This design comes from an exercise in tuning for small area on the open sky130 flow, not from production work. Function was checked by simulation only, so behaviour that the tests miss may differ from the original. Not every run is shown, and edits may drop behaviour that the tests do not exercise. Power and IR drop assume default switching activity.

[flow/config.mk]
export PLATFORM = sky130hd
export DESIGN_NAME = Poly94_Video
export DESIGN_NICKNAME = Poly94_Video
export VERILOG_FILES = /design/flow/design.v
export SDC_FILE = /design/flow/constraint.sdc
export NUM_CORES = 4
export LEC_CHECK = 0
export CAP_MARGIN = 20
export CORE_MARGIN = 2
export CORE_UTILIZATION = 30
export PLACE_DENSITY = 0.42
export SLEW_MARGIN = 20
export SYNTH_MEMORY_MAX_BITS = 32768
[flow/constraint.sdc]
create_clock -name core_clock -period 10.0 [get_ports {clk_i}]
set_input_delay 2.0000 -clock core_clock [delete_from_list [all_inputs] [get_ports {clk_i}]]
set_output_delay 2.0000 -clock core_clock [all_outputs]
set_load 0.01 [all_outputs]
[flow/design.v]
typedef struct packed {
    logic hsync_n;
    logic vsync_n;
    logic blank_n;           
    logic next_line_visible;     
    logic end_of_line;           
    logic end_of_visible_line;   
    logic end_of_frame;      
    logic valid;
} VGA_Timing;
`default_nettype none
module VGA_Timing_Generator #(
    CLK_DIV
)(
    clk_i,
    rst_i,
    timing_o
);
input clk_i;
input rst_i;
output VGA_Timing timing_o;
localparam H_VISIBLE = 640;
localparam H_FRONT_PORCH = 16;
localparam H_BACK_PORCH = 44;
localparam H_TOTAL = H_VISIBLE + H_FRONT_PORCH + 96 + H_BACK_PORCH;
localparam V_VISIBLE = 480;
localparam V_FRONT_PORCH = 10;
localparam V_BACK_PORCH = 31;
localparam V_TOTAL = V_VISIBLE + V_FRONT_PORCH + 2 + V_BACK_PORCH;
logic[$clog2(CLK_DIV)-1:0] prescaler;
logic clk_en;            
reg[$clog2(V_TOTAL)-1:0] scanline;
reg[$clog2(V_TOTAL)-1:0] next_scanline;      
/*verilator lint_off UNUSED*/
reg[$clog2(H_TOTAL)-1:0] i;
/*verilator lint_on UNUSED*/
reg[$clog2(H_TOTAL)-1:0] next_i;
reg is_picture_line;
always_ff @ (posedge clk_i) begin
    if (rst_i) begin
        prescaler <= '0;
        clk_en <= '0;
    end else begin
        if (prescaler == '0) begin
            prescaler <= CLK_DIV - 1;
            clk_en <= '1;
        end else begin
            prescaler <= prescaler - 1;
            clk_en <= '0;
        end
    end
end
always @ (posedge clk_i) begin
    if (rst_i) begin
        scanline <= 0;
        next_scanline <= 0;
        i <= 0;
        next_i <= 0;
        is_picture_line <= 1'b0;
    end else if (clk_en) begin
        if (next_i == 0) begin
            if (next_scanline == 0) begin
                is_picture_line <= 1'b1;
            end
            if (next_scanline == V_VISIBLE) begin
                is_picture_line <= 1'b0;
            end
        end
        i <= next_i;
        scanline <= next_scanline;
        if (next_i < H_TOTAL-1) begin
            next_i <= next_i + 1'b1;
        end else begin
            next_i <= '0;
            if (scanline < V_TOTAL-1) begin
                next_scanline <= scanline + 1'b1;
            end else begin
                next_scanline <= 0;
            end
        end
    end
end
localparam H_SYNC_BEGIN =   H_VISIBLE + H_FRONT_PORCH;
localparam H_SYNC_END =     H_TOTAL - H_BACK_PORCH;
localparam V_SYNC_BEGIN =   V_VISIBLE + V_FRONT_PORCH;
localparam V_SYNC_END =     V_TOTAL - V_BACK_PORCH;
always @ (posedge clk_i) begin
    if (rst_i) begin
        timing_o.hsync_n <= 1'b1;
        timing_o.vsync_n <= 1'b1;
    end else if (clk_en) begin
        if (next_i == H_SYNC_BEGIN) begin
            timing_o.hsync_n <= 1'b0;
        end else if (next_i == H_SYNC_END) begin
            timing_o.hsync_n <= 1'b1;
        end
        if (next_i == 0 && next_scanline == V_SYNC_BEGIN) begin
            timing_o.vsync_n <= 1'b0;
        end else if (next_i == 0 && next_scanline == V_SYNC_END) begin
            timing_o.vsync_n <= 1'b1;
        end
        if (next_i < H_VISIBLE && next_scanline < V_VISIBLE) begin
            timing_o.blank_n <= 1'b1;
        end else begin
            timing_o.blank_n <= 1'b0;
        end
    end
    timing_o.next_line_visible <= (scanline + 1'b1 < V_VISIBLE || scanline == V_TOTAL-1);
end
always @ (posedge clk_i) begin
    if (clk_en && next_i == H_VISIBLE) begin
        timing_o.end_of_line <= 1'b1;
    end else begin
        timing_o.end_of_line <= 1'b0;
    end
    if (clk_en && is_picture_line && next_i == H_VISIBLE) begin
        timing_o.end_of_visible_line <= 1'b1;
    end else begin
        timing_o.end_of_visible_line <= 1'b0;
    end
end
always @ (posedge clk_i) begin
    if (clk_en && is_picture_line && next_i == H_VISIBLE && next_scanline == V_VISIBLE - 1) begin
        timing_o.end_of_frame <= 1'b1;
    end else begin
        timing_o.end_of_frame <= 1'b0;
    end
end
always_ff @ (posedge clk_i) begin
    if (rst_i) begin
        timing_o.valid <= '0;
    end else begin
        timing_o.valid <= clk_en;
    end
end
endmodule
`default_nettype none
module Video_Ctrl(
  clk_i,
  rst_i,
  fb_en_i,
  sdram_cmd_valid,
  sdram_cmd_ready,
  sdram_rdy,
  sdram_ack,
  sdram_addr_x16,
  sdram_resp_valid,
  sdram_resp_last,
  sdram_rdata,
  timing_i,
  timing_o,
  rgb_o
);
input             clk_i;
input             rst_i;
input             fb_en_i;
output reg        sdram_cmd_valid;
input             sdram_cmd_ready;
input             sdram_rdy;
output reg        sdram_ack;
output reg[23:0]  sdram_addr_x16;      
input             sdram_resp_valid;
input             sdram_resp_last;
input[15:0]       sdram_rdata;
input VGA_Timing  timing_i;
output VGA_Timing timing_o;
output reg[23:0]  rgb_o;
wire[5:0] fb_page = 6'h20;             
reg[15:0] line_buffer[0:319];       
reg[15:0] line_read_data;
reg[9:0] line_write_ptr;
reg[9:0] line_no;
localparam DISPLAY_W = 320;
localparam DISPLAY_H = 240;
localparam BURST_LEN = 64;
localparam BURST_BITS = 6;
always @ (posedge clk_i) begin
  sdram_ack <= 1'b0;
  if (sdram_cmd_valid && sdram_cmd_ready) begin
    sdram_cmd_valid <= '0;
  end
  if (rst_i) begin
    sdram_cmd_valid <= '0;
    sdram_addr_x16 <= 0;
    line_write_ptr <= 10'd0;
    line_no <= '0;
  end else begin
    if (timing_i.end_of_visible_line) begin
    end
    if (timing_i.end_of_line && timing_i.next_line_visible) begin
      line_write_ptr <= 10'd0;
      if (fb_en_i && line_no < DISPLAY_H) begin
        sdram_cmd_valid <= '1;
      end
    end
    if (sdram_ack) begin
      sdram_ack <= 1'b0;
      if (line_write_ptr < DISPLAY_W) begin
        sdram_cmd_valid <= '1;
      end
    end else if (sdram_resp_valid) begin
      if (line_write_ptr[BURST_BITS-1:0] == BURST_LEN - 1) begin
        sdram_ack <= 1'b1;
        sdram_addr_x16[17:0] <= sdram_addr_x16[17:0] + BURST_LEN;
      end
      if (line_write_ptr < DISPLAY_W)
        line_buffer[line_write_ptr[8:0]] <= sdram_rdata;
      line_write_ptr <= line_write_ptr + 1'b1;
    end
    if (timing_i.end_of_visible_line) begin
      line_no <= line_no + 1;
    end
    if (timing_i.end_of_frame) begin
      sdram_addr_x16[17:0] <= 18'h00000;
      line_no <= '0;
    end
  end
  sdram_addr_x16[23:18] <= fb_page;
end
reg[9:0] line_read_ptr;
always_ff @ (posedge clk_i) begin
  if (rst_i) begin
    line_read_ptr <= 10'd0;
  end else begin
    if (timing_i.end_of_visible_line) begin
      line_read_ptr <= 10'd0;
    end else if (timing_i.valid && timing_i.blank_n == '1) begin
      line_read_ptr <= line_read_ptr + 1'b1;
    end
  end
end
always_comb begin
  line_read_data = (line_read_ptr < DISPLAY_W) ? line_buffer[line_read_ptr[8:0]] : 16'h0000;
end
always_ff @ (posedge clk_i) begin
  if (rst_i) begin
    rgb_o <= 24'h000000;
  end else begin
    if (fb_en_i) begin
      if (line_no < DISPLAY_H && line_read_ptr < DISPLAY_W) begin
        rgb_o <= {line_read_data[15:11], line_read_data[15:13],  
                  line_read_data[10:5], line_read_data[10:9],    
                  line_read_data[4:0], line_read_data[2:0]};     
      end else begin
        rgb_o <= 24'h000000;
      end
    end else begin
      rgb_o <= 24'hFF00FF;
    end
  end
  timing_o <= timing_i;
end
endmodule
`default_nettype none
module Poly94_Video(
    input  wire        clk_i,
    input  wire        rst_i,
    input  wire        fb_en_i,
    output wire        sdram_cmd_valid_o,
    input  wire        sdram_cmd_ready_i,
    output wire [23:0] sdram_addr_x16_o,
    input  wire        sdram_resp_valid_i,
    input  wire        sdram_resp_last_i,
    input  wire [15:0] sdram_rdata_i,
    output wire        sdram_ack_o,
    output wire        hsync_n_o,
    output wire        vsync_n_o,
    output wire        blank_n_o,
    output wire        pixel_valid_o,
    output wire        end_of_visible_line_o,
    output wire        end_of_frame_o,
    output wire [23:0] vga_color_o
);
    wire VGA_Timing timing0;
    wire VGA_Timing timing1;
    VGA_Timing_Generator #(.CLK_DIV(2)) vgatm(
        .clk_i(clk_i),
        .rst_i(rst_i),
        .timing_o(timing0)
    );
    Video_Ctrl video_inst(
        .clk_i(clk_i),
        .rst_i(rst_i),
        .fb_en_i(fb_en_i),
        .sdram_cmd_valid(sdram_cmd_valid_o),
        .sdram_cmd_ready(sdram_cmd_ready_i),
        .sdram_rdy(1'b1),
        .sdram_ack(sdram_ack_o),
        .sdram_addr_x16(sdram_addr_x16_o),
        .sdram_resp_valid(sdram_resp_valid_i),
        .sdram_resp_last(sdram_resp_last_i),
        .sdram_rdata(sdram_rdata_i),
        .timing_i(timing0),
        .timing_o(timing1),
        .rgb_o(vga_color_o)
    );
    assign hsync_n_o = timing1.hsync_n;
    assign vsync_n_o = timing1.vsync_n;
    assign blank_n_o = timing1.blank_n;
    assign pixel_valid_o = timing1.valid;
    assign end_of_visible_line_o = timing1.end_of_visible_line;
    assign end_of_frame_o = timing1.end_of_frame;
endmodule
[flow/run.sh]
#!/bin/bash
# synth_recipe.tcl (not shown) runs the flow's synth.tcl, then flattens the netlist and writes it again
# the make line also repeats each setting of config.mk as NAME=value (left out here)
make -C /OpenROAD-flow-scripts/flow DESIGN_CONFIG=/design/flow/config.mk WORK_HOME=/design/flow/orfs CLKGATE_MAP_FILE= SYNTH_SCRIPT=/design/flow/synth_recipe.tcl finish
==> impl_metrics.tcl, run 1 <==
set metrics [dict create \
    fin_hold_ws_ns 0.380 \
    h-tree-depth 6 \
    r2r_end "video_inst.rgb_o[13]$_SDFF_PP0_" \
    die_y_um 823 \
    ant_nets 0 \
    row_count 300 \
    power.internal_w 0.0366 \
    max_stage_delay_ns 1.14 \
    core_area_mm2 0.668 \
    slew-limit-headroom 0.164 \
    syn-mean-instance-area_um2 22.0 \
    yosys.area.top_type "edfxtp_1" \
    fin_tns_setup_ns 0 \
    p_comb_frac 0.037 \
    grt_pass1_vias 99800 \
    async_flop_share 0 \
    drive_above_1_share 0.283 \
    synthCells 9140 \
    synth_cell_types 79 \
    synth_common_cells "5121 x edfxtp_1, 1321 x mux4_2, 462 x nor2_1, 272 x mux2i_1, 265 x nand2_1" \
    worstPathCellList "clkdlybuf4s50_1 -> nand2b_1 -> buf_4 -> or4_1 -> buf_4 -> nor3b_1 -> nand2_1 -> nor2_2" \
    r2r_cells 8 \
    dp_hpwl_mm 399 \
    worst-path-buf-inv 3 \
    endpoint "video_inst.line_buffer[96][3]$_DFFE_PP_" \
    ys.flop_type "edfxtp_1" \
    period_share 0.564 \
    setup.worst_path.start_class "input port" \
    synth_top_family_by_area "multiplexers" \
    vias 98300 \
    hp-start "vgatm.timing_o[6]$_SDFFE_PP1P_" \
    placed_cells 17900 \
    grt_pass1_wl_mm 875 \
    drt_first_pass_iters 5 \
    synth-compound-area-share 0.0217 \
    grt_overflow 0 \
    ys_warn_count 2 \
    crit_path_end_kind "flop" \
    viasPerCell 5.18 \
    start_util 0.301 \
    wl_per_cell_um 34.3 \
    multi_input_area_mm2 0.0439 \
    p_leak_nw 68.9 \
    outcome "finished clean" \
    ys_ff_latch 5235 \
    fill_cells 61900 \
    grt_usage 0.186 \
    cts.clk_slew.worst_paths_ns 0.06 \
    cts_tree "built" \
    path_max_fanout 16 \
    startpoint "sdram_resp_valid_i" \
    p_comb_w 0.00174 \
    yosysMostFrequentCell "edfxtp_1" \
]
run 1: placed cells by master (no fill, tap or decap), types with 72 or more instances in the layout:
master	synthesis	layout
nor2_1	462	172
nor2_4	0	98
a21oi_1	111	110
clkbuf_16	0	593
o22ai_1	93	93
edfxtp_1	5121	5121
nor2_2	0	192
nand3_1	80	76
mux2i_1	272	272
clkbuf_1	213	136
nand2_1	265	245
o21ai_0	73	72
buf_4	89	274
mux4_2	1321	1321
a22oi_1	86	86
dfxtp_1	114	107
clkinv_2	0	86
clkinv_1	1	125
run 1: per-stage QoR:
stage               setup WS, ns  instance area [µm²]
finish                      4.36               233000
global route                4.18               233000
CTS                         4.30               233000
detailed placement          3.15               214000
global placement            3.23               214000
floorplan                   5.16               201000
run 1: cell type report:
type                    count  area share
flip-flops and latches   5235       0.670
clock inverters           299      0.0116
inverters                  15    0.000311
well taps                8909      0.0478
diodes                     23    0.000247
multi-input cells        3356       0.188
clock buffers             734      0.0662
repair buffers            385      0.0156
run 1: layer usage:
layer	vias to the layer above	share of wire	global-route usage
met5	-	0.00014	0
met4	10	0.025	0.0442
li1	39500	-	-
met1	54500	0.43	0.261
met2	3537	0.48	0.303
met3	728	0.068	0.0341
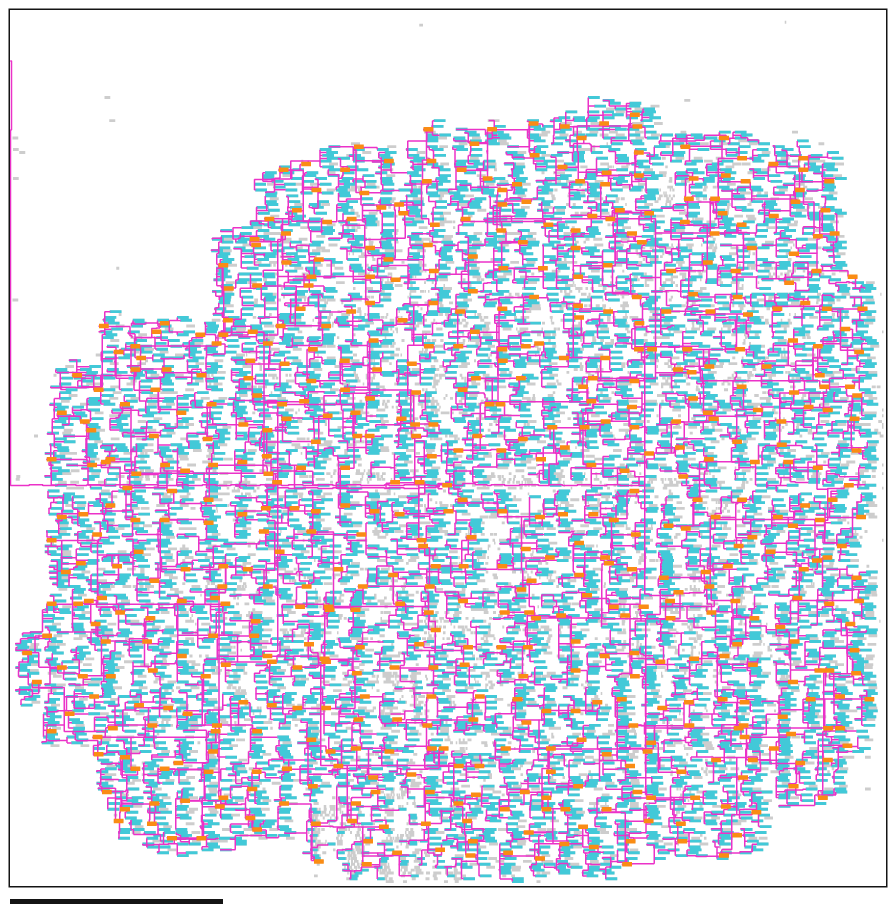
(run_1/clock_wires.png)
Bar = 200 µm.
Key: magenta = clock wires [length 66.7 mm]; cyan = flip-flops [count 5235]; orange = clock-net drivers [count 575]
Position of the flops: spread over the die.

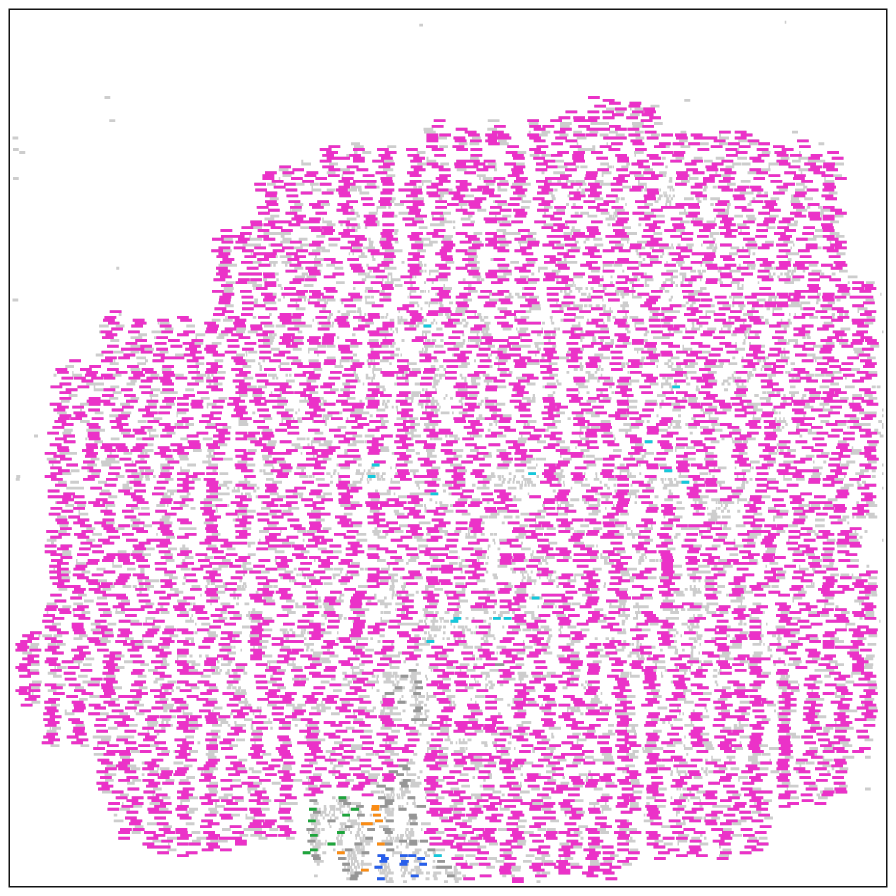
(run_1/ff_map.png)
Other sequential cells in the stronger gray, the rest of the logic in the fainter gray.
Key: orange = vgatm.timing_o [sequential cells 8, where bottom middle]; green = vgatm.next_scanline [sequential cells 10]; magenta = video_inst.line_buffer [sequential cells 5120, where spread over the die]; blue = video_inst.sdram_addr_x16 [sequential cells 12, where bottom middle]; cyan = video_inst.rgb_o [sequential cells 16, where middle]
Another 69 sequential cells are not colored.
Seq. pwr: 0.0241 W
Storage cell area: 0.156 mm²
fin util: 0.349
sequential share of cell area: 0.670

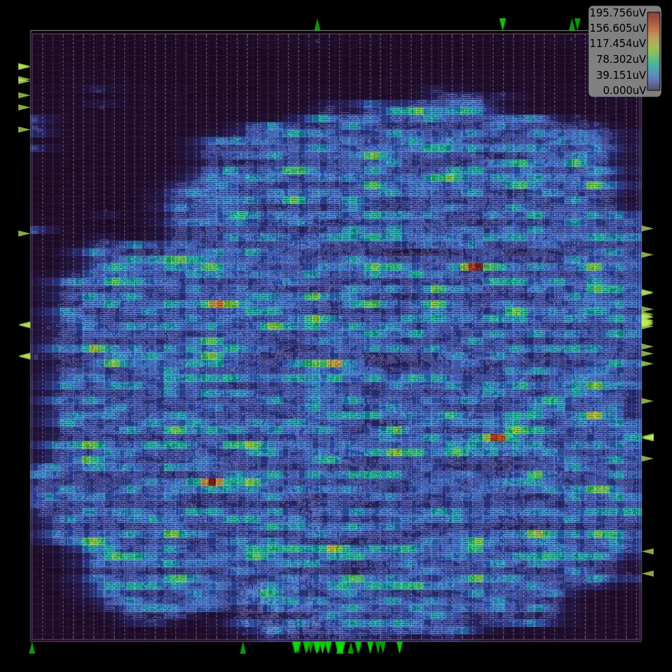
(run_1/ir_map.png)
Total Power: 0.0465 W
Pwr Density: 200 mW/mm²
P_sw: 0.00996 W

--- run 2 (changed files replaced; the others as in run 1) ---
==> flow/design.v <==
`default_nettype none
module VGA_Timing_Generator(
    input  wire       clk_i,
    input  wire       rst_i,
    output wire       hsync_n_o,
    output wire       vsync_n_o,
    output wire       blank_n_o,
    output wire       valid_o,
    output wire       end_of_visible_line_o,
    output wire       end_of_frame_o,
    output wire       left_o,        
    output wire       top_o,         
    output wire       line0_o        
);
reg       ph;            
reg [9:0] px;            
reg [9:0] v;             
always @(posedge clk_i) begin
    if (rst_i) begin
        ph <= 1'b1;
        px <= 10'd794;
        v  <= 10'd522;
    end else begin
        ph <= ~ph;
        if (ph) begin
            if (px == 10'd795) begin
                px <= 10'd0;
                v  <= (v == 10'd522) ? 10'd0 : v + 1'b1;
            end else begin
                px <= px + 1'b1;
            end
        end
    end
end
wire vis_line = (v < 10'd480);
wire eol      = ~ph & (px == 10'd640);
assign valid_o               = ~ph;
assign blank_n_o             = (px < 10'd640) & vis_line;
assign hsync_n_o             = ~((px >= 10'd656) & (px < 10'd752));
assign vsync_n_o             = ~((v == 10'd490) | (v == 10'd491));
assign end_of_visible_line_o = eol & vis_line;
assign end_of_frame_o        = eol & (v == 10'd479);
assign left_o  = (px < 10'd320);
assign top_o   = (v < 10'd240);
assign line0_o = (v == 10'd0);
endmodule
`default_nettype none
module Video_Ctrl #(
  parameter DEPTH     = 48,
  parameter REQ_LEVEL = 29
)(
  input  wire        clk_i,
  input  wire        rst_i,
  input  wire        fb_en_i,
  output wire        sdram_cmd_valid,
  input  wire        sdram_cmd_ready,
  output wire        sdram_ack,
  output wire [23:0] sdram_addr_x16,
  input  wire        sdram_resp_valid,
  input  wire        sdram_resp_last,
  input  wire [15:0] sdram_rdata,
  input  wire        valid_i,
  input  wire        left_i,
  input  wire        top_i,
  input  wire        line0_i,
  input  wire        end_of_frame_i,
  output wire [23:0] rgb_o
);
localparam LW = $clog2(DEPTH + 1);
reg [15:0]   fifo [1:DEPTH];    
reg [LW-1:0] level;
reg [16:0]   addr;
reg          first_frame;       
reg          req;               
reg          busy;              
reg          cap;               
wire show = left_i & top_i;
wire pop  = valid_i & show & ~(first_frame & line0_i);
wire full = (level == DEPTH);
wire push = sdram_resp_valid & cap & (~full | pop);
wire ack  = sdram_resp_valid & sdram_resp_last;
wire want = (level <= REQ_LEVEL);
assign sdram_cmd_valid = req;
assign sdram_ack       = ack;
assign sdram_addr_x16  = {6'h20, 1'b0, addr};
integer k;
always @(posedge clk_i) begin
  if (push) begin
    fifo[1] <= sdram_rdata;
    for (k = 2; k <= DEPTH; k = k + 1)
      fifo[k] <= fifo[k-1];
  end
end
always @(posedge clk_i) begin
  if (rst_i) begin
    level       <= '0;
    addr        <= '0;
    first_frame <= 1'b1;
    req         <= 1'b0;
    busy        <= 1'b0;
    cap         <= 1'b0;
  end else begin
    if (push & ~pop)
      level <= level + 1'b1;
    else if (pop & ~push)
      level <= level - 1'b1;
    if (push)
      addr <= addr + 1'b1;
    if (sdram_resp_valid & ~push)
      cap <= 1'b0;
    if (req) begin
      if (sdram_cmd_ready) begin
        req  <= 1'b0;
        busy <= 1'b1;
        cap  <= 1'b1;
      end
    end else if (busy) begin
      if (ack) begin
        busy <= 1'b0;
        req  <= want;
      end
    end else begin
      req <= want;
    end
    if (end_of_frame_i) begin
      level       <= '0;
      addr        <= '0;
      first_frame <= 1'b0;
    end
  end
end
wire [15:0] d = fifo[level];
assign rgb_o = ~fb_en_i ? 24'hFF00FF :
               ~show    ? 24'h000000 :
               {d[15:11], d[15:13], d[10:5], d[10:9], d[4:0], d[2:0]};
endmodule
`default_nettype none
module Poly94_Video(
    input  wire        clk_i,
    input  wire        rst_i,
    input  wire        fb_en_i,
    output wire        sdram_cmd_valid_o,
    input  wire        sdram_cmd_ready_i,
    output wire [23:0] sdram_addr_x16_o,
    input  wire        sdram_resp_valid_i,
    input  wire        sdram_resp_last_i,
    input  wire [15:0] sdram_rdata_i,
    output wire        sdram_ack_o,
    output wire        hsync_n_o,
    output wire        vsync_n_o,
    output wire        blank_n_o,
    output wire        pixel_valid_o,
    output wire        end_of_visible_line_o,
    output wire        end_of_frame_o,
    output wire [23:0] vga_color_o
);
    wire valid, left, top, line0;
    VGA_Timing_Generator vgatm(
        .clk_i(clk_i),
        .rst_i(rst_i),
        .hsync_n_o(hsync_n_o),
        .vsync_n_o(vsync_n_o),
        .blank_n_o(blank_n_o),
        .valid_o(valid),
        .end_of_visible_line_o(end_of_visible_line_o),
        .end_of_frame_o(end_of_frame_o),
        .left_o(left),
        .top_o(top),
        .line0_o(line0)
    );
    assign pixel_valid_o = valid;
    Video_Ctrl video_inst(
        .clk_i(clk_i),
        .rst_i(rst_i),
        .fb_en_i(fb_en_i),
        .sdram_cmd_valid(sdram_cmd_valid_o),
        .sdram_cmd_ready(sdram_cmd_ready_i),
        .sdram_ack(sdram_ack_o),
        .sdram_addr_x16(sdram_addr_x16_o),
        .sdram_resp_valid(sdram_resp_valid_i),
        .sdram_resp_last(sdram_resp_last_i),
        .sdram_rdata(sdram_rdata_i),
        .valid_i(valid),
        .left_i(left),
        .top_i(top),
        .line0_i(line0),
        .end_of_frame_i(end_of_frame_o),
        .rgb_o(vga_color_o)
    );
endmodule
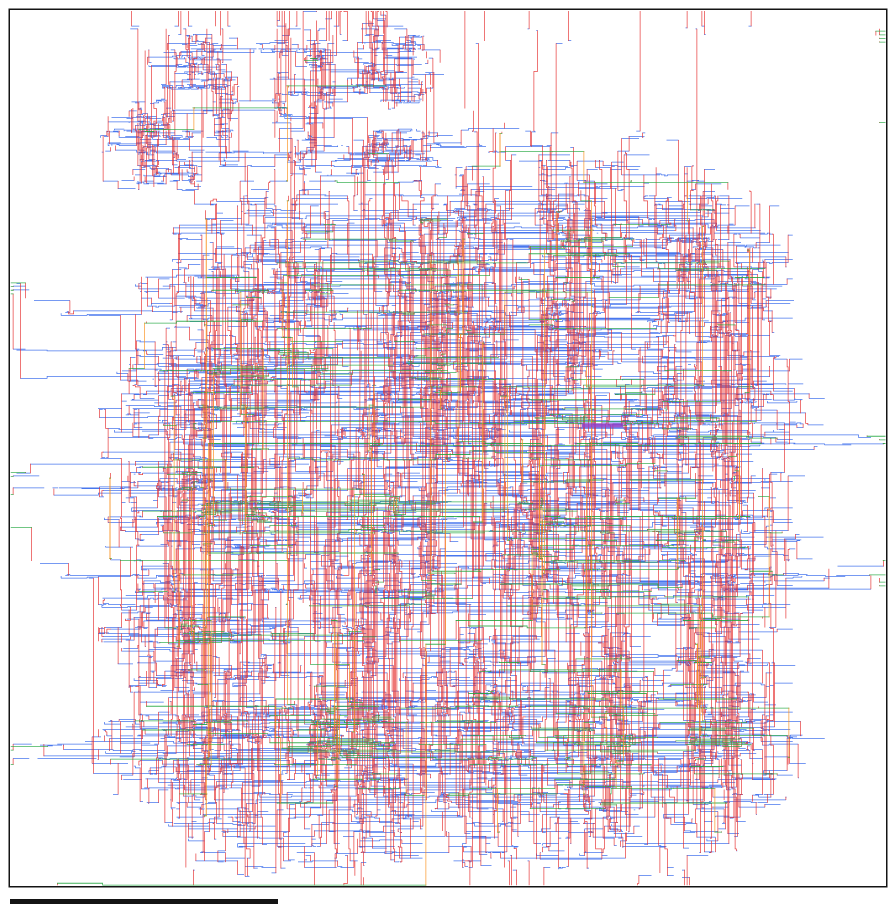
(run_2/layers.png)
Bar = 100 µm.
Key: orange = M4 [wire length 3200 µm]; red = M2 [wire length 49.3 mm]; blue = M1 [wire length 46.3 mm]; purple = M5 [wire length 13.8 µm]; green = M3 [wire length 9080 µm]
GR Util All Layers: 0.197
Vias: 19300
Routed WL: 108 mm

==> run 2 against run 1 <==
  * Hold slack better by 0.036 ns
  * Final cell count down 82%
  * Global-route usage up 1.1 points
  * Sequential power down 84%
  * Flip-flop and latch count down 4419
  * Wire length down 83%
  * Die area down 84%
  * Setup slack worse by 1.1 ns
  * Clock power down 84%
  * Maximum frequency down 16%
  * Final area down 84%
  * Synthesized cell count down 79%
  * Highest routed layer unchanged
==> impl_metrics.tcl, run 2 <==
set metrics [dict create \
    p_leak_nw 11.7 \
    row_count 118 \
    core_area_mm2 0.103 \
    buffers 129 \
    drive_above_1_share 0.132 \
    setup.worst_path.start_class "flop" \
    startpoint "video_inst.level[4]$_SDFFE_PP0P_" \
    outcome "finished clean" \
    grt_pass1_vias 18700 \
    synth_cell_types 83 \
    worst-path-buf-inv 2 \
    cts_tree "built" \
    ys.flop_type "edfxtp_1" \
    multi_input_area_share 0.180 \
    yosys.area.top_type "edfxtp_1" \
    buf_share 0.0328 \
    multi_input_area_mm2 0.00657 \
    start_util 0.302 \
    path_max_fanout 15 \
    fin_area_mm2 0.0365 \
    h-tree-depth 3 \
    comb.multi_input.count 935 \
    cts.clk_slew.worst_paths_ns 0.06 \
    fin_tns_setup_ns 0 \
    regArea_mm2 0.0240 \
    dp_hpwl_mm 64.4 \
    yosysMostFrequentCell "edfxtp_1" \
    viasPerCell 5.59 \
    nClkBuffers 116 \
    slew-limit-headroom 0.136 \
    mostFrequentLayoutCell "edfxtp_1" \
    ys_ff_latch 816 \
    placed_cells 3279 \
    grt_overflow 0 \
    wl_per_cell_um 31.4 \
    drt_first_pass_iters 5 \
    synth_top_family_by_area "compound AO/OA/AOI/OAI gates" \
    largest_class "flip-flops and latches" \
    place_area_mm2 0.0336 \
    async_flop_share 0 \
    final-clk-cell-share 0.0805 \
    synth-compound-area-share 0.102 \
    sh_seq_area 0.658 \
    power.density_mw_per_mm2 210 \
    max_stage_delay_ns 0.87 \
    fill_cells 9835 \
    die_y_um 326 \
    synth_common_cells "768 x edfxtp_1, 284 x a22oi_1, 85 x nand2_1, 70 x nor2_1, 65 x and3_1" \
    worstPathCellList "or2_1 -> buf_4 -> o32a_2 -> nand2b_1 -> o21ai_0 -> a31oi_1 -> clkdlybuf4s50_1" \
    grt_pass1_wl_mm 148 \
    nonClockInverterCount 19 \
    synthCells 1874 \
    ant_nets 0 \
    hp-start "video_inst.fifo[33][6]$_DFFE_PP_" \
]
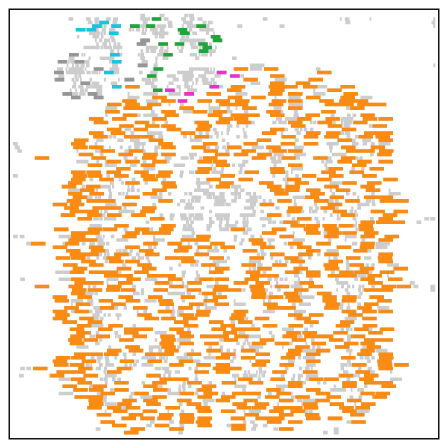
(run_2/ff_map.png)
Other sequential cells in the stronger gray, the rest of the logic in the fainter gray.
Key: green = video_inst.addr [sequential cells 17, where top middle]; cyan = vgatm.px [sequential cells 10, where top left]; magenta = video_inst.level [sequential cells 6, where top middle]; orange = video_inst.fifo [sequential cells 768, where spread over the die]
Another 15 sequential cells are not colored.

-- run 2: through the flow --
stage	setup slack, ns	utilization	hold slack [ns]
3_3_place_gp	3.40	0.325	0.423
4_1_cts	3.29	0.353	0.417
3_5_place_dp	3.38	0.325	0.426
6_report	3.28	0.353	0.416
5_1_grt	3.20	0.353	0.434
2_1_floorplan	-5.85	-	0.417
-- run 2: metal layers --
metal  wire [µm]  up-vias  GRT usage  part of all wire
li1            -     7873          -                 -
met5          13        -          0           0.00012
met2       49300      999      0.304              0.46
met3        9080      180     0.0383             0.084
met1       46300    10200      0.278              0.43
met4        3200        2     0.0716             0.030
-- run 2: worst paths after layout --
check / depth (start not counted) / endpoint
worst max-delay path: 7 / vga_color_o[5]
worst min-delay path: 0 / video_inst.fifo[34][6]$_DFFE_PP_
worst max register to register: 14 / video_inst.level[5]$_SDFFE_PP0P_
worst min register to register: 0 / video_inst.fifo[34][6]$_DFFE_PP_
-- run 2: where the power goes --
| part | internal (W) | switching [W] | leakage [nW] |
|---|---|---|---|
| combinational | 0.000106 | 0.000251 | 2.87 |
| clock | 0.00197 | 0.00141 | 1.43 |
| sequential | 0.00386 | 0.0000796 | 7.37 |
| total | 0.00593 | 0.00174 | 11.7 |
--- run 3 (diff from run 2) ---
--- a/flow/design.v
+++ b/flow/design.v
@@ -47,5 +47,5 @@
 `default_nettype none
 module Video_Ctrl #(
-  parameter DEPTH     = 48,
+  parameter DEPTH     = 47,
   parameter REQ_LEVEL = 29
 )(
@@ -130,8 +130,49 @@
   end
 end
-wire [15:0] d = fifo[level];
+localparam NG = (DEPTH + 2) / 3;
+wire [DEPTH+2:1] sel;
+wire [15:0]      ent [1:DEPTH+2];
+genvar g;
+generate
+  for (g = 1; g <= DEPTH + 2; g = g + 1) begin : g_sel
+    if (g <= DEPTH) begin : g_e
+      assign sel[g] = (level == g);
+      assign ent[g] = fifo[g];
+    end else begin : g_pad
+      assign sel[g] = 1'b0;
+      assign ent[g] = 16'h0000;
+    end
+  end
+endgenerate
+wire [15:0] grp_n [0:NG-1];
+generate
+  for (g = 0; g < NG; g = g + 1) begin : g_grp
+    Sel3_N u_sel (
+      .a0(ent[3*g+1]), .a1(ent[3*g+2]), .a2(ent[3*g+3]),
+      .s0(sel[3*g+1]), .s1(sel[3*g+2]), .s2(sel[3*g+3]),
+      .y_n(grp_n[g])
+    );
+  end
+endgenerate
+reg [15:0] d;
+always @(*) begin
+  d = 16'h0000;
+  for (k = 0; k < NG; k = k + 1)
+    d = d | ~grp_n[k];
+end
 assign rgb_o = ~fb_en_i ? 24'hFF00FF :
                ~show    ? 24'h000000 :
                {d[15:11], d[15:13], d[10:5], d[10:9], d[4:0], d[2:0]};
+endmodule
+module Sel3_N(
+  input  wire [15:0] a0,
+  input  wire [15:0] a1,
+  input  wire [15:0] a2,
+  input  wire        s0,
+  input  wire        s1,
+  input  wire        s2,
+  output wire [15:0] y_n
+);
+assign y_n = ~((a0 & {16{s0}}) | (a1 & {16{s1}}) | (a2 & {16{s2}}));
 endmodule
 `default_nettype none
--- a/flow/config.mk
+++ b/flow/config.mk
@@ -11,3 +11,4 @@
 export PLACE_DENSITY = 0.42
 export SLEW_MARGIN = 20
+export SYNTH_HIERARCHICAL = 1
 export SYNTH_MEMORY_MAX_BITS = 32768
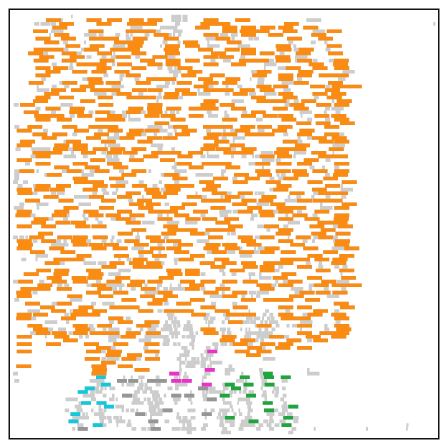
(run_3/ff_map.png)
Other sequential cells in the stronger gray, the rest of the logic in the fainter gray.
Key: orange = video_inst.fifo [sequential cells 752, where spread over the die]; magenta = video_inst.level [sequential cells 6, where bottom middle]; green = video_inst.addr [sequential cells 17, where bottom middle]; cyan = vgatm.px [sequential cells 10, where bottom left]
Another 15 sequential cells are not colored.

==> run 3 against run 2 <==
  * Synthesized area shrank 6.2%
  * Total power shrank 7.6%
  * Highest routed layer is now met4
  * Clock power shrank 12%
  * Largest power group unchanged
  * Still clean
  * Final cell count shrank 11%
  * Critical endpoint is now vga_color_o[0]
==> impl_metrics.tcl, run 3 <==
set metrics [dict create \
    outcome "finished clean" \
    buf_share 0.0322 \
    hp-start "video_inst.fifo[40][0]$_DFFE_PP_" \
    yosysMostFrequentCell "edfxtp_1" \
    fill_cells 9109 \
    p_clk_w 0.00299 \
    dr_wl_met3_mm 5.62 \
    grt_usage 0.140 \
    h-tree-depth 3 \
    ant_nets 0 \
    seqPwrFrac 0.541 \
    place_area_mm2 0.0315 \
    mostFrequentLayoutCell "edfxtp_1" \
    die_y_um 316 \
    endpoint "vga_color_o[0]" \
    grt_pass1_wl_mm 106 \
    core_area_mm2 0.0967 \
    placed_cells 2897 \
    grt_overflow 0 \
    p_comb_frac 0.036 \
    setup.worst_path.start_class "flop" \
    synth_common_cells "752 x edfxtp_1, 256 x a222oi_1, 74 x nand4_1, 74 x nor2_1, 48 x dfxtp_1" \
    wl_met2_mm 32.5 \
    grt_pass1_vias 16100 \
    fin_area_mm2 0.0341 \
    vias 16600 \
    async_flop_share 0 \
]
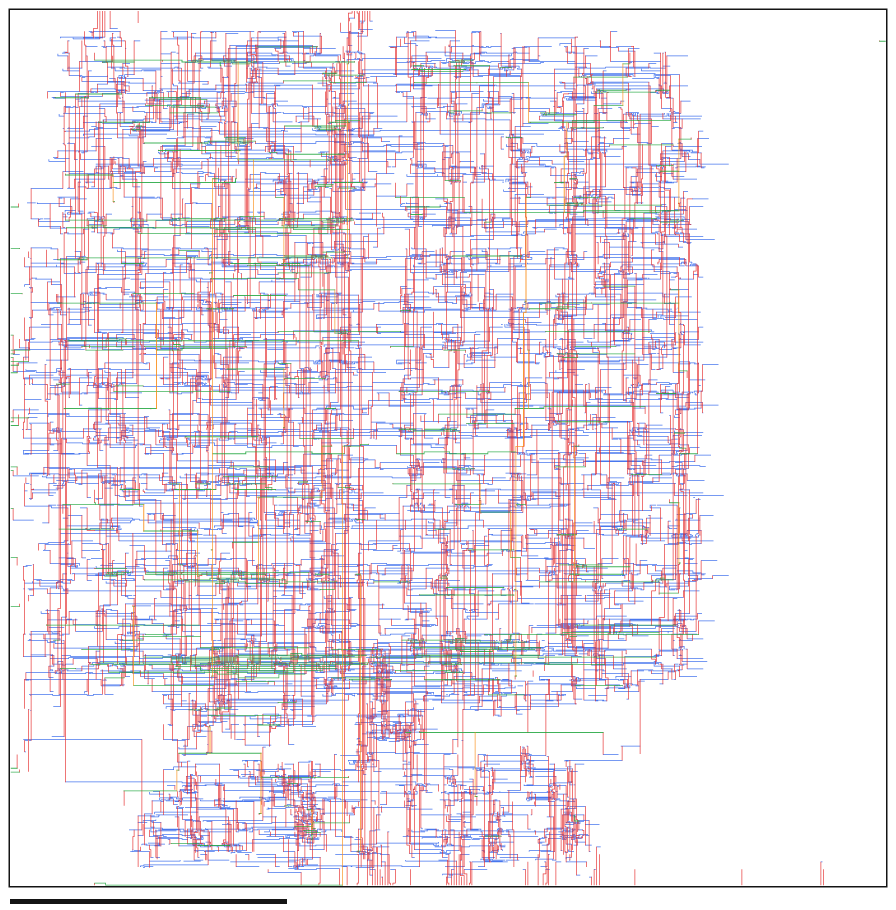
(run_3/layers.png)
Bar = 100 µm.
Key: blue = M1 [wire length 32.6 mm]; red = M2 [wire length 32.5 mm]; green = M3 [wire length 5620 µm]; orange = M4 [wire length 1290 µm]

## run 3: changes by cell type after synthesis, moves of 20 or more
cell / change
a222oi_1: +255
a22o_1: -24
a22oi_1: -284
and3_1: -61
buf_6: +20
nand2_1: -47
nand4_1: +22
## run 3: cell families (layout without fill, tap and decap cells)
logic type | after synthesis | count (layout) | share of synthesized area
other cells | 2 | 30 | 0.000257
xor+xnor | 13 | 13 | 0.00389
fa+ha+maj | 12 | 12 | 0.00513
compound gates | 336 | 336 | 0.105
buf+inv | 103 | 282 | 0.0248
simple gates | 296 | 296 | 0.0550
flops | 800 | 800 | 0.805
mux | 4 | 4 | 0.00141
## run 3: modules after synthesis (local to each module, per instance), excerpt
module	flops+latches	area (µm²)
Video_Ctrl	779	25000
Sel3_N	0	188
VGA_Timing_Generator	21	1220
## run 3: worst max-delay path, stage by stage (launching register included)
cell,delay (ns)
dfxtp_1,0.42
nand2b_1,0.70
nor2_2,0.38
a222oi_1,0.69
nand4_1,0.42
nor4_1,0.61
o21ai_0,0.19
clkdlybuf4s50_1,0.55
## run 3: routing by layer
metal	vias up	global-route usage
li1	7169	-
met3	80	0.0293
met1	8646	0.201
met4	0	0.0419
met2	663	0.215
met5	-	0
--- run 4 (diff from run 3) ---
--- a/flow/config.mk
+++ b/flow/config.mk
@@ -8,6 +8,9 @@
 export CAP_MARGIN = 20
 export CORE_MARGIN = 2
-export CORE_UTILIZATION = 30
-export PLACE_DENSITY = 0.42
+export CORE_UTILIZATION = 60
+export CTS_BUF_LIST = sky130_fd_sc_hd__clkbuf_8
+export CTS_CLUSTER_DIAMETER = 60
+export CTS_CLUSTER_SIZE = 18
+export PLACE_DENSITY = 0.7
 export SLEW_MARGIN = 20
 export SYNTH_HIERARCHICAL = 1
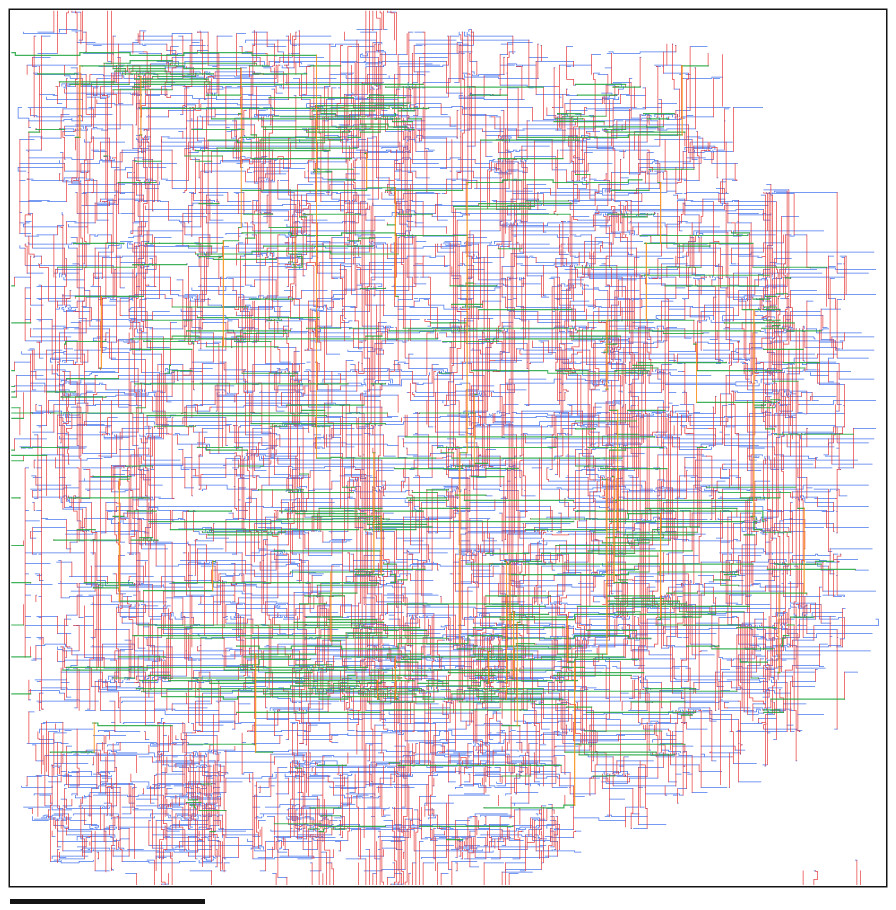
(run_4/layers.png)
Bar = 50 µm.
Key: green = M3 [wire length 7750 µm]; blue = M1 [wire length 25.9 mm]; orange = M4 [wire length 1020 µm]; red = M2 [wire length 28.3 mm]
GR Util All Layers: 0.247
WL/cell: 27.7 µm

==> run 4 against run 3 <==
  * Still clean on timing, DRC and antenna
  * Non-clock buffer count fell by 34
  * Maximum frequency fell by 2.7%
  * Final area decreased by 8.0%
  * Critical endpoint is now vga_color_o[16]
==> impl_metrics.tcl, run 4 <==
set metrics [dict create \
    outcome "finished clean" \
    dr_wl_met3_mm 7.75 \
    use_met2 0.357 \
    setup.worst_path.start_class "flop" \
    grt_overflow 0 \
    busiest_layer "met1" \
    synthMuxAreaShare 0.00141 \
    p_clk_w 0.00151 \
    global_route.usage.met1 0.381 \
    ant_nets 0 \
    synth_adder_area_share 0.00513 \
    syn_to_final_growth_pct 7.24 \
    p_comb_frac 0.045 \
    placed_cells 2200 \
    vias 16500 \
    synth_xor_area_frac 0.00389 \
    wl_met2_mm 28.3 \
    hp-start "video_inst.fifo[6][15]$_DFFE_PP_" \
    synth-compound-area-share 0.105 \
    seqPwrFrac 0.685 \
    h-tree-depth 2 \
    met3_usage 0.0679 \
    die_y_um 225 \
    fill_cells 3215 \
    async_flop_share 0 \
    mostFrequentLayoutCell "edfxtp_1" \
    core_area_mm2 0.0479 \
    yosysMostFrequentCell "edfxtp_1" \
    synthSimpleGateAreaFrac 0.0550 \
    grt_pass1_vias 15400 \
    endpoint "vga_color_o[16]" \
]
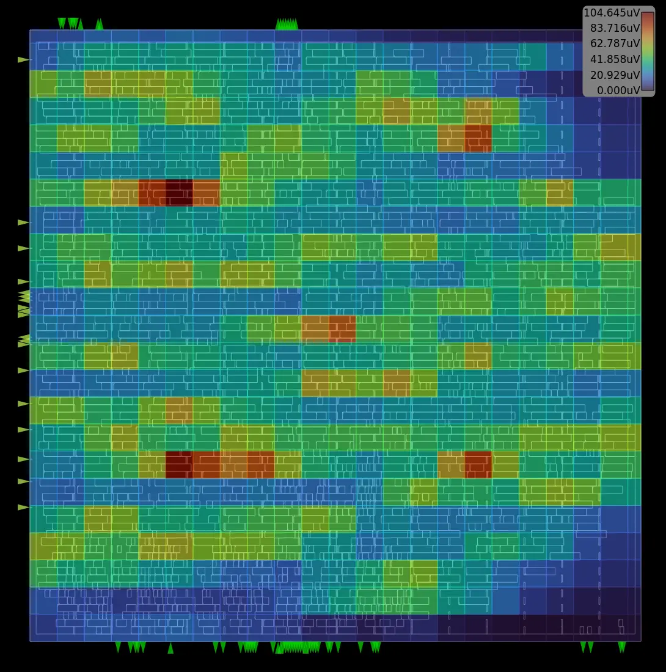
(run_4/ir_map.png)
Pwr Density: 178 mW/mm²
Total Power: 0.00558 W
P_sw: 0.00122 W
cell internal pwr: 0.00437 W

[run 4: cell counts after synthesis]
Identical to the previous run, type by type.
[run 4: area by class of cell]
cell class / count / area share
Multi-Input combinational cell: 691 / 0.167
Sequential cell: 800 / 0.750
Clock inverter: 20 / 0.00499
Timing Repair Buffer: 85 / 0.0286
Inverter: 12 / 0.00144
Clock buffer: 53 / 0.0233
Tap cell: 615 / 0.0245
[run 4: per-module statistics from Yosys (local to each module, per instance), excerpt]
module | cells | times used | area [µm²] | flops+latches
VGA_Timing_Generator | 148 | 1 | 1220 | 21
Video_Ctrl | 1114 | 1 | 25000 | 779
Sel3_N | 19 | 16 | 188 | 0
[run 4: critical path, stage by stage (launching register included)]
cell	delay, ns
dfxtp_1	0.45
nand2b_1	0.85
nor2_2	0.46
a222oi_1	0.50
nand4_1	0.22
nor4_1	0.80
o21ai_0	0.23
clkdlybuf4s50_1	0.53
[run 4: through the flow]
stage	cell area (µm²)	total power [W]	setup WS [ns]	hold WS, ns
after floorplan	29400	0.00408	-5.06	0.426
after global placement	30400	0.00413	4.13	0.428
after detailed placement	30400	0.00414	4.00	0.433
after CTS	31300	0.00562	3.28	0.449
after global routing	31400	0.00578	2.94	0.457
final	31400	0.00558	3.23	0.451
--- run 5 (diff from run 4) ---
==> flow/flow/run.sh (new file) <==
#!/bin/bash
set -euo pipefail
export BUFFER_PORTS_ARGS="-buffer_cell sky130_fd_sc_hd__buf_1"
export CTS_ARGS="-sink_clustering_enable -repair_clock_nets -sink_clustering_size 28 -sink_clustering_max_diameter 80 -buf_list sky130_fd_sc_hd__clkbuf_16 -dont_use_dummy_load"
bash standard.sh > standard.log 2>&1
==> flow/standard.sh (new file) <==
#!/bin/bash
# synth_recipe.tcl (not shown) runs the flow's synth.tcl, then flattens the netlist and writes it again
# the make line also repeats each setting of config.mk as NAME=value (left out here)
make -C /OpenROAD-flow-scripts/flow DESIGN_CONFIG=/design/flow/config.mk WORK_HOME=/design/flow/orfs CLKGATE_MAP_FILE= SYNTH_SCRIPT=/design/flow/synth_recipe.tcl "${@:-finish}"
--- a/flow/config.mk
+++ b/flow/config.mk
@@ -9,7 +9,4 @@
 export CORE_MARGIN = 2
 export CORE_UTILIZATION = 60
-export CTS_BUF_LIST = sky130_fd_sc_hd__clkbuf_8
-export CTS_CLUSTER_DIAMETER = 60
-export CTS_CLUSTER_SIZE = 18
 export PLACE_DENSITY = 0.7
 export SLEW_MARGIN = 20
removed: flow/run.sh
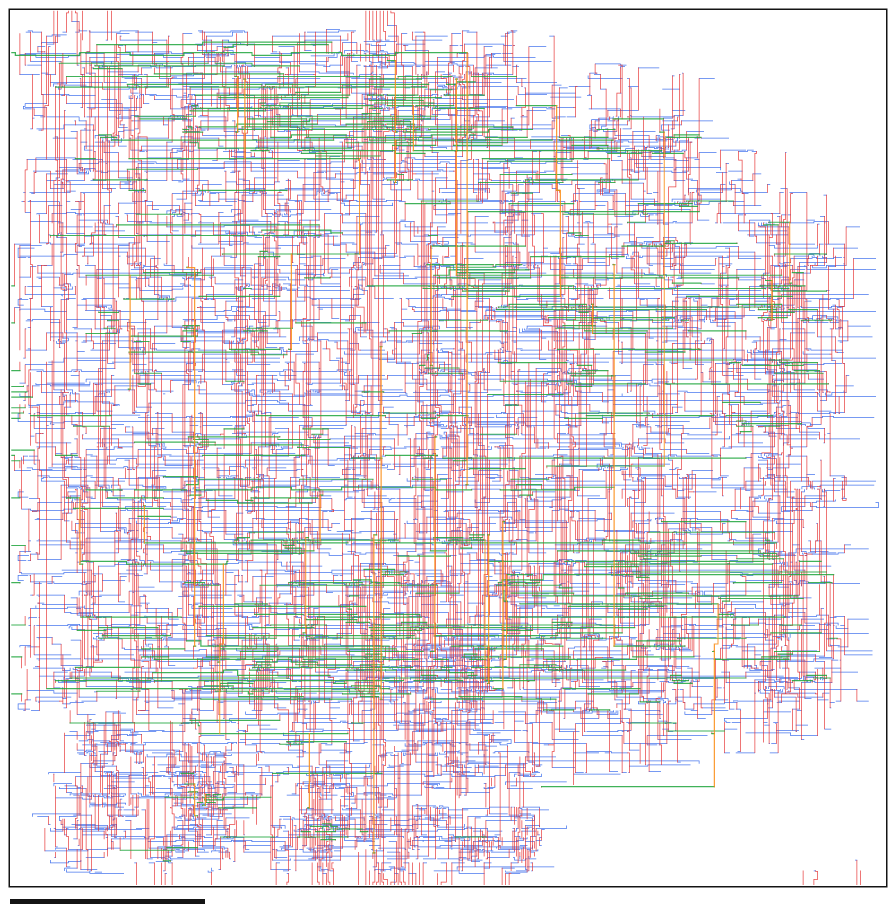
(run_5/layers.png)
Bar = 50 µm.
WL/cell: 28.1 µm
Vias: 16400

==> run 5 against run 4 <==
  * Synthesized area did not move
  * Sequential power barely moved
  * Final area fell by 1.5%
  * Synthesized cell count did not move
  * Via count fell by 0.52%
  * Hold slack got worse by 0.022 ns
  * Final cell count fell by 1.7%
  * Clock-buffer cell count fell by 17
  * Register-to-register slack got worse by 0.02 ns
  * Critical endpoint is now vga_color_o[22]
  * Largest power group unchanged
  * Highest routed layer unchanged
==> impl_metrics.tcl, run 5 <==
set metrics [dict create \
    outcome "finished clean" \
    grt_max_degree 220 \
    fin_area_mm2 0.0309 \
    hp-start "video_inst.fifo[31][1]$_DFFE_PP_" \
    worstPathCellList "nand2b_1 -> nor2_2 -> a222oi_1 -> nand4_1 -> nor4_1 -> o21ai_0 -> buf_1" \
    pre_cts_ws_ns 4.66 \
    fin_hold_ws_ns 0.429 \
    row_count 80 \
    layout_common_cells "752 x edfxtp_1, 256 x a222oi_1, 74 x nand4_1" \
    yosysMostFrequentCell "edfxtp_1" \
    grt_setup_unrepaired "false" \
    synthMuxAreaShare 0.00141 \
    largest_reg_flops 752 \
    drcViolationCount 0 \
    worstSetupPathDepth 7 \
    endpoint "vga_color_o[22]" \
    totalPowerFinal_w 0.00564 \
    setup_slack_ns 4.02 \
    grt_pass1_vias 15100 \
    cpMaxStageDelayCell "nand2b_1" \
    mostFrequentLayoutCell "edfxtp_1" \
    setup.worst_path.start_class "flop" \
    syn_to_final_growth_pct 5.65 \
    max_stage_delay_ns 0.76 \
    synth-compound-area-share 0.105 \
    synth_adder_area_share 0.00513 \
    grt_overflow 0 \
    placed_cells 2199 \
    die_y_um 225 \
    syn-mean-instance-area_um2 18.7 \
    synth_xor_area_frac 0.00389 \
    worst-path-buf-inv 1 \
    cp_top_family "simple AND/OR/NAND/NOR gates" \
    place_area_mm2 0.0300 \
    synthSimpleGateAreaFrac 0.0550 \
    core_area_mm2 0.0479 \
    power.density_mw_per_mm2 183 \
    hp-class "flop to flop" \
    h-tree-depth 2 \
]
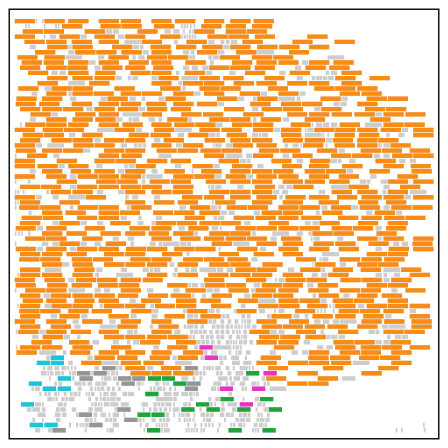
(run_5/ff_map.png)
Other sequential cells in the stronger gray, the rest of the logic in the fainter gray.
Seq. pwr: 0.00383 W
sequential share of cell area: 0.762
fin util: 0.645

run 5: cell counts after synthesis:
Identical to the previous run, type by type.
run 5: cell type report:
| cell class | count | area (µm²) |
|---|---|---|
| Antenna cell | 1 | 2.50 |
| Clock buffer | 36 | 901 |
| Fill cell | 3256 | 17000 |
| Inverter | 12 | 45.0 |
| Multi-Input combinational cell | 691 | 5230 |
| Sequential cell | 800 | 23500 |
| Tap cell | 615 | 769 |
| Timing Repair Buffer | 83 | 413 |
run 5: where the power goes:
part	switching (W)	total (W)	internal (W)
logic	0.000165	0.000233	0.0000683
registers	0.0000678	0.00383	0.00376
clock network	0.000930	0.00158	0.000650
run 5: kinds of logic (layout without fill, tap and decap cells):
family                   Yosys count  after routing
AO/OA/AOI/OAI                    336            336
XOR/XNOR                          13             13
adder cells (fa/ha/maj)           12             12
buffers and inverters            103            131
flip-flops                       800            800
multiplexers                       4              4
other                              2             31
AND/OR/NAND/NOR                  296            296
run 5: metal layers:
layer	vias to the layer above	routed length, µm	GRT usage
met5	-	0	0
met4	0	1260	0.0628
met3	81	8350	0.0685
met2	1101	27900	0.353
met1	8268	25500	0.374
li1	6915	-	-
--- run 6 (diff from run 5) ---
==> flow/flow/run.sh (replaced) <==
#!/bin/bash
set -euo pipefail
export BUFFER_PORTS_ARGS="-buffer_cell sky130_fd_sc_hd__buf_1"
export CTS_ARGS="-sink_clustering_enable -repair_clock_nets -sink_clustering_size 10 -sink_clustering_max_diameter 45 -buf_list sky130_fd_sc_hd__clkbuf_4 -dont_use_dummy_load"
bash standard.sh > standard.log 2>&1
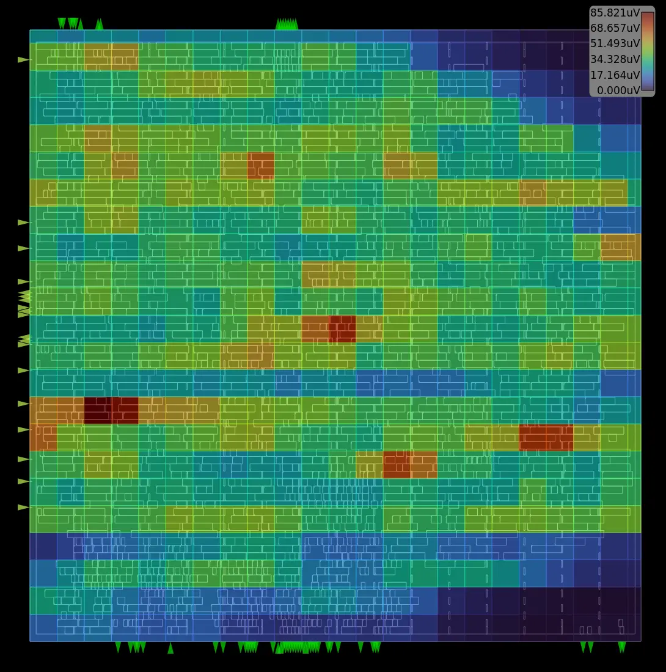
(run_6/ir_map.png)
Total Power: 0.00546 W
cell internal pwr: 0.00426 W

==> run 6 against run 5 <==
  * Global-route usage is 0.51 points higher
  * Combinational power is essentially flat
  * Synthesized cell count stayed put
  * Sequential share of layout area increased by 0.46 points
  * Final area is 0.60% lower
  * Clock skew increased by 0.031 ns
  * Final cell count is 2.8% higher
  * Synthesized area unchanged
  * Wire length rose by 1.5%
  * Die area unchanged
  * Total power fell by 3.1%
  * Setup slack worse by 0.30 ns
==> impl_metrics.tcl, run 6 <==
set metrics [dict create \
    outcome "finished clean" \
    layout_common_cells "752 x edfxtp_1, 256 x a222oi_1, 94 x clkbuf_4" \
    wl_met2_mm 28.2 \
    global_route.usage.met1 0.379 \
    buf_share 0.0134 \
    use_met2 0.356 \
    multi_input_area_share 0.170 \
    worstSetupPathDepth 7 \
    p_comb_frac 0.043 \
    largest_class "flip-flops and latches" \
    p_clk_frac 0.257 \
    final-clk-cell-share 0.0230 \
    regArea_mm2 0.0235 \
    die_y_um 225 \
    core_area_mm2 0.0479 \
    mostFrequentLayoutCell "edfxtp_1" \
    nonClockInverterCount 12 \
    seqPwrFrac 0.700 \
    p_sw_w 0.00121 \
    syn-mean-instance-area_um2 18.7 \
    n_tap_cell 615 \
    p_clk_w 0.00140 \
    yosysMostFrequentCell "edfxtp_1" \
    drcViolationCount 0 \
    comb.multi_input.count 691 \
    worstPathCellList "nand2b_1 -> nor2_2 -> a222oi_1 -> nand4_1 -> nor4_1 -> o21ai_0 -> buf_1" \
    hp-start "video_inst.fifo[29][10]$_DFFE_PP_" \
    setup.worst_path.start_class "flop" \
    buffers 83 \
    h-tree-depth 3 \
    fin_area_mm2 0.0307 \
    async_flop_share 0 \
    powerSeq_w 0.00383 \
    syn_to_final_growth_pct 5.02 \
    numSequentialCells 800 \
    met3_usage 0.0781 \
    top_layer "met4" \
    dr_wl_met3_mm 8.88 \
    sh_seq_area 0.766 \
    swShare 0.221 \
    place_area_mm2 0.0300 \
    hp-class "flop to flop" \
    grt_max_degree 220 \
    largest_reg_flops 752 \
    power.density_mw_per_mm2 178 \
    nClkBuffers 94 \
    antenna_cells 5 \
    grt_setup_unrepaired "false" \
    max_stage_delay_ns 0.78 \
    worst-path-buf-inv 1 \
    p_comb_w 0.000234 \
]
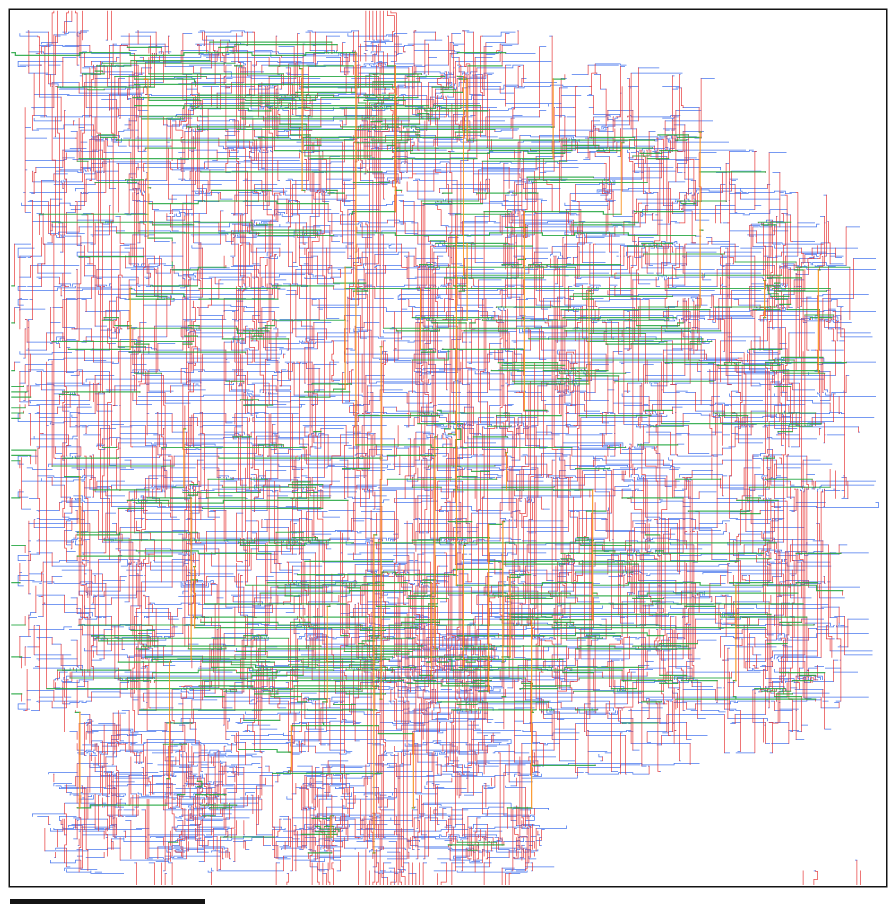
(run_6/layers.png)
Bar = 50 µm.
Vias: 16700
WL/cell: 27.8 µm
GR Util All Layers: 0.250

-- run 6: cell counts after synthesis --
Identical to the previous run, type by type.
-- run 6: cell families after synthesis --
family / Yosys count / share of synthesized area
and+or+nand+nor: 296 / 0.0550
other: 2 / 0.000257
xor gates and xnor gates: 13 / 0.00389
muxes: 4 / 0.00141
DFF: 800 / 0.805
adders and majority gates: 12 / 0.00513
buffers and inverters: 103 / 0.0248
AOI/OAI and AO/OA: 336 / 0.105
-- run 6: final timing paths --
| path | end | slack (ns) |
|---|---|---|
| worst max-delay path | vga_color_o[20] | 3.71 |
| worst min-delay path | video_inst.fifo[30][10]$_DFFE_PP_ | 0.40 |
| worst max register to register | video_inst.fifo[26][5]$_DFFE_PP_ | 5.26 |
| worst min register to register | video_inst.fifo[30][10]$_DFFE_PP_ | 0.40 |
-- run 6: stage by stage --
stage / TNS, ns / setup slack [ns] / hold WS, ns / instances
floorplan: -2835.03 / -5.06 / 0.426 / 1594
global placement: 0 / 4.69 / 0.430 / 2199
detailed placement: 0 / 4.66 / 0.431 / 2199
CTS: 0 / 3.69 / 0.390 / 2293
global route: 0 / 3.39 / 0.406 / 2300
finish: 0 / 3.71 / 0.399 / 2300
--- run 7 (diff from run 6) ---
==> flow/flow/run.sh (replaced) <==
#!/bin/bash
set -euo pipefail
export BUFFER_PORTS_ARGS="-buffer_cell sky130_fd_sc_hd__buf_1"
export CTS_ARGS="-sink_clustering_enable -repair_clock_nets -sink_clustering_size 18 -sink_clustering_max_diameter 60 -buf_list sky130_fd_sc_hd__clkbuf_8 -dont_use_dummy_load"
bash standard.sh > standard.log 2>&1
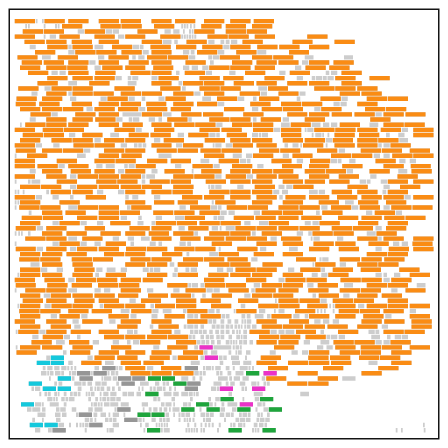
(run_7/ff_map.png)
Other sequential cells in the stronger gray, the rest of the logic in the fainter gray.
fin util: 0.641
Storage cell area: 0.0235 mm²
sequential share of cell area: 0.766

==> run 7 against run 6 <==
  * Global-route usage fell by 0.41 points
  * Register-to-register slack improved by 0.12 ns
  * Die area did not move
  * Clock power barely moved
  * Via count fell by 2.0%
  * Hold slack improved by 0.014 ns
  * Total power barely moved
  * Largest cell class unchanged
  * Maximum frequency rose by 1.9%
==> impl_metrics.tcl, run 7 <==
set metrics [dict create \
    setup_slack_ns 3.83 \
    pre_cts_ws_ns 4.66 \
    synth_area_leaders "edfxtp_1 77%, a222oi_1 8.8%, dfxtp_1 3.3%" \
    syn-mean-instance-area_um2 18.7 \
    synth_top_area_frac 0.772 \
    fin_hold_ws_ns 0.413 \
    synth_xor_area_frac 0.00389 \
    synth_cell_types 55 \
    fin_tns_setup_ns 0 \
    synth_top_family_by_area "compound AO/OA/AOI/OAI gates" \
    synthSimpleGateAreaFrac 0.0550 \
    hp-class "flop to flop" \
    worstPathCellList "nand2b_1 -> nor2_2 -> a222oi_1 -> nand4_1 -> nor4_1 -> o21ai_0 -> buf_1" \
    setup.worst_path.start_class "flop" \
    n_tap_cell 615 \
    layout.cells.non_filler 2254 \
    grt_usage 0.246 \
    buffers 83 \
    max_stage_delay_ns 1.11 \
    power.density_mw_per_mm2 178 \
    worst-path-buf-inv 1 \
    placed_cells 2199 \
    yosysMostFrequentCell "edfxtp_1" \
    antenna_cells 0 \
    synth_adder_area_share 0.00513 \
    synthMuxAreaShare 0.00141 \
    nClkBuffers 53 \
    drtIter0Drc 3429 \
    vias 16300 \
    grt_max_degree 220 \
    grt_setup_unrepaired "false" \
    die_y_um 225 \
    comb.multi_input.count 691 \
    fin_area_mm2 0.0307 \
    synth-compound-area-share 0.105 \
    nonClockInverterCount 12 \
    buf_share 0.0134 \
    final-clk-cell-share 0.0237 \
    drcViolationCount 0 \
    outcome "finished clean" \
    largest_reg_flops 752 \
    largest_class "flip-flops and latches" \
    syn_to_final_growth_pct 5.06 \
    core_area_mm2 0.0479 \
    layout_common_cells "752 x edfxtp_1, 256 x a222oi_1, 74 x nand4_1" \
    ys_warn_count 10 \
    multi_input_area_share 0.170 \
    mostFrequentLayoutCell "edfxtp_1" \
    place_area_mm2 0.0300 \
    numSequentialCells 800 \
    h-tree-depth 2 \
    wl_per_cell_um 28.1 \
    finalSetupViolCount 0 \
    async_flop_share 0 \
]
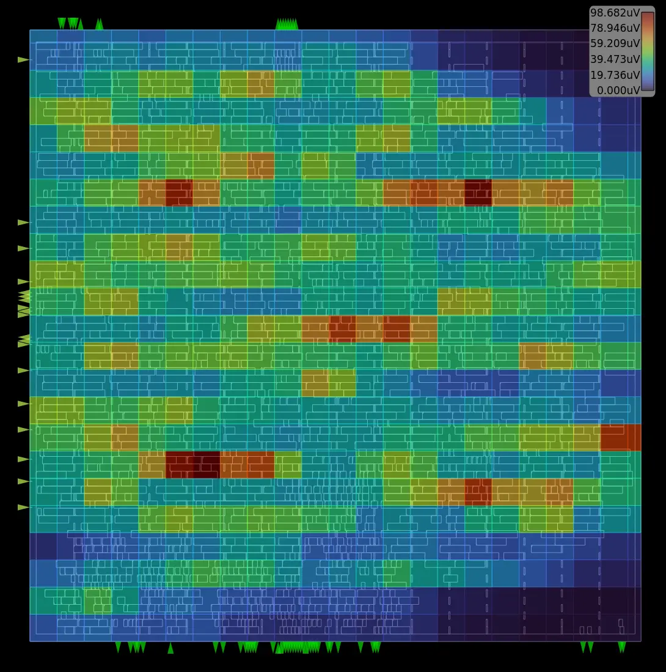
(run_7/ir_map.png)
cell internal pwr: 0.00430 W
Total Power: 0.00547 W

run 7: path summary, 6_finish.rpt:
path	start	end	slack (ns)	depth (start not counted)
min	video_inst.fifo[20][15]$_DFFE_PP_	video_inst.fifo[21][15]$_DFFE_PP_	0.41	0
max	video_inst.level[4]$_SDFFE_PP0P_	vga_color_o[7]	3.83	7
min reg2reg	video_inst.fifo[20][15]$_DFFE_PP_	video_inst.fifo[21][15]$_DFFE_PP_	0.41	0
max reg2reg	vgatm.v[5]$_SDFFE_PP0P_	video_inst.fifo[26][5]$_DFFE_PP_	5.38	9
run 7: Yosys stat by module, one instance, submodules excluded, excerpt:
module / flops+latches / area [µm²] / times used
Sel3_N: 0 / 188 / 16
VGA_Timing_Generator: 21 / 1220 / 1
Video_Ctrl: 779 / 25000 / 1
run 7: report_power, final:
group | total, W | internal, W | switching, W
logic | 0.000234 | 0.0000682 | 0.000166
registers | 0.00383 | 0.00376 | 0.0000679
clock network | 0.00141 | 0.000476 | 0.000933
total | 0.00547 | 0.00430 | 0.00117
run 7: layer usage:
layer	share of wire	wire length [µm]	track usage
met1	0.41	25800	0.376
met2	0.44	28100	0.358
met3	0.13	8300	0.0645
met4	0.020	1250	0.0620
met5	0	0	0
--- run 8 (diff from run 7) ---
--- a/flow/config.mk
+++ b/flow/config.mk
@@ -8,6 +8,6 @@
 export CAP_MARGIN = 20
 export CORE_MARGIN = 2
-export CORE_UTILIZATION = 60
-export PLACE_DENSITY = 0.7
+export CORE_UTILIZATION = 75
+export PLACE_DENSITY = 0.85
 export SLEW_MARGIN = 20
 export SYNTH_HIERARCHICAL = 1
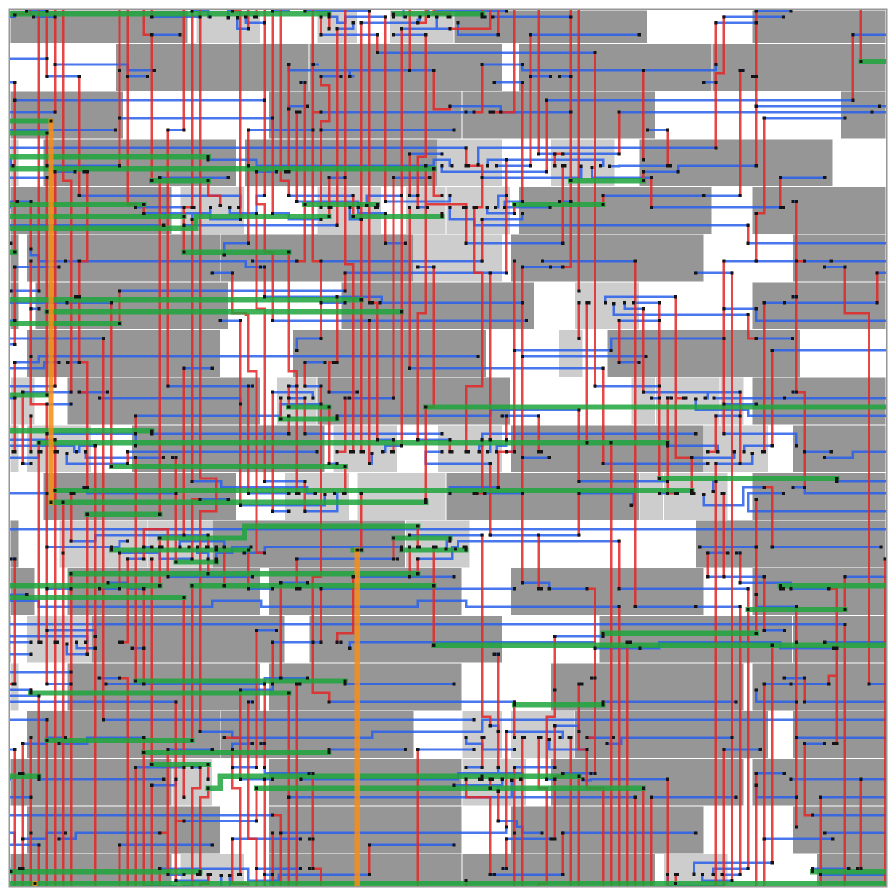
(run_8/closeup.png)
Region (126, 126) to (176, 176) µm. Cells in gray, sequential cells in the stronger gray; small squares are vias.
Key: green = M3; orange = M4; blue = M1; red = M2
Sequential cells in the window: 59. Netlist names of flops here include video_inst.fifo (59). 94 logic cells have their middle in the window. Most frequent: edfxtp_1 (59), a222oi_1 (22).

==> run 8 against run 7 <==
  * Still clean
  * Via count up 2.9%
  * Clock skew down 0.031 ns
  * Critical path depth up 1
  * Combinational power about the same
  * Wire length up 0.65%
  * Synthesized area unchanged
  * Non-clock buffer count up 10
  * Final area down 0.35%
  * Core utilization up 15 points
  * Total power down 0.50%
  * First-iteration DRC count up 7.4%
  * Critical path type unchanged
  * Critical endpoint is now vga_color_o[21]
==> impl_metrics.tcl, run 8 <==
set metrics [dict create \
    async_flop_share 0 \
    synth_cell_types 55 \
    drtIter0Drc 3682 \
    fin_tns_setup_ns 0 \
    synth_area_leaders "edfxtp_1 77%, a222oi_1 8.8%, dfxtp_1 3.3%" \
    p_comb_w 0.000233 \
    outcome "finished clean" \
    layout.cells.non_filler 2166 \
    core_area_mm2 0.0386 \
    syn_to_final_growth_pct 4.69 \
    grt_max_degree 215 \
    ys_warn_count 10 \
    synth_top_family_by_area "compound AO/OA/AOI/OAI gates" \
    m1WireLength_mm 22.7 \
    busiest_layer "met2" \
    use_met2 0.468 \
    wl_met2_mm 29.2 \
    met3_usage 0.0808 \
    swShare 0.211 \
    wl_per_cell_um 29.5 \
    final_util 0.794 \
    dr_wl_met3_mm 9.67 \
    yosysMostFrequentCell "edfxtp_1" \
    top_layer "met4" \
    setup.worst_path.start_class "flop" \
    placed_cells 2114 \
    top_power_group "sequential cells" \
    grt_usage 0.314 \
    grt_setup_unrepaired "false" \
    drcViolationCount 0 \
]
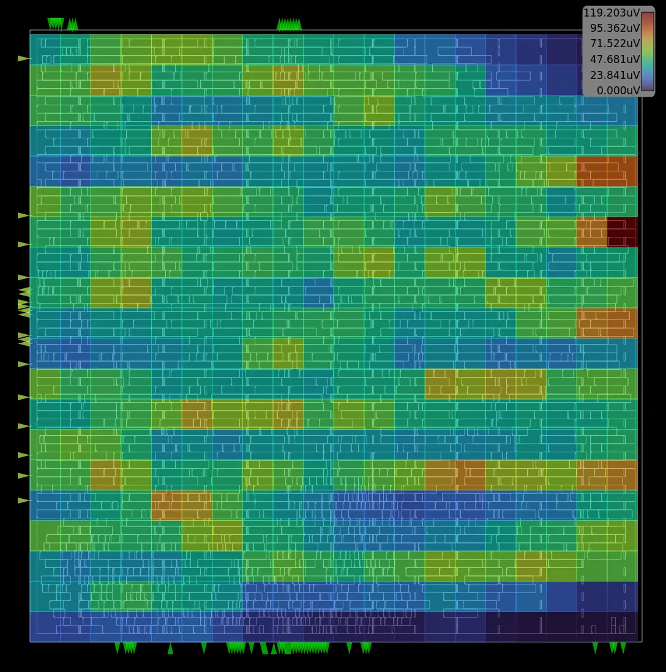
(run_8/ir_map.png)
P_sw: 0.00115 W
Total Power: 0.00544 W
cell internal pwr: 0.00430 W

## run 8: layout make-up
type | count | area [µm²]
inverters | 12 | 45.0
multi-input cells | 691 | 5200
fillers | 1984 | 7930
repair buffers | 93 | 477
well taps | 518 | 648
clock buffers | 52 | 716
flip-flops and latches | 800 | 23500
## run 8: final timing paths
kind / to / slack (ns) / cells past startpoint
setup / recovery: vga_color_o[21] / 4.11 / 8
hold / removal: video_inst.fifo[32][10]$_DFFE_PP_ / 0.42 / 0
setup reg to reg: video_inst.fifo[47][10]$_DFFE_PP_ / 6.06 / 8
hold reg to reg: video_inst.fifo[32][10]$_DFFE_PP_ / 0.42 / 0
## run 8: kinds of logic (layout without fill, tap and decap cells)
logic type / Yosys count / after routing
and+or+nand+nor: 296 / 296
buffers and inverters: 103 / 157
DFF: 800 / 800
xor gates and xnor gates: 13 / 13
muxes: 4 / 4
other: 2 / 30
AOI/OAI and AO/OA: 336 / 336
adders and majority gates: 12 / 12
## run 8: critical path, stage by stage, from the launching register on
cell      delay (ns)
dfxtp_1         0.43
nand2b_1        0.70
nor2_2          0.08
buf_4           0.24
a222oi_1        0.60
nand4_1         0.26
nor4_1          0.49
o21ai_0         0.22
buf_1           0.20
--- run 9 (diff from run 8) ---
--- a/flow/design.v
+++ b/flow/design.v
@@ -131,15 +131,15 @@
 end
 localparam NG = (DEPTH + 2) / 3;
-wire [DEPTH+2:1] sel;
-wire [15:0]      ent [1:DEPTH+2];
+wire [3*NG:1] sel;
+wire [15:0]   ent [1:3*NG];
 genvar g;
 generate
-  for (g = 1; g <= DEPTH + 2; g = g + 1) begin : g_sel
+  for (g = 1; g <= 3 * NG; g = g + 1) begin : g_sel
     if (g <= DEPTH) begin : g_e
       assign sel[g] = (level == g);
       assign ent[g] = fifo[g];
-    end else begin : g_pad
-      assign sel[g] = 1'b0;
-      assign ent[g] = 16'h0000;
+    end else begin : g_rep
+      assign sel[g] = sel[DEPTH];
+      assign ent[g] = fifo[DEPTH];
     end
   end
--- a/flow/config.mk
+++ b/flow/config.mk
@@ -8,6 +8,6 @@
 export CAP_MARGIN = 20
 export CORE_MARGIN = 2
-export CORE_UTILIZATION = 75
-export PLACE_DENSITY = 0.85
+export CORE_UTILIZATION = 60
+export PLACE_DENSITY = 0.7
 export SLEW_MARGIN = 20
 export SYNTH_HIERARCHICAL = 1
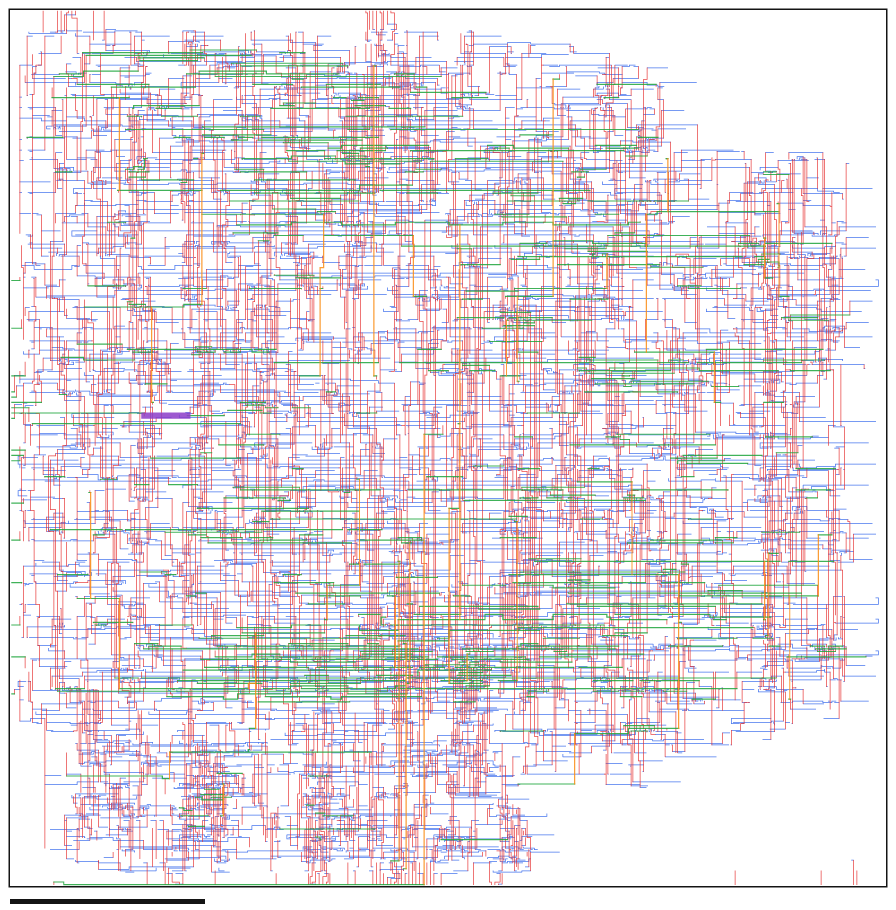
(run_9/layers.png)
Bar = 50 µm.
GR Util All Layers: 0.244
Routed WL: 62.1 mm
WL/cell: 27.7 µm
Vias: 16200

==> run 9 against run 8 <==
  * Final area increased by 0.22%
  * Combinational power decreased by 4%
  * Critical path type unchanged
  * Hold slack improved by 0.0026 ns
  * Non-clock buffer count decreased by 4
  * First-iteration DRC count decreased by 7.2%
  * Sequential share of layout area decreased by 0.17 points
  * Flip-flop and latch count unchanged
  * Clock skew about the same
  * Maximum frequency decreased by 7.1%
  * Still clean
  * Core utilization decreased by 15 points
  * Die area increased by 24%
  * Register-to-register slack got worse by 0.36 ns
  * Largest cell class unchanged
==> impl_metrics.tcl, run 9 <==
set metrics [dict create \
    synth_top_family_by_area "compound AO/OA/AOI/OAI gates" \
    whs_endpoint "video_inst.fifo[2][2]$_DFFE_PP_" \
    largest_class "flip-flops and latches" \
    grt_setup_unrepaired "false" \
    n_tap_cell 615 \
    nonClockInverterCount 12 \
    r2r_end "video_inst.fifo[29][9]$_DFFE_PP_" \
    numSequentialCells 800 \
    comb.multi_input.count 668 \
    max_stage_delay_ns 0.85 \
    synth_area_leaders "edfxtp_1 77%, a222oi_1 8.8%, dfxtp_1 3.3%" \
    multi_input_area_share 0.168 \
    buffers 89 \
    syn_to_final_growth_pct 4.92 \
    nClkBuffers 52 \
    placed_cells 2182 \
    final_util 0.640 \
    layout.cells.non_filler 2237 \
    core_area_mm2 0.0479 \
    yosysMostFrequentCell "edfxtp_1" \
    grt_max_degree 212 \
    multi_input_area_mm2 0.00515 \
    fill_cells 3219 \
    sh_seq_area 0.767 \
    outcome "finished clean" \
    fin_tns_setup_ns 0 \
    worstPathCellList "nand2b_1 -> nor2_2 -> a222oi_1 -> nand4_1 -> nor4_1 -> o21ai_0 -> buf_1" \
    regArea_mm2 0.0235 \
    r2r_cells 6 \
]
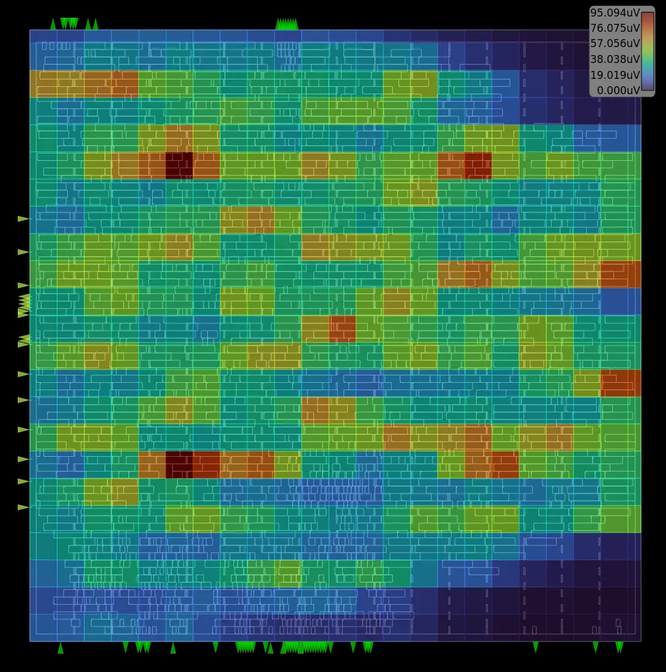
(run_9/ir_map.png)
P_sw: 0.00116 W
Total Power: 0.00546 W

==> run 9: through the flow <==
step	hold slack, ns	total power [W]
after CTS	0.429	0.00549
after floorplan	0.426	0.00408
after detailed placement	0.431	0.00412
final	0.427	0.00546
after global placement	0.429	0.00411
after global routing	0.438	0.00563
==> run 9: power breakdown <==
group	switching [W]	internal (W)	total, W
clock network	0.000940	0.000467	0.00141
logic	0.000158	0.0000656	0.000223
registers	0.0000674	0.00376	0.00383
==> run 9: metal layers <==
metal / up-vias / wire length [µm] / GRT usage / part of all wire
met2: 1004 / 27900 / 0.359 / 0.45
met4: 2 / 1200 / 0.0577 / 0.019
met5: - / 11 / 0 / 0.00018
met1: 8156 / 25700 / 0.372 / 0.41
li1: 6932 / - / - / -
met3: 95 / 7300 / 0.0609 / 0.12
==> run 9: logic make-up after synthesis <==
family	Yosys count
fa+ha+maj	12
simple gates	296
flops	800
other cells	2
mux	4
buf+inv	103
compound gates	336
xor+xnor	13
==> run 9: critical path, delay by kind of cell (launching register included) <==
family	cells	cell delay (ns)
simple gates	4	2.15
buf+inv	1	0.21
compound gates	2	0.80
flops	1	0.46
--- run 10 (diff from run 9) ---
==> flow/flow/run.sh (replaced) <==
#!/bin/bash
# The standard layout with three changes:
# - synthesis is the standard flow's own script, except that ABC maps the logic with an
#   area-oriented script (flow/abc_area_map.script: ifraig, dc2, dch, amap)
#   instead of ORFS's delay-oriented one; flip-flops are mapped as before
# - port buffers use the smallest buffer cell
# - the clock tree uses clkbuf_8 sink clusters of up to 18 flip-flops, without
#   dummy loads
set -euo pipefail
HERE=$(pwd)
{
  cat << 'EOT'
proc abc {args} {
  set i [lsearch -exact $args -script]
  if {$i >= 0} { lset args [expr {$i + 1}] $::env(AREA_ABC_SCRIPT) }
  yosys abc {*}$args
}
EOT
  cat synth_recipe.tcl
} > synth_area.tcl
export AREA_ABC_SCRIPT="$HERE/flow/abc_area_map.script"
export BUFFER_PORTS_ARGS="-buffer_cell sky130_fd_sc_hd__buf_1"
export CTS_ARGS="-sink_clustering_enable -repair_clock_nets -sink_clustering_size 18 -sink_clustering_max_diameter 60 -buf_list sky130_fd_sc_hd__clkbuf_8 -dont_use_dummy_load"
bash standard.sh SYNTH_SCRIPT="$HERE/synth_area.tcl" synth > synth.log 2>&1
bash standard.sh > standard.log 2>&1
==> flow/flow/abc_area_map.script (new file) <==
strash
ifraig
dc2
dch -f
amap
topo
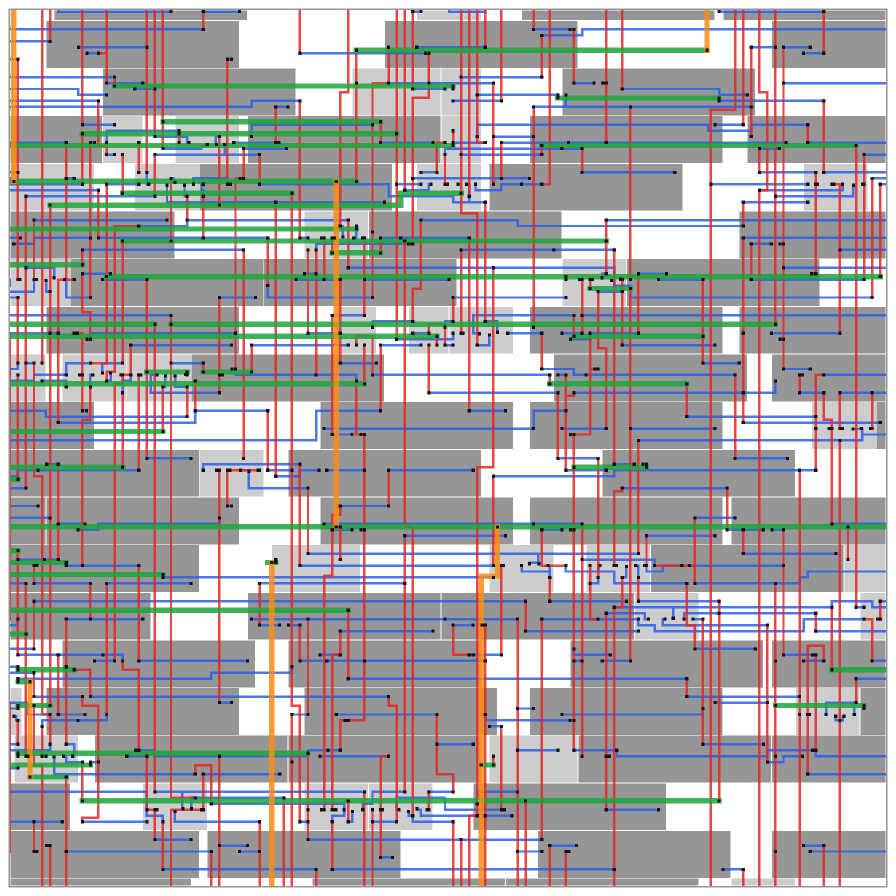
(run_10/closeup.png)
Region (141, 141) to (191, 191) µm. Cells in gray, sequential cells in the stronger gray; small squares are vias.

==> run 10 against run 9 <==
  * Clock-buffer cell count grew 1
  * Global-route usage shrank 1.4 points
  * Synthesized area shrank 3.0%
  * Register-to-register slack lost 0.24 ns
  * Still clean
  * Flip-flop and latch count is the same
  * Wire length shrank 7.4%
  * Total power grew 1.2%
  * Hold slack is essentially flat
  * Largest cell class unchanged
  * First-iteration DRC count shrank 11%
  * Clock skew shrank 0.028 ns
  * Die area shrank 2.9%
  * Via count shrank 2.6%
==> impl_metrics.tcl, run 10 <==
set metrics [dict create \
    wl_met2_mm 26.2 \
    die_y_um 222 \
    grt_overflow 0 \
    fin_hold_ws_ns 0.428 \
    antenna_found_initial 0 \
    top_layer "met4" \
    totalPowerFinal_w 0.00552 \
    p_sw_w 0.00118 \
    yosysMostFrequentCell "edfxtp_1" \
    wl_per_cell_um 25.8 \
    layout.cells.non_filler 2230 \
    sh_seq_area 0.773 \
    multi_input_area_share 0.153 \
    buffers 105 \
    largest_class "flip-flops and latches" \
    p_clk_w 0.00141 \
    grt_setup_unrepaired "false" \
    top_power_group "sequential cells" \
    n_tap_cell 607 \
    grt_max_degree 216 \
    final_util 0.653 \
    grt_usage 0.230 \
    cts_made_buffers 53 \
    synth_area_leaders "edfxtp_1 80%, a222oi_1 9.0%, dfxtp_1 3.4%" \
    powerSeq_w 0.00389 \
    multi_input_area_mm2 0.00465 \
    power.internal_w 0.00434 \
    numSequentialCells 800 \
    syn_to_final_growth_pct 7.24 \
    busiest_layer "met1" \
    place_area_mm2 0.0297 \
    wl_mm 57.5 \
    p_comb_w 0.000230 \
    m1WireLength_mm 24.4 \
    placed_cells 2177 \
    outcome "finished clean" \
    use_met2 0.345 \
    swShare 0.214 \
    fill_cells 3119 \
    fin_tns_setup_ns 0 \
    comb.multi_input.count 619 \
    nonClockInverterCount 46 \
    setup.worst_path.start_class "flop" \
    dr_wl_met3_mm 5.65 \
    nClkBuffers 53 \
]
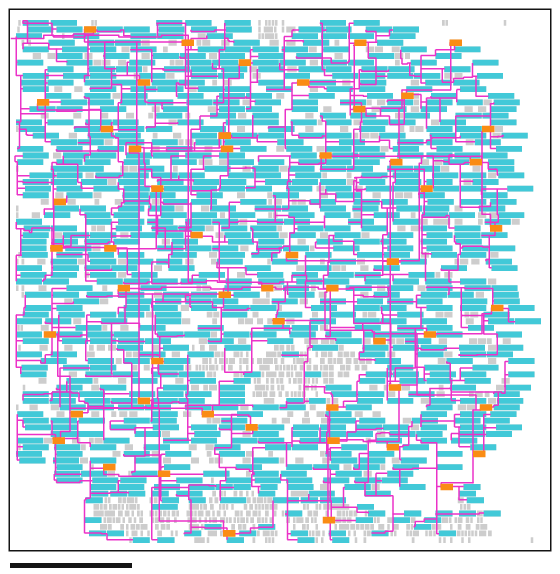
(run_10/clock_wires.png)
Bar = 50 µm.
Key: magenta = clock wires [length 7950 µm]; orange = clock-net drivers [count 53]; cyan = flip-flops [count 800]
Position of the flops: spread over the die.
clock share of power: 0.255
clk_skew: 0.0465 ns

==> run 10: final timing paths <==
| path | startpoint | to | slack (ns) | depth (start not counted) |
|---|---|---|---|---|
| worst max-delay path | video_inst.level[4]$_SDFFE_PP0P_ | vga_color_o[19] | 4.09 | 8 |
| worst min-delay path | video_inst.fifo[28][0]$_DFFE_PP_ | video_inst.fifo[29][0]$_DFFE_PP_ | 0.43 | 0 |
| worst max register to register | video_inst.level[4]$_SDFFE_PP0P_ | video_inst.fifo[19][15]$_DFFE_PP_ | 5.46 | 8 |
| worst min register to register | video_inst.fifo[28][0]$_DFFE_PP_ | video_inst.fifo[29][0]$_DFFE_PP_ | 0.43 | 0 |
==> run 10: cells by family after synthesis <==
group	synth area share
flip-flops	0.829
adder cells (fa/ha/maj)	0.00529
AND/OR/NAND/NOR	0.0448
AO/OA/AOI/OAI	0.110
other	0.000265
buffers and inverters	0.0100
==> run 10: worst max-delay path, cell delays in order, from the launching register on <==
cell and delay (ns):
dfxtp_1 0.38, clkinv_1 0.16, nand2_1 0.64, nor2_2 0.37, a222oi_1 0.44, nand4_1 0.28, nor4_1 0.61, o21ai_0 0.19
buf_1 0.17
--- run 11 (diff from run 10) ---
==> flow/flow/abc_area_map.script (replaced) <==
strash
dch -f
amap
topo
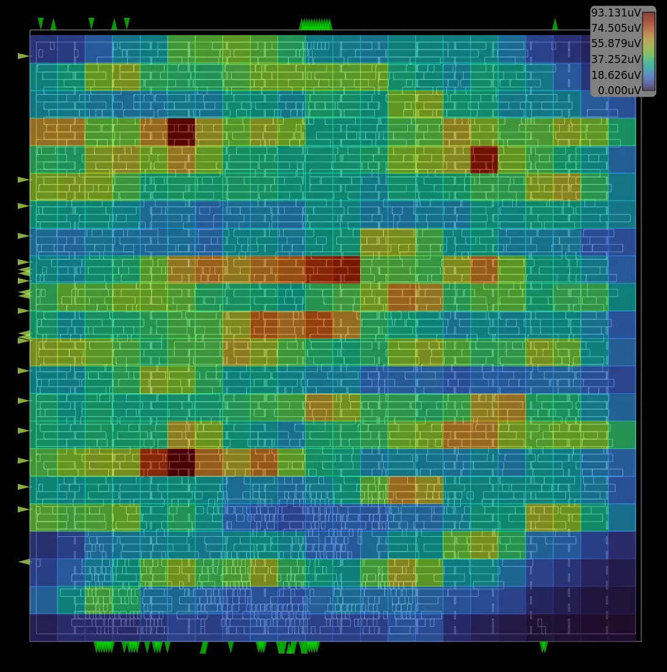
(run_11/ir_map.png)
cell internal pwr: 0.00423 W
Pwr Density: 174 mW/mm²
Total Power: 0.00532 W

==> run 11 against run 10 <==
  * Clock skew about the same
  * Final cell count up 0.94%
  * Hold slack worse by 0.019 ns
  * Clock power about the same
  * Die area up 0.42%
  * Sequential power down 3%
  * Core utilization about the same
  * Via count up 0.84%
  * Clock-buffer cell count down 1
  * Total power down 3.8%
  * Register-to-register slack worse by 0.78 ns
  * Critical endpoint is now vga_color_o[8]
  * Largest power group unchanged
==> impl_metrics.tcl, run 11 <==
set metrics [dict create \
    worstPathCellList "clkinv_1 -> nand2_1 -> nor2_2 -> buf_4 -> a222oi_1 -> nand4_1 -> nor4_1 -> nor2_1 -> buf_1" \
    r2r_slack_ns 4.68 \
    dr_wl_met3_mm 6.18 \
    whs_path_depth 0 \
    startpoint "video_inst.level[4]$_SDFFE_PP0P_" \
    max_stage_delay_ns 0.60 \
    grt_usage 0.233 \
    cts.clk_slew.worst_paths_ns 0.12 \
    cts_made_buffers 52 \
    wl_met2_mm 26.1 \
    worstSetupPathDepth 9 \
    wl_per_cell_um 26.1 \
    grt_max_degree 237 \
    skew_ns 0.0462 \
    yosysMostFrequentCell "edfxtp_1" \
    r2r_cells 9 \
    synth_area_leaders "edfxtp_1 79%, a222oi_1 9.0%, dfxtp_1 3.4%" \
    wl_mm 58.7 \
    place_area_mm2 0.0298 \
    use_met2 0.338 \
    cts_tree "built" \
    placed_cells 2197 \
    outcome "finished clean" \
    grt_setup_unrepaired "false" \
    grt_overflow 0 \
    r2r_end "video_inst.fifo[24][14]$_DFFE_PP_" \
    setup.worst_path.start_class "flop" \
    cpMaxStageDelayCell "nor4_1" \
    layout.cells.non_filler 2251 \
    fin_tns_setup_ns 0 \
    busiest_layer "met1" \
    antenna_found_initial 1 \
    top_layer "met4" \
    die_y_um 222 \
    whs_endpoint "video_inst.fifo[5][8]$_DFFE_PP_" \
    reg2reg_from "video_inst.level[4]$_SDFFE_PP0P_" \
    cp_top_family "simple AND/OR/NAND/NOR gates" \
]
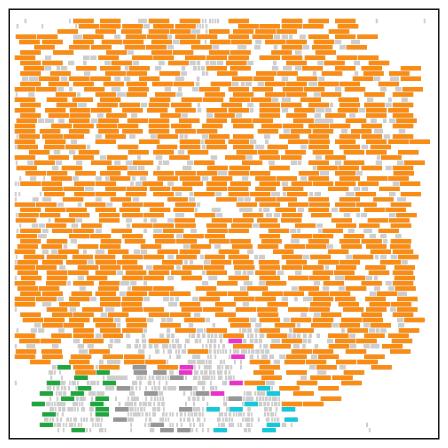
(run_11/ff_map.png)
Other sequential cells in the stronger gray, the rest of the logic in the fainter gray.
Key: orange = video_inst.fifo [sequential cells 752, where spread over the die]; cyan = vgatm.px [sequential cells 10, where bottom middle]; magenta = video_inst.level [sequential cells 6, where bottom middle]; green = video_inst.addr [sequential cells 17, where bottom left]
sequential share of cell area: 0.771
fin util: 0.653
Seq. pwr: 0.00376 W

## run 11: changes by cell type after synthesis, moves of 7 or more
| cell | change |
|---|---|
| nor2_1 | +24 |
| a21oi_1 | -12 |
| o21ai_0 | -11 |
| nor4_1 | +9 |
| and3_1 | -8 |
| a211oi_1 | +7 |
## run 11: kinds of logic after synthesis
| kind of cell | Yosys count | synth area share |
|---|---|---|
| and+or+nand+nor | 296 | 0.0509 |
| DFF | 800 | 0.826 |
| AOI/OAI and AO/OA | 330 | 0.108 |
| buffers and inverters | 62 | 0.0101 |
| other | 2 | 0.000263 |
| adders and majority gates | 12 | 0.00527 |
## run 11: area by class of cell
class                      instances  area [µm²]
fill                            3141       16200
clock buffer                      52         716
sequential                       800       23500
antenna                            1        2.50
inverter                          47         203
multi-input combinational        645        4770
tap                              607         759
timing repair buffer              99         526
## run 11: power breakdown
group          total [W]  internal, W  switching [W]
sequential       0.00376      0.00372      0.0000449
clock            0.00139     0.000467       0.000924
combinational   0.000160    0.0000405       0.000120
## run 11: modules after synthesis (local to each module, per instance), excerpt
module	flip-flops and latches	cell area [µm²]
Video_Ctrl	779	24800
VGA_Timing_Generator	21	1130
Sel3_N	0	160
--- run 12 (diff from run 11) ---
==> flow/flow/abc_area_map.script (replaced) <==
strash
dc2
dch -f
amap
topo
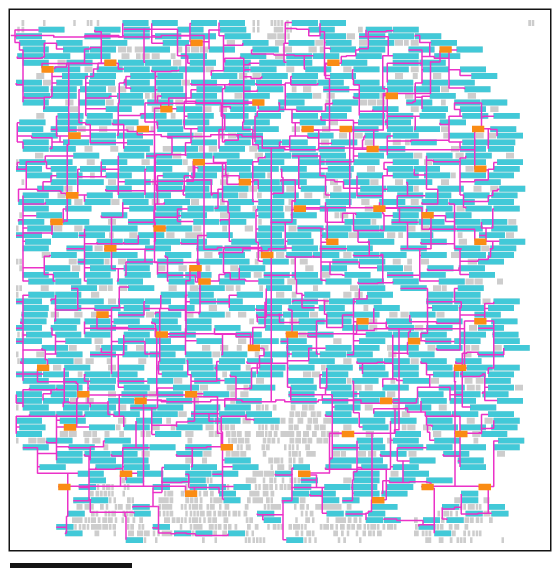
(run_12/clock_wires.png)
Bar = 50 µm.
Key: cyan = flip-flops [count 800]; orange = clock-net drivers [count 53]; magenta = clock wires [length 7890 µm]
There are 54 routed clock nets.
Clock group: 0.00141 W
Clk Latency, worst-skew pair: 0.69 ns

==> run 12 against run 11 <==
  * Synthesized cell count decreased by 1.3%
  * Register-to-register slack improved by 0.68 ns
  * Global-route usage increased by 0.76 points
  * Non-clock buffer count decreased by 8
  * Clock skew increased by 0.020 ns
  * Maximum frequency decreased by 2.0%
  * Clock power about the same
  * Total power increased by 4.1%
  * Die area decreased by 0.38%
  * Critical path type unchanged
==> impl_metrics.tcl, run 12 <==
set metrics [dict create \
    regArea_mm2 0.0235 \
    seqPwrFrac 0.703 \
    grt_setup_unrepaired "false" \
    top_power_group "sequential cells" \
    totalPowerFinal_w 0.00553 \
    grt_max_degree 219 \
    place_area_mm2 0.0297 \
    outcome "finished clean" \
    skew_ns 0.0665 \
    top_layer "met4" \
    grt_overflow 0 \
    grt_usage 0.241 \
    synth_area_leaders "edfxtp_1 80%, a222oi_1 9.0%, dfxtp_1 3.4%" \
    cpMaxStageDelayCell "nand2_1" \
    multi_input_area_mm2 0.00473 \
    fin_tns_setup_ns 0 \
    p_comb_frac 0.043 \
    p_comb_w 0.000235 \
    cts.clk_slew.worst_paths_ns 0.10 \
    cts_made_buffers 53 \
    setup.worst_path.start_class "flop" \
    power.density_mw_per_mm2 182 \
    busiest_layer "met2" \
    worstPathCellList "clkinv_1 -> nand2_1 -> nor2_2 -> a222oi_1 -> nand4_1 -> nor4_1 -> o21ai_0 -> buf_1" \
    yosysMostFrequentCell "edfxtp_1" \
    antenna_cells 0 \
    powerSeq_w 0.00389 \
    dr_wl_met3_mm 6.21 \
    p_sw_w 0.00119 \
    layout.cells.non_filler 2223 \
    cts_tree "built" \
    placed_cells 2170 \
    fill_cells 3214 \
]
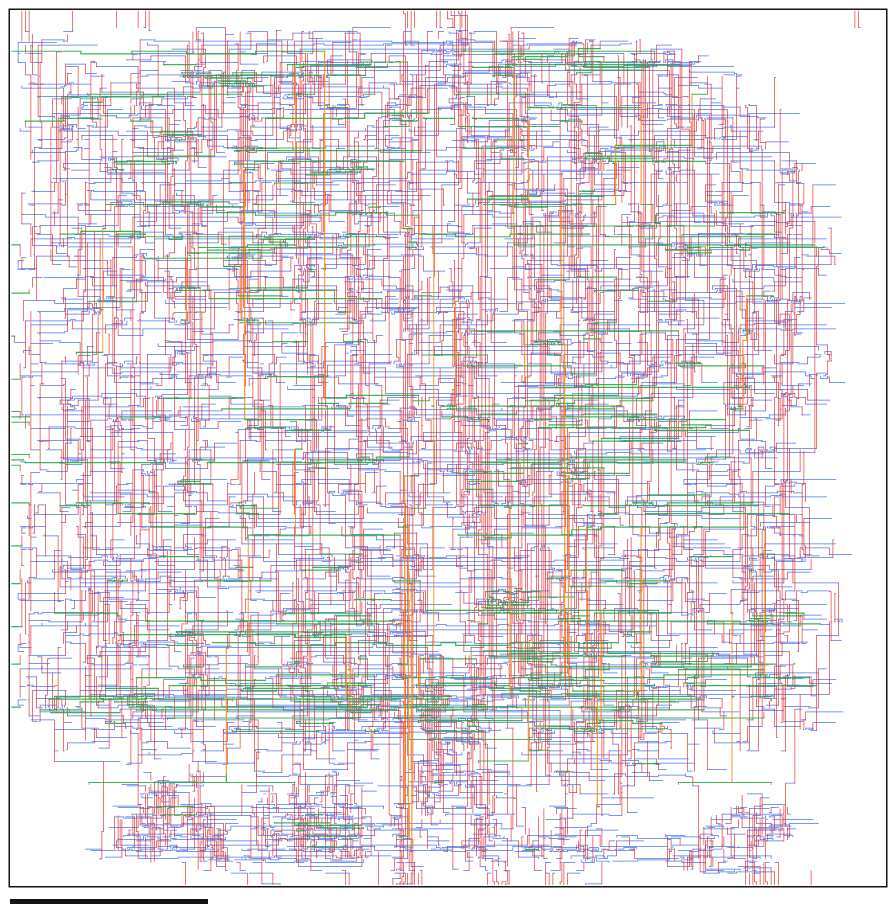
(run_12/layers.png)
Bar = 50 µm.
Key: red = M2 [wire length 27.7 mm]; orange = M4 [wire length 1310 µm]; green = M3 [wire length 6210 µm]; blue = M1 [wire length 24.7 mm]
Vias: 15800
Routed WL: 59.9 mm

-- run 12: cells by family after synthesis --
kind of cell	share of synthesized area
and+or+nand+nor	0.0464
buffers and inverters	0.00978
adders and majority gates	0.00529
DFF	0.829
other	0.000264
AOI/OAI and AO/OA	0.109
-- run 12: path summary, 6_finish.rpt --
kind	slack [ns]	from	cells after the start	end
setup / recovery	3.87	video_inst.level[4]$_SDFFE_PP0P_	8	vga_color_o[1]
hold / removal	0.42	video_inst.fifo[8][13]$_DFFE_PP_	0	video_inst.fifo[9][13]$_DFFE_PP_
setup reg to reg	5.36	video_inst.level[4]$_SDFFE_PP0P_	21	video_inst.addr[16]$_SDFFE_PP0P_
hold reg to reg	0.42	video_inst.fifo[8][13]$_DFFE_PP_	0	video_inst.fifo[9][13]$_DFFE_PP_
-- run 12: worst max-delay path, delay by kind of cell (launching register included) --
kind	cells	cell delay, ns
DFF	1	0.37
AOI/OAI and AO/OA	2	0.79
and+or+nand+nor	4	1.93
buffers and inverters	2	0.39
-- run 12: final cells by class --
class,count,area share
flip-flops and latches,800,0.775
inverters,44,0.00630
clock buffers,53,0.0240
well taps,607,0.0250
multi-input cells,628,0.156
repair buffers,91,0.0145
--- run 13 (diff from run 12) ---
--- a/flow/config.mk
+++ b/flow/config.mk
@@ -6,9 +6,9 @@
 export NUM_CORES = 4
 export LEC_CHECK = 0
-export CAP_MARGIN = 20
+export CAP_MARGIN = 5
 export CORE_MARGIN = 2
 export CORE_UTILIZATION = 60
 export PLACE_DENSITY = 0.7
-export SLEW_MARGIN = 20
+export SLEW_MARGIN = 5
 export SYNTH_HIERARCHICAL = 1
 export SYNTH_MEMORY_MAX_BITS = 32768
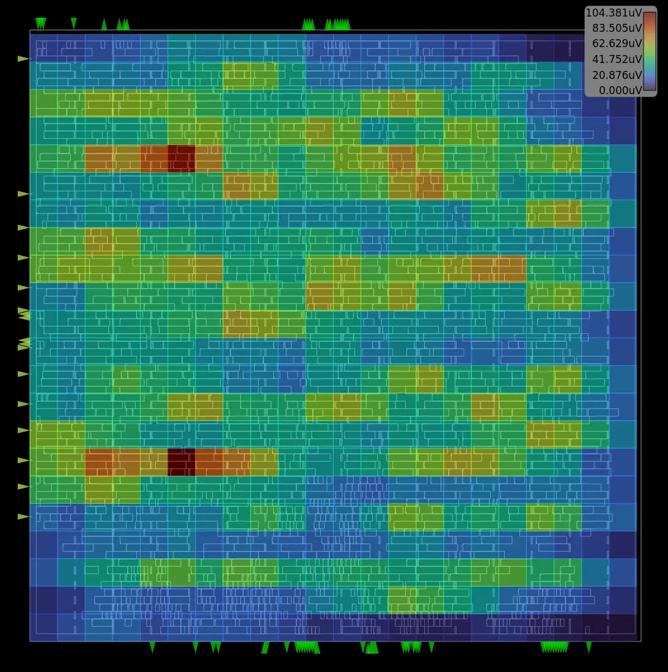
(run_13/ir_map.png)
cell internal pwr: 0.00434 W
Total Power: 0.00553 W

==> run 13 against run 12 <==
  * Flip-flop and latch count is the same
  * Final cell count is the same
  * Sequential share of layout area is essentially flat
  * Die area is the same
  * Largest cell class unchanged
==> impl_metrics.tcl, run 13 <==
set metrics [dict create \
    p_comb_w 0.000235 \
    p_sw_w 0.00119 \
    skew_ns 0.0651 \
    sh_seq_area 0.775 \
    drt_first_pass_iters 13 \
    swShare 0.215 \
    multi_input_area_share 0.156 \
    yosysMostFrequentCell "edfxtp_1" \
    placed_cells 2170 \
    comb.multi_input.count 628 \
    vias 15800 \
    r2r_end "video_inst.fifo[30][8]$_DFFE_PP_" \
    synth-compound-area-share 0.109 \
    powerSeq_w 0.00389 \
    worstPathCellList "clkinv_1 -> nand2_1 -> nor2_2 -> a222oi_1 -> nand4_1 -> nor4_1 -> o21ai_0 -> buf_1" \
    cts_tree "built" \
    buf_share 0.0142 \
    synth_adder_area_share 0.00529 \
    ys_ff_latch 800 \
    synth_top_family_by_area "compound AO/OA/AOI/OAI gates" \
    worst-path-buf-inv 2 \
    grt_max_degree 219 \
    r2r_slack_ns 5.12 \
    synthMuxAreaShare 0 \
    synthSimpleGateAreaFrac 0.0464 \
    cts_num_sinks 800 \
    reg2reg_from "video_inst.level[4]$_SDFFE_PP0P_" \
    wl_per_cell_um 26.9 \
    fill_cells 3217 \
    n_tap_cell 607 \
    p_leak_nw 9.19 \
    place_area_mm2 0.0297 \
    cts_made_buffers 53 \
    cts.clk_slew.worst_paths_ns 0.10 \
    nonClockInverterCount 44 \
    power.density_mw_per_mm2 182 \
    clock_latency_ns 0.69 \
    setup.worst_path.start_class "flop" \
    p_comb_frac 0.042 \
    largest_class "flip-flops and latches" \
    grt_usage 0.241 \
    dr_wl_met3_mm 6.22 \
    cpMaxStageDelayCell "nand2_1" \
    endpoint "vga_color_o[1]" \
    multi_input_area_mm2 0.00473 \
    synth_area_leaders "edfxtp_1 80%, a222oi_1 9.0%, dfxtp_1 3.4%" \
    worstSetupPathDepth 8 \
    outcome "finished clean" \
    ys_seq_area_frac 0.829 \
    wl_mm 59.9 \
    cp_top_family "simple AND/OR/NAND/NOR gates" \
    antenna_cells 0 \
    grt_setup_unrepaired "false" \
    r2r_cells 8 \
    synth_xor_area_frac 0 \
    regArea_mm2 0.0235 \
    startpoint "video_inst.level[4]$_SDFFE_PP0P_" \
    fin_tns_setup_ns 0 \
    top_layer "met4" \
]
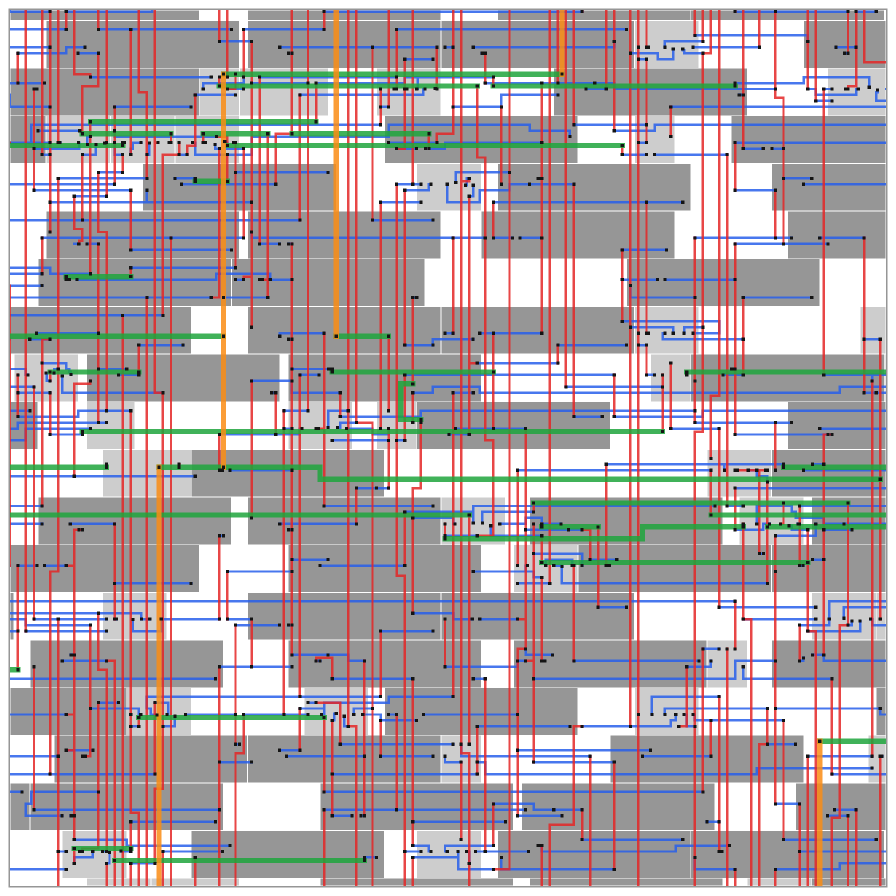
(run_13/closeup.png)
Region (141, 141) to (191, 191) µm. Cells in gray, sequential cells in the stronger gray; small squares are vias.
Key: green = M3; red = M2; blue = M1; orange = M4
Sequential cells in the window: 51. 81 logic cells have their middle in the window. Most frequent: edfxtp_1 (51), a222oi_1 (21), nand4_1 (6). Netlist names of flops here include video_inst.fifo (51).

[run 13: cell counts after synthesis]
No cell type changed its count.
[run 13: Yosys stat by module (local to each module, per instance), a selection]
module | cells inside | times used | flip-flops and latches | area [µm²]
VGA_Timing_Generator | 150 | 1 | 21 | 1080
Sel3_N | 16 | 16 | 0 | 160
Video_Ctrl | 1076 | 1 | 779 | 24800
[run 13: metal layers]
metal,up-vias,global-route usage
met4,0,0.0619
met2,894,0.368
met1,7977,0.360
met3,83,0.0526
li1,6823,-
met5,-,0
[run 13: how the worst min path moves through the flow]
stage	startpoint	end	slack, ns	cells after the start
final	video_inst.fifo[8][13]$_DFFE_PP_	video_inst.fifo[9][13]$_DFFE_PP_	0.42	0
after global placement	vgatm.ph$_SDFF_PP1_	vgatm.ph$_SDFF_PP1_	0.42	1
after floorplan	vgatm.ph$_SDFF_PP1_	vgatm.ph$_SDFF_PP1_	0.40	1
after global routing	video_inst.fifo[8][13]$_DFFE_PP_	video_inst.fifo[9][13]$_DFFE_PP_	0.43	0
after CTS	video_inst.fifo[8][13]$_DFFE_PP_	video_inst.fifo[9][13]$_DFFE_PP_	0.43	0
after detailed placement	vgatm.ph$_SDFF_PP1_	vgatm.ph$_SDFF_PP1_	0.43	1
--- run 14 (diff from run 13) ---
--- a/flow/flow/run.sh
+++ b/flow/flow/run.sh
@@ -5,5 +5,5 @@
 #   instead of ORFS's delay-oriented one; flip-flops are mapped as before
 # - port buffers use the smallest buffer cell
-# - the clock tree uses clkbuf_8 sink clusters of up to 18 flip-flops, without
+# - the clock tree uses clkbuf_4 sink clusters of up to 10 flip-flops, without
 #   dummy loads
 set -euo pipefail
@@ -21,5 +21,5 @@
 export AREA_ABC_SCRIPT="$HERE/flow/abc_area_map.script"
 export BUFFER_PORTS_ARGS="-buffer_cell sky130_fd_sc_hd__buf_1"
-export CTS_ARGS="-sink_clustering_enable -repair_clock_nets -sink_clustering_size 18 -sink_clustering_max_diameter 60 -buf_list sky130_fd_sc_hd__clkbuf_8 -dont_use_dummy_load"
+export CTS_ARGS="-sink_clustering_enable -repair_clock_nets -sink_clustering_size 10 -sink_clustering_max_diameter 45 -buf_list sky130_fd_sc_hd__clkbuf_4 -dont_use_dummy_load"
 bash standard.sh SYNTH_SCRIPT="$HERE/synth_area.tcl" synth > synth.log 2>&1
 bash standard.sh > standard.log 2>&1
--- a/flow/config.mk
+++ b/flow/config.mk
@@ -6,9 +6,9 @@
 export NUM_CORES = 4
 export LEC_CHECK = 0
-export CAP_MARGIN = 5
+export CAP_MARGIN = 20
 export CORE_MARGIN = 2
 export CORE_UTILIZATION = 60
 export PLACE_DENSITY = 0.7
-export SLEW_MARGIN = 5
+export SLEW_MARGIN = 20
 export SYNTH_HIERARCHICAL = 1
 export SYNTH_MEMORY_MAX_BITS = 32768
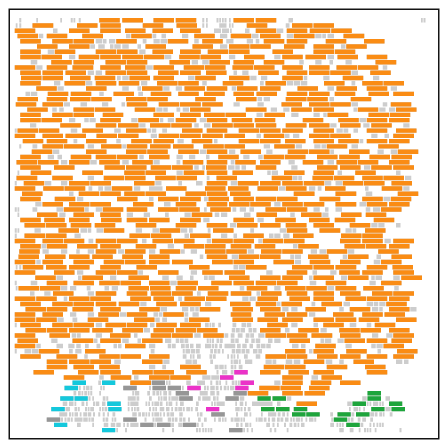
(run_14/ff_map.png)
Other sequential cells in the stronger gray, the rest of the logic in the fainter gray.
sequential share of cell area: 0.775
fin util: 0.651
Seq. pwr: 0.00389 W

==> run 14 against run 13 <==
  * Clock skew fell by 0.0085 ns
  * Wire length rose by 1.2%
  * Synthesized area did not move
  * Die area did not move
  * Synthesized cell count did not move
  * Clock-buffer cell count rose by 40
  * First-iteration DRC count rose by 9.2%
  * Hold slack got worse by 0.0066 ns
  * Total power fell by 0.23%
  * Core utilization barely moved
  * Flip-flop and latch count did not move
  * Sequential share of layout area barely moved
  * Highest routed layer unchanged
==> impl_metrics.tcl, run 14 <==
set metrics [dict create \
    whs_endpoint "video_inst.fifo[32][11]$_DFFE_PP_" \
    whs_path_depth 0 \
    dr_wl_met3_mm 6.40 \
    multi_input_area_mm2 0.00473 \
    largest_class "flip-flops and latches" \
    skew_ns 0.0566 \
    buf_share 0.0145 \
    clock_latency_ns 0.82 \
    power.density_mw_per_mm2 182 \
    drt_first_pass_iters 10 \
    met3_usage 0.0526 \
    cts_tree "built" \
    fin_tns_setup_ns 0 \
    multi_input_area_share 0.156 \
    synth_area_leaders "edfxtp_1 80%, a222oi_1 9.0%, dfxtp_1 3.4%" \
    yosysMostFrequentCell "edfxtp_1" \
    p_leak_nw 9.24 \
    grt_setup_unrepaired "false" \
    cts_num_sinks 800 \
    wl_per_cell_um 26.8 \
    use_met2 0.365 \
    ys_seq_area_frac 0.829 \
    outcome "finished clean" \
    top_layer "met4" \
    r2r_cells 8 \
]
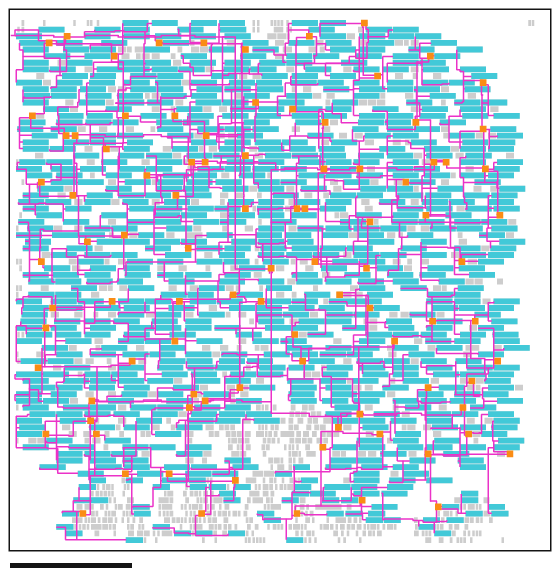
(run_14/clock_wires.png)
Bar = 50 µm.
Key: orange = clock-net drivers [count 93]; magenta = clock wires [length 8590 µm]; cyan = flip-flops [count 800]
Position of the flops: spread over the die. There are 94 routed clock nets.

run 14: report_power, final:
group | switching [W] | internal [W] | total, W
sequential | 0.0000741 | 0.00381 | 0.00389
clock | 0.000966 | 0.000428 | 0.00139
combinational | 0.000184 | 0.0000521 | 0.000236
run 14: worst max-delay path, cell delays in order (launching register included):
cell and delay [ns]:
dfxtp_1 0.36, clkinv_1 0.16, nand2_1 0.66, nor2_2 0.38, a222oi_1 0.50, nand4_1 0.35, nor4_1 0.56, o21ai_0 0.33
buf_1 0.22
run 14: logic make-up after synthesis:
group | Yosys count | share of synthesized area
buffers and inverters | 59 | 0.00978
AND/OR/NAND/NOR | 268 | 0.0464
flip-flops | 800 | 0.829
other | 2 | 0.000264
adder cells (fa/ha/maj) | 12 | 0.00529
AO/OA/AOI/OAI | 341 | 0.109
run 14: through the flow:
step / utilization / total power (W)
global route: 0.651 / 0.00574
global placement: 0.636 / 0.00418
CTS: 0.651 / 0.00557
floorplan: - / 0.00411
detailed placement: 0.636 / 0.00420
finish: 0.651 / 0.00552
run 14: per-module statistics from Yosys (local to each module, per instance), excerpt:
module / flip-flops and latches / cells
Sel3_N: 0 / 16
VGA_Timing_Generator: 21 / 150
Video_Ctrl: 779 / 1076
--- run 15 (diff from run 14) ---
--- a/flow/design.v
+++ b/flow/design.v
@@ -72,7 +72,8 @@
 reg [16:0]   addr;
 reg          first_frame;       
-reg          req;               
 reg          busy;              
-reg          cap;               
+reg          st0;               
+wire         req = ~busy & st0;
+wire         cap = busy & st0;
 wire show = left_i & top_i;
 wire pop  = valid_i & show & ~(first_frame & line0_i);
@@ -97,7 +98,6 @@
     addr        <= '0;
     first_frame <= 1'b1;
-    req         <= 1'b0;
     busy        <= 1'b0;
-    cap         <= 1'b0;
+    st0         <= 1'b0;
   end else begin
     if (push & ~pop)
@@ -107,19 +107,16 @@
     if (push)
       addr <= addr + 1'b1;
-    if (sdram_resp_valid & ~push)
-      cap <= 1'b0;
-    if (req) begin
-      if (sdram_cmd_ready) begin
-        req  <= 1'b0;
-        busy <= 1'b1;
-        cap  <= 1'b1;
-      end
-    end else if (busy) begin
+    if (busy) begin
       if (ack) begin
         busy <= 1'b0;
-        req  <= want;
+        st0  <= want;
+      end else if (sdram_resp_valid & ~push) begin
+        st0  <= 1'b0;
       end
+    end else if (st0) begin
+      if (sdram_cmd_ready)
+        busy <= 1'b1;
     end else begin
-      req <= want;
+      st0 <= want;
     end
     if (end_of_frame_i) begin
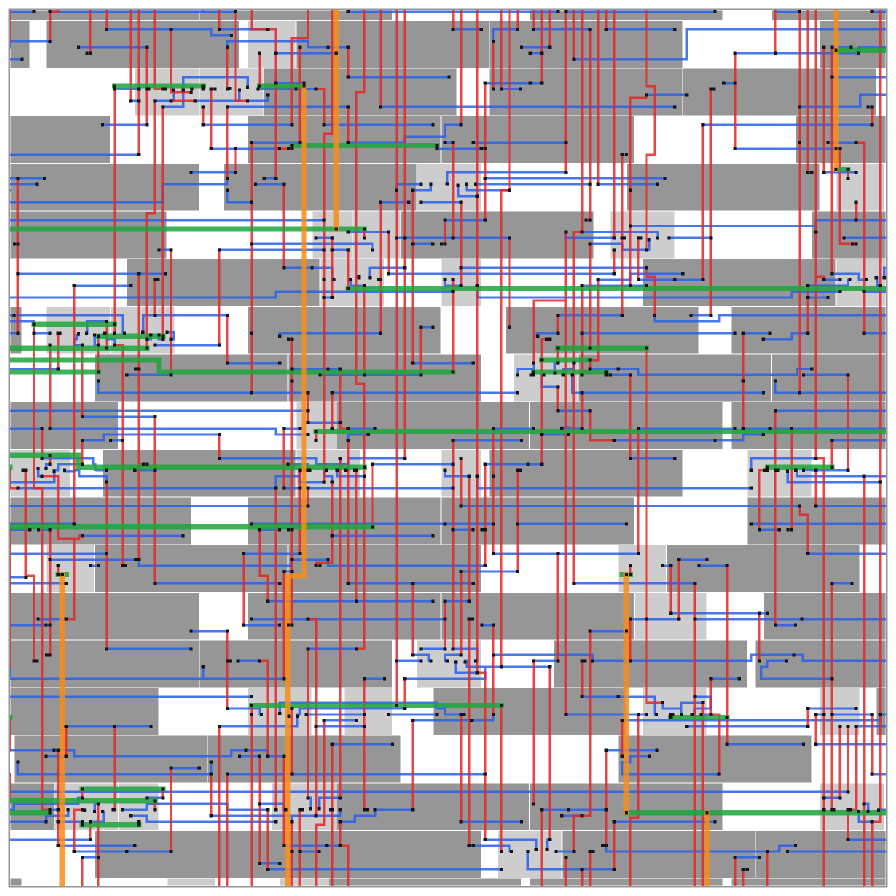
(run_15/closeup.png)
Region (141, 141) to (191, 191) µm. Cells in gray, sequential cells in the stronger gray; small squares are vias.

==> run 15 against run 14 <==
  * Via count is 1.2% lower
  * Synthesized cell count shrank 0.54%
  * Register-to-register slack improved by 0.29 ns
  * Final area rose by 0.49%
  * Flip-flop and latch count shrank 1
  * Hold slack got worse by 0.044 ns
  * Combinational power down 47%
  * Critical endpoint is now vga_color_o[3]
  * Largest power group unchanged
  * Clock power is essentially flat
  * Wire length down 4.8%
  * Die area down 0.15%
==> impl_metrics.tcl, run 15 <==
set metrics [dict create \
    outcome "finished clean" \
    skew_ns 0.0916 \
    p_comb_frac 0.024 \
    synthSimpleGateAreaFrac 0.0461 \
    synth_top_family_by_area "compound AO/OA/AOI/OAI gates" \
    cts_num_sinks 799 \
    seqPwrFrac 0.708 \
    dr_wl_met3_mm 5.49 \
    drive_above_1_share 0.0953 \
    fin_tns_setup_ns 0 \
    synth_xor_area_frac 0 \
    max_stage_delay_ns 0.60 \
    cts.clk_slew.worst_paths_ns 0.10 \
    swShare 0.207 \
    grt_pass1_vias 15200 \
    synth_adder_area_share 0.00529 \
    synth-compound-area-share 0.110 \
    whs_endpoint "video_inst.fifo[26][13]$_DFFE_PP_" \
    top_layer "met5" \
    ys_seq_area_frac 0.829 \
    period_share 0.597 \
    drt_first_pass_iters 13 \
    yosysMostFrequentCell "edfxtp_1" \
    synthMuxAreaShare 0 \
    cts_made_buffers 96 \
    met3_usage 0.0546 \
    cpMaxStageDelayCell "o21ai_0" \
    synth_area_leaders "edfxtp_1 80%, a222oi_1 9.0%, dfxtp_1 3.3%" \
    p_comb_w 0.000126 \
    grt_setup_unrepaired "false" \
    wl_per_cell_um 25.2 \
    async_flop_share 0 \
    worstPathCellList "clkinv_1 -> nor2_1 -> nand2_1 -> nor2_2 -> buf_4 -> a222oi_1 -> nand4_1 -> nor4_1 -> o21ai_0 -> buf_1" \
    p_leak_nw 9.35 \
    r2r_cells 9 \
    top_power_group "sequential cells" \
    p_clk_frac 0.268 \
    powerSeq_w 0.00371 \
    clock_latency_ns 0.84 \
    p_clk_w 0.00140 \
    use_met2 0.330 \
]
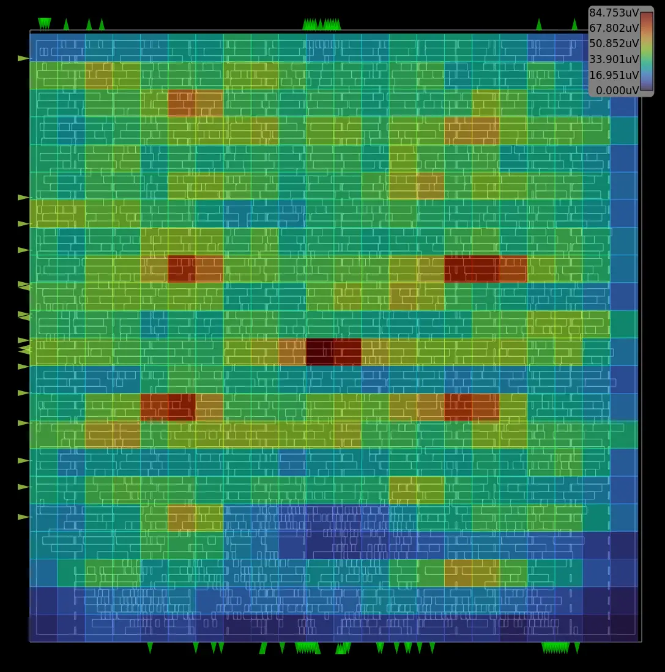
(run_15/ir_map.png)
P_sw: 0.00109 W
Total Power: 0.00524 W
Pwr Density: 172 mW/mm²
cell internal pwr: 0.00415 W

[run 15: changes by cell type in the layout (fill, tap and decap cells not counted), sizes merged, moves of 3 or more]
cell	change
nand3	-3
buf	+28
nor3	-4
nor2	-3
nor2b	+3
o21ai	+3
clkbuf	+3
clkinv	-6
a21oi	+3
[run 15: final cells by class]
class	instances	area (µm²)
diodes	1	2.50
clock buffers	96	721
fillers	3183	16000
inverters	38	144
multi-input cells	627	4660
flip-flops and latches	799	23500
well taps	607	759
repair buffers	119	703
[run 15: per-stage QoR]
step | cell area, µm² | utilization | hold WS, ns
final | 30500 | 0.655 | 0.369
after floorplan | 28400 | - | 0.395
after detailed placement | 29700 | 0.639 | 0.425
after global placement | 29700 | 0.639 | 0.423
after global routing | 30500 | 0.655 | 0.385
after CTS | 30400 | 0.654 | 0.378
[run 15: worst max-delay path: cells and delay by family, from the launching register on]
family          cells  cell delay, ns
simple gates        5            1.02
buf+inv             3            0.86
compound gates      2            0.79
flops               1            0.46
[run 15: logic make-up (layout without fill, tap and decap cells)]
logic type,after synthesis,in the layout
fa+ha+maj,12,12
buf+inv,53,253
compound gates,344,344
flops,799,799
other cells,2,8
simple gates,264,264

==> gallery <==
Wiring by layer.
(a)
Bar = 50 µm.
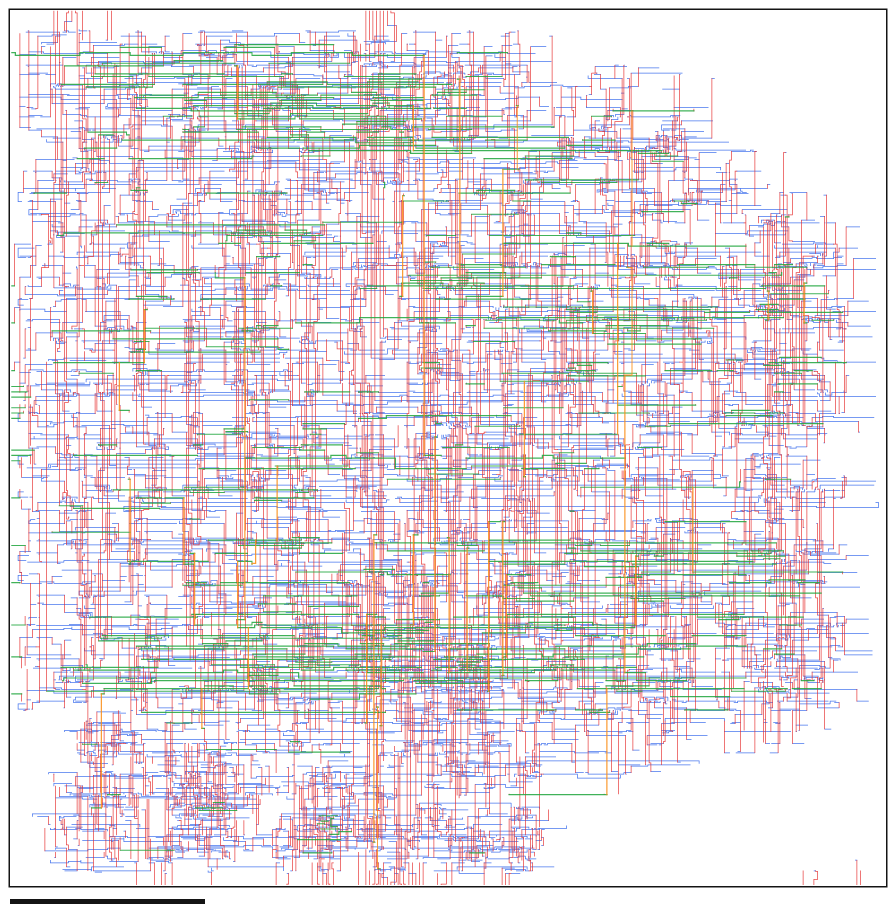
(b)
Bar = 50 µm.
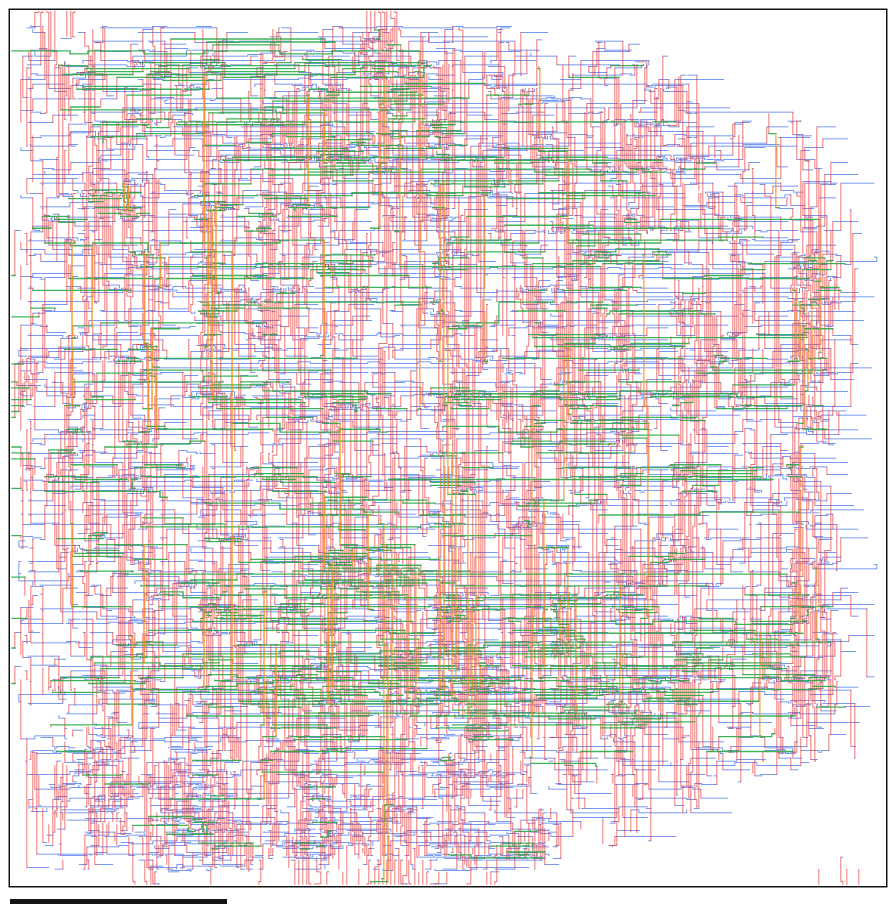
(c)
Bar = 50 µm.
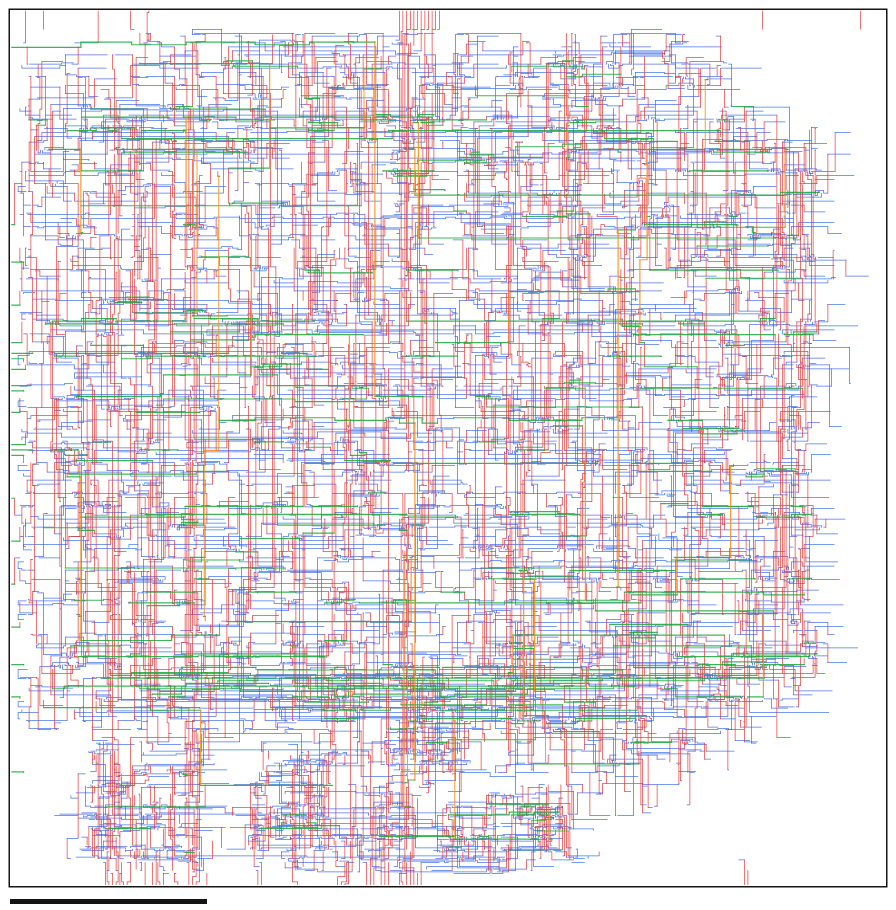
- run 11 = (c)
- run 7 = (a)
- run 8 = (b)

Key to (a):
Key: red = M2 [wire length 28.1 mm]; orange = M4 [wire length 1250 µm]; green = M3 [wire length 8300 µm]; blue = M1 [wire length 25.8 mm]

[afterwards: timing with drivers on the ports]
How much do the figures lean on ideal ports? The routed layouts below were timed once more, with nothing changed but the port constraints.
Step 1: set_driving_cell puts a clkbuf_16 on clk_i and a buf_2 on each other input, an assumption about the parent block.
Step 2 adds t to the input delays and takes it off the output delays; t is the mean of the earliest and latest rising clock arrival at the registers after step 1. Input paths then give back, and output paths get back, about the clock's delay inside the block.
Three values: no drivers, after step 1, after step 2; two values: the first two.
run	t (ns)	setup WS [ns]	hold WS [ns]	cell pins on the clock port's net
run 1	1.177	4.364 / 4.467 / 3.290	0.380 / 0.380 / 0.380	1
run 2	0.716	3.280 / 3.216 / 3.308	0.416 / 0.416 / 0.416	1
run 3	0.670	3.415 / 3.356 / 3.827	0.426 / 0.426 / 0.426	1
run 4	0.741	3.233 / 3.177 / 3.918	0.451 / 0.451 / 0.451	1
run 5	0.623	4.017 / 3.954 / 4.577	0.429 / 0.429 / 0.429	1
run 6	0.882	3.714 / 3.653 / 4.535	0.399 / 0.399 / 0.399	1
run 7	0.717	3.833 / 3.776 / 4.492	0.413 / 0.413 / 0.413	1
run 8	0.687	4.106 / 4.055 / 4.653	0.425 / 0.425 / 0.425	1
run 9	0.716	3.655 / 3.604 / 4.319	0.427 / 0.427 / 0.427	1
run 10	0.705	4.093 / 4.037 / 4.597	0.428 / 0.428 / 0.428	1
run 11	0.709	3.994 / 3.942 / 3.959	0.408 / 0.408 / 0.408	1
run 12	0.706	3.874 / 3.821 / 4.527	0.419 / 0.419 / 0.419	1
run 13	0.704	3.871 / 3.819 / 4.523	0.420 / 0.420 / 0.420	1
run 14	0.856	3.670 / 3.616 / 4.472	0.413 / 0.413 / 0.413	1
run 15	0.864	4.026 / 3.968 / 4.382	0.369 / 0.369 / 0.369	1
After both steps setup and hold are still met in every run listed. For run 1, which loses most, drivers alone change the setup slack by +0.103 ns; drivers and shift together by -1.074 ns.
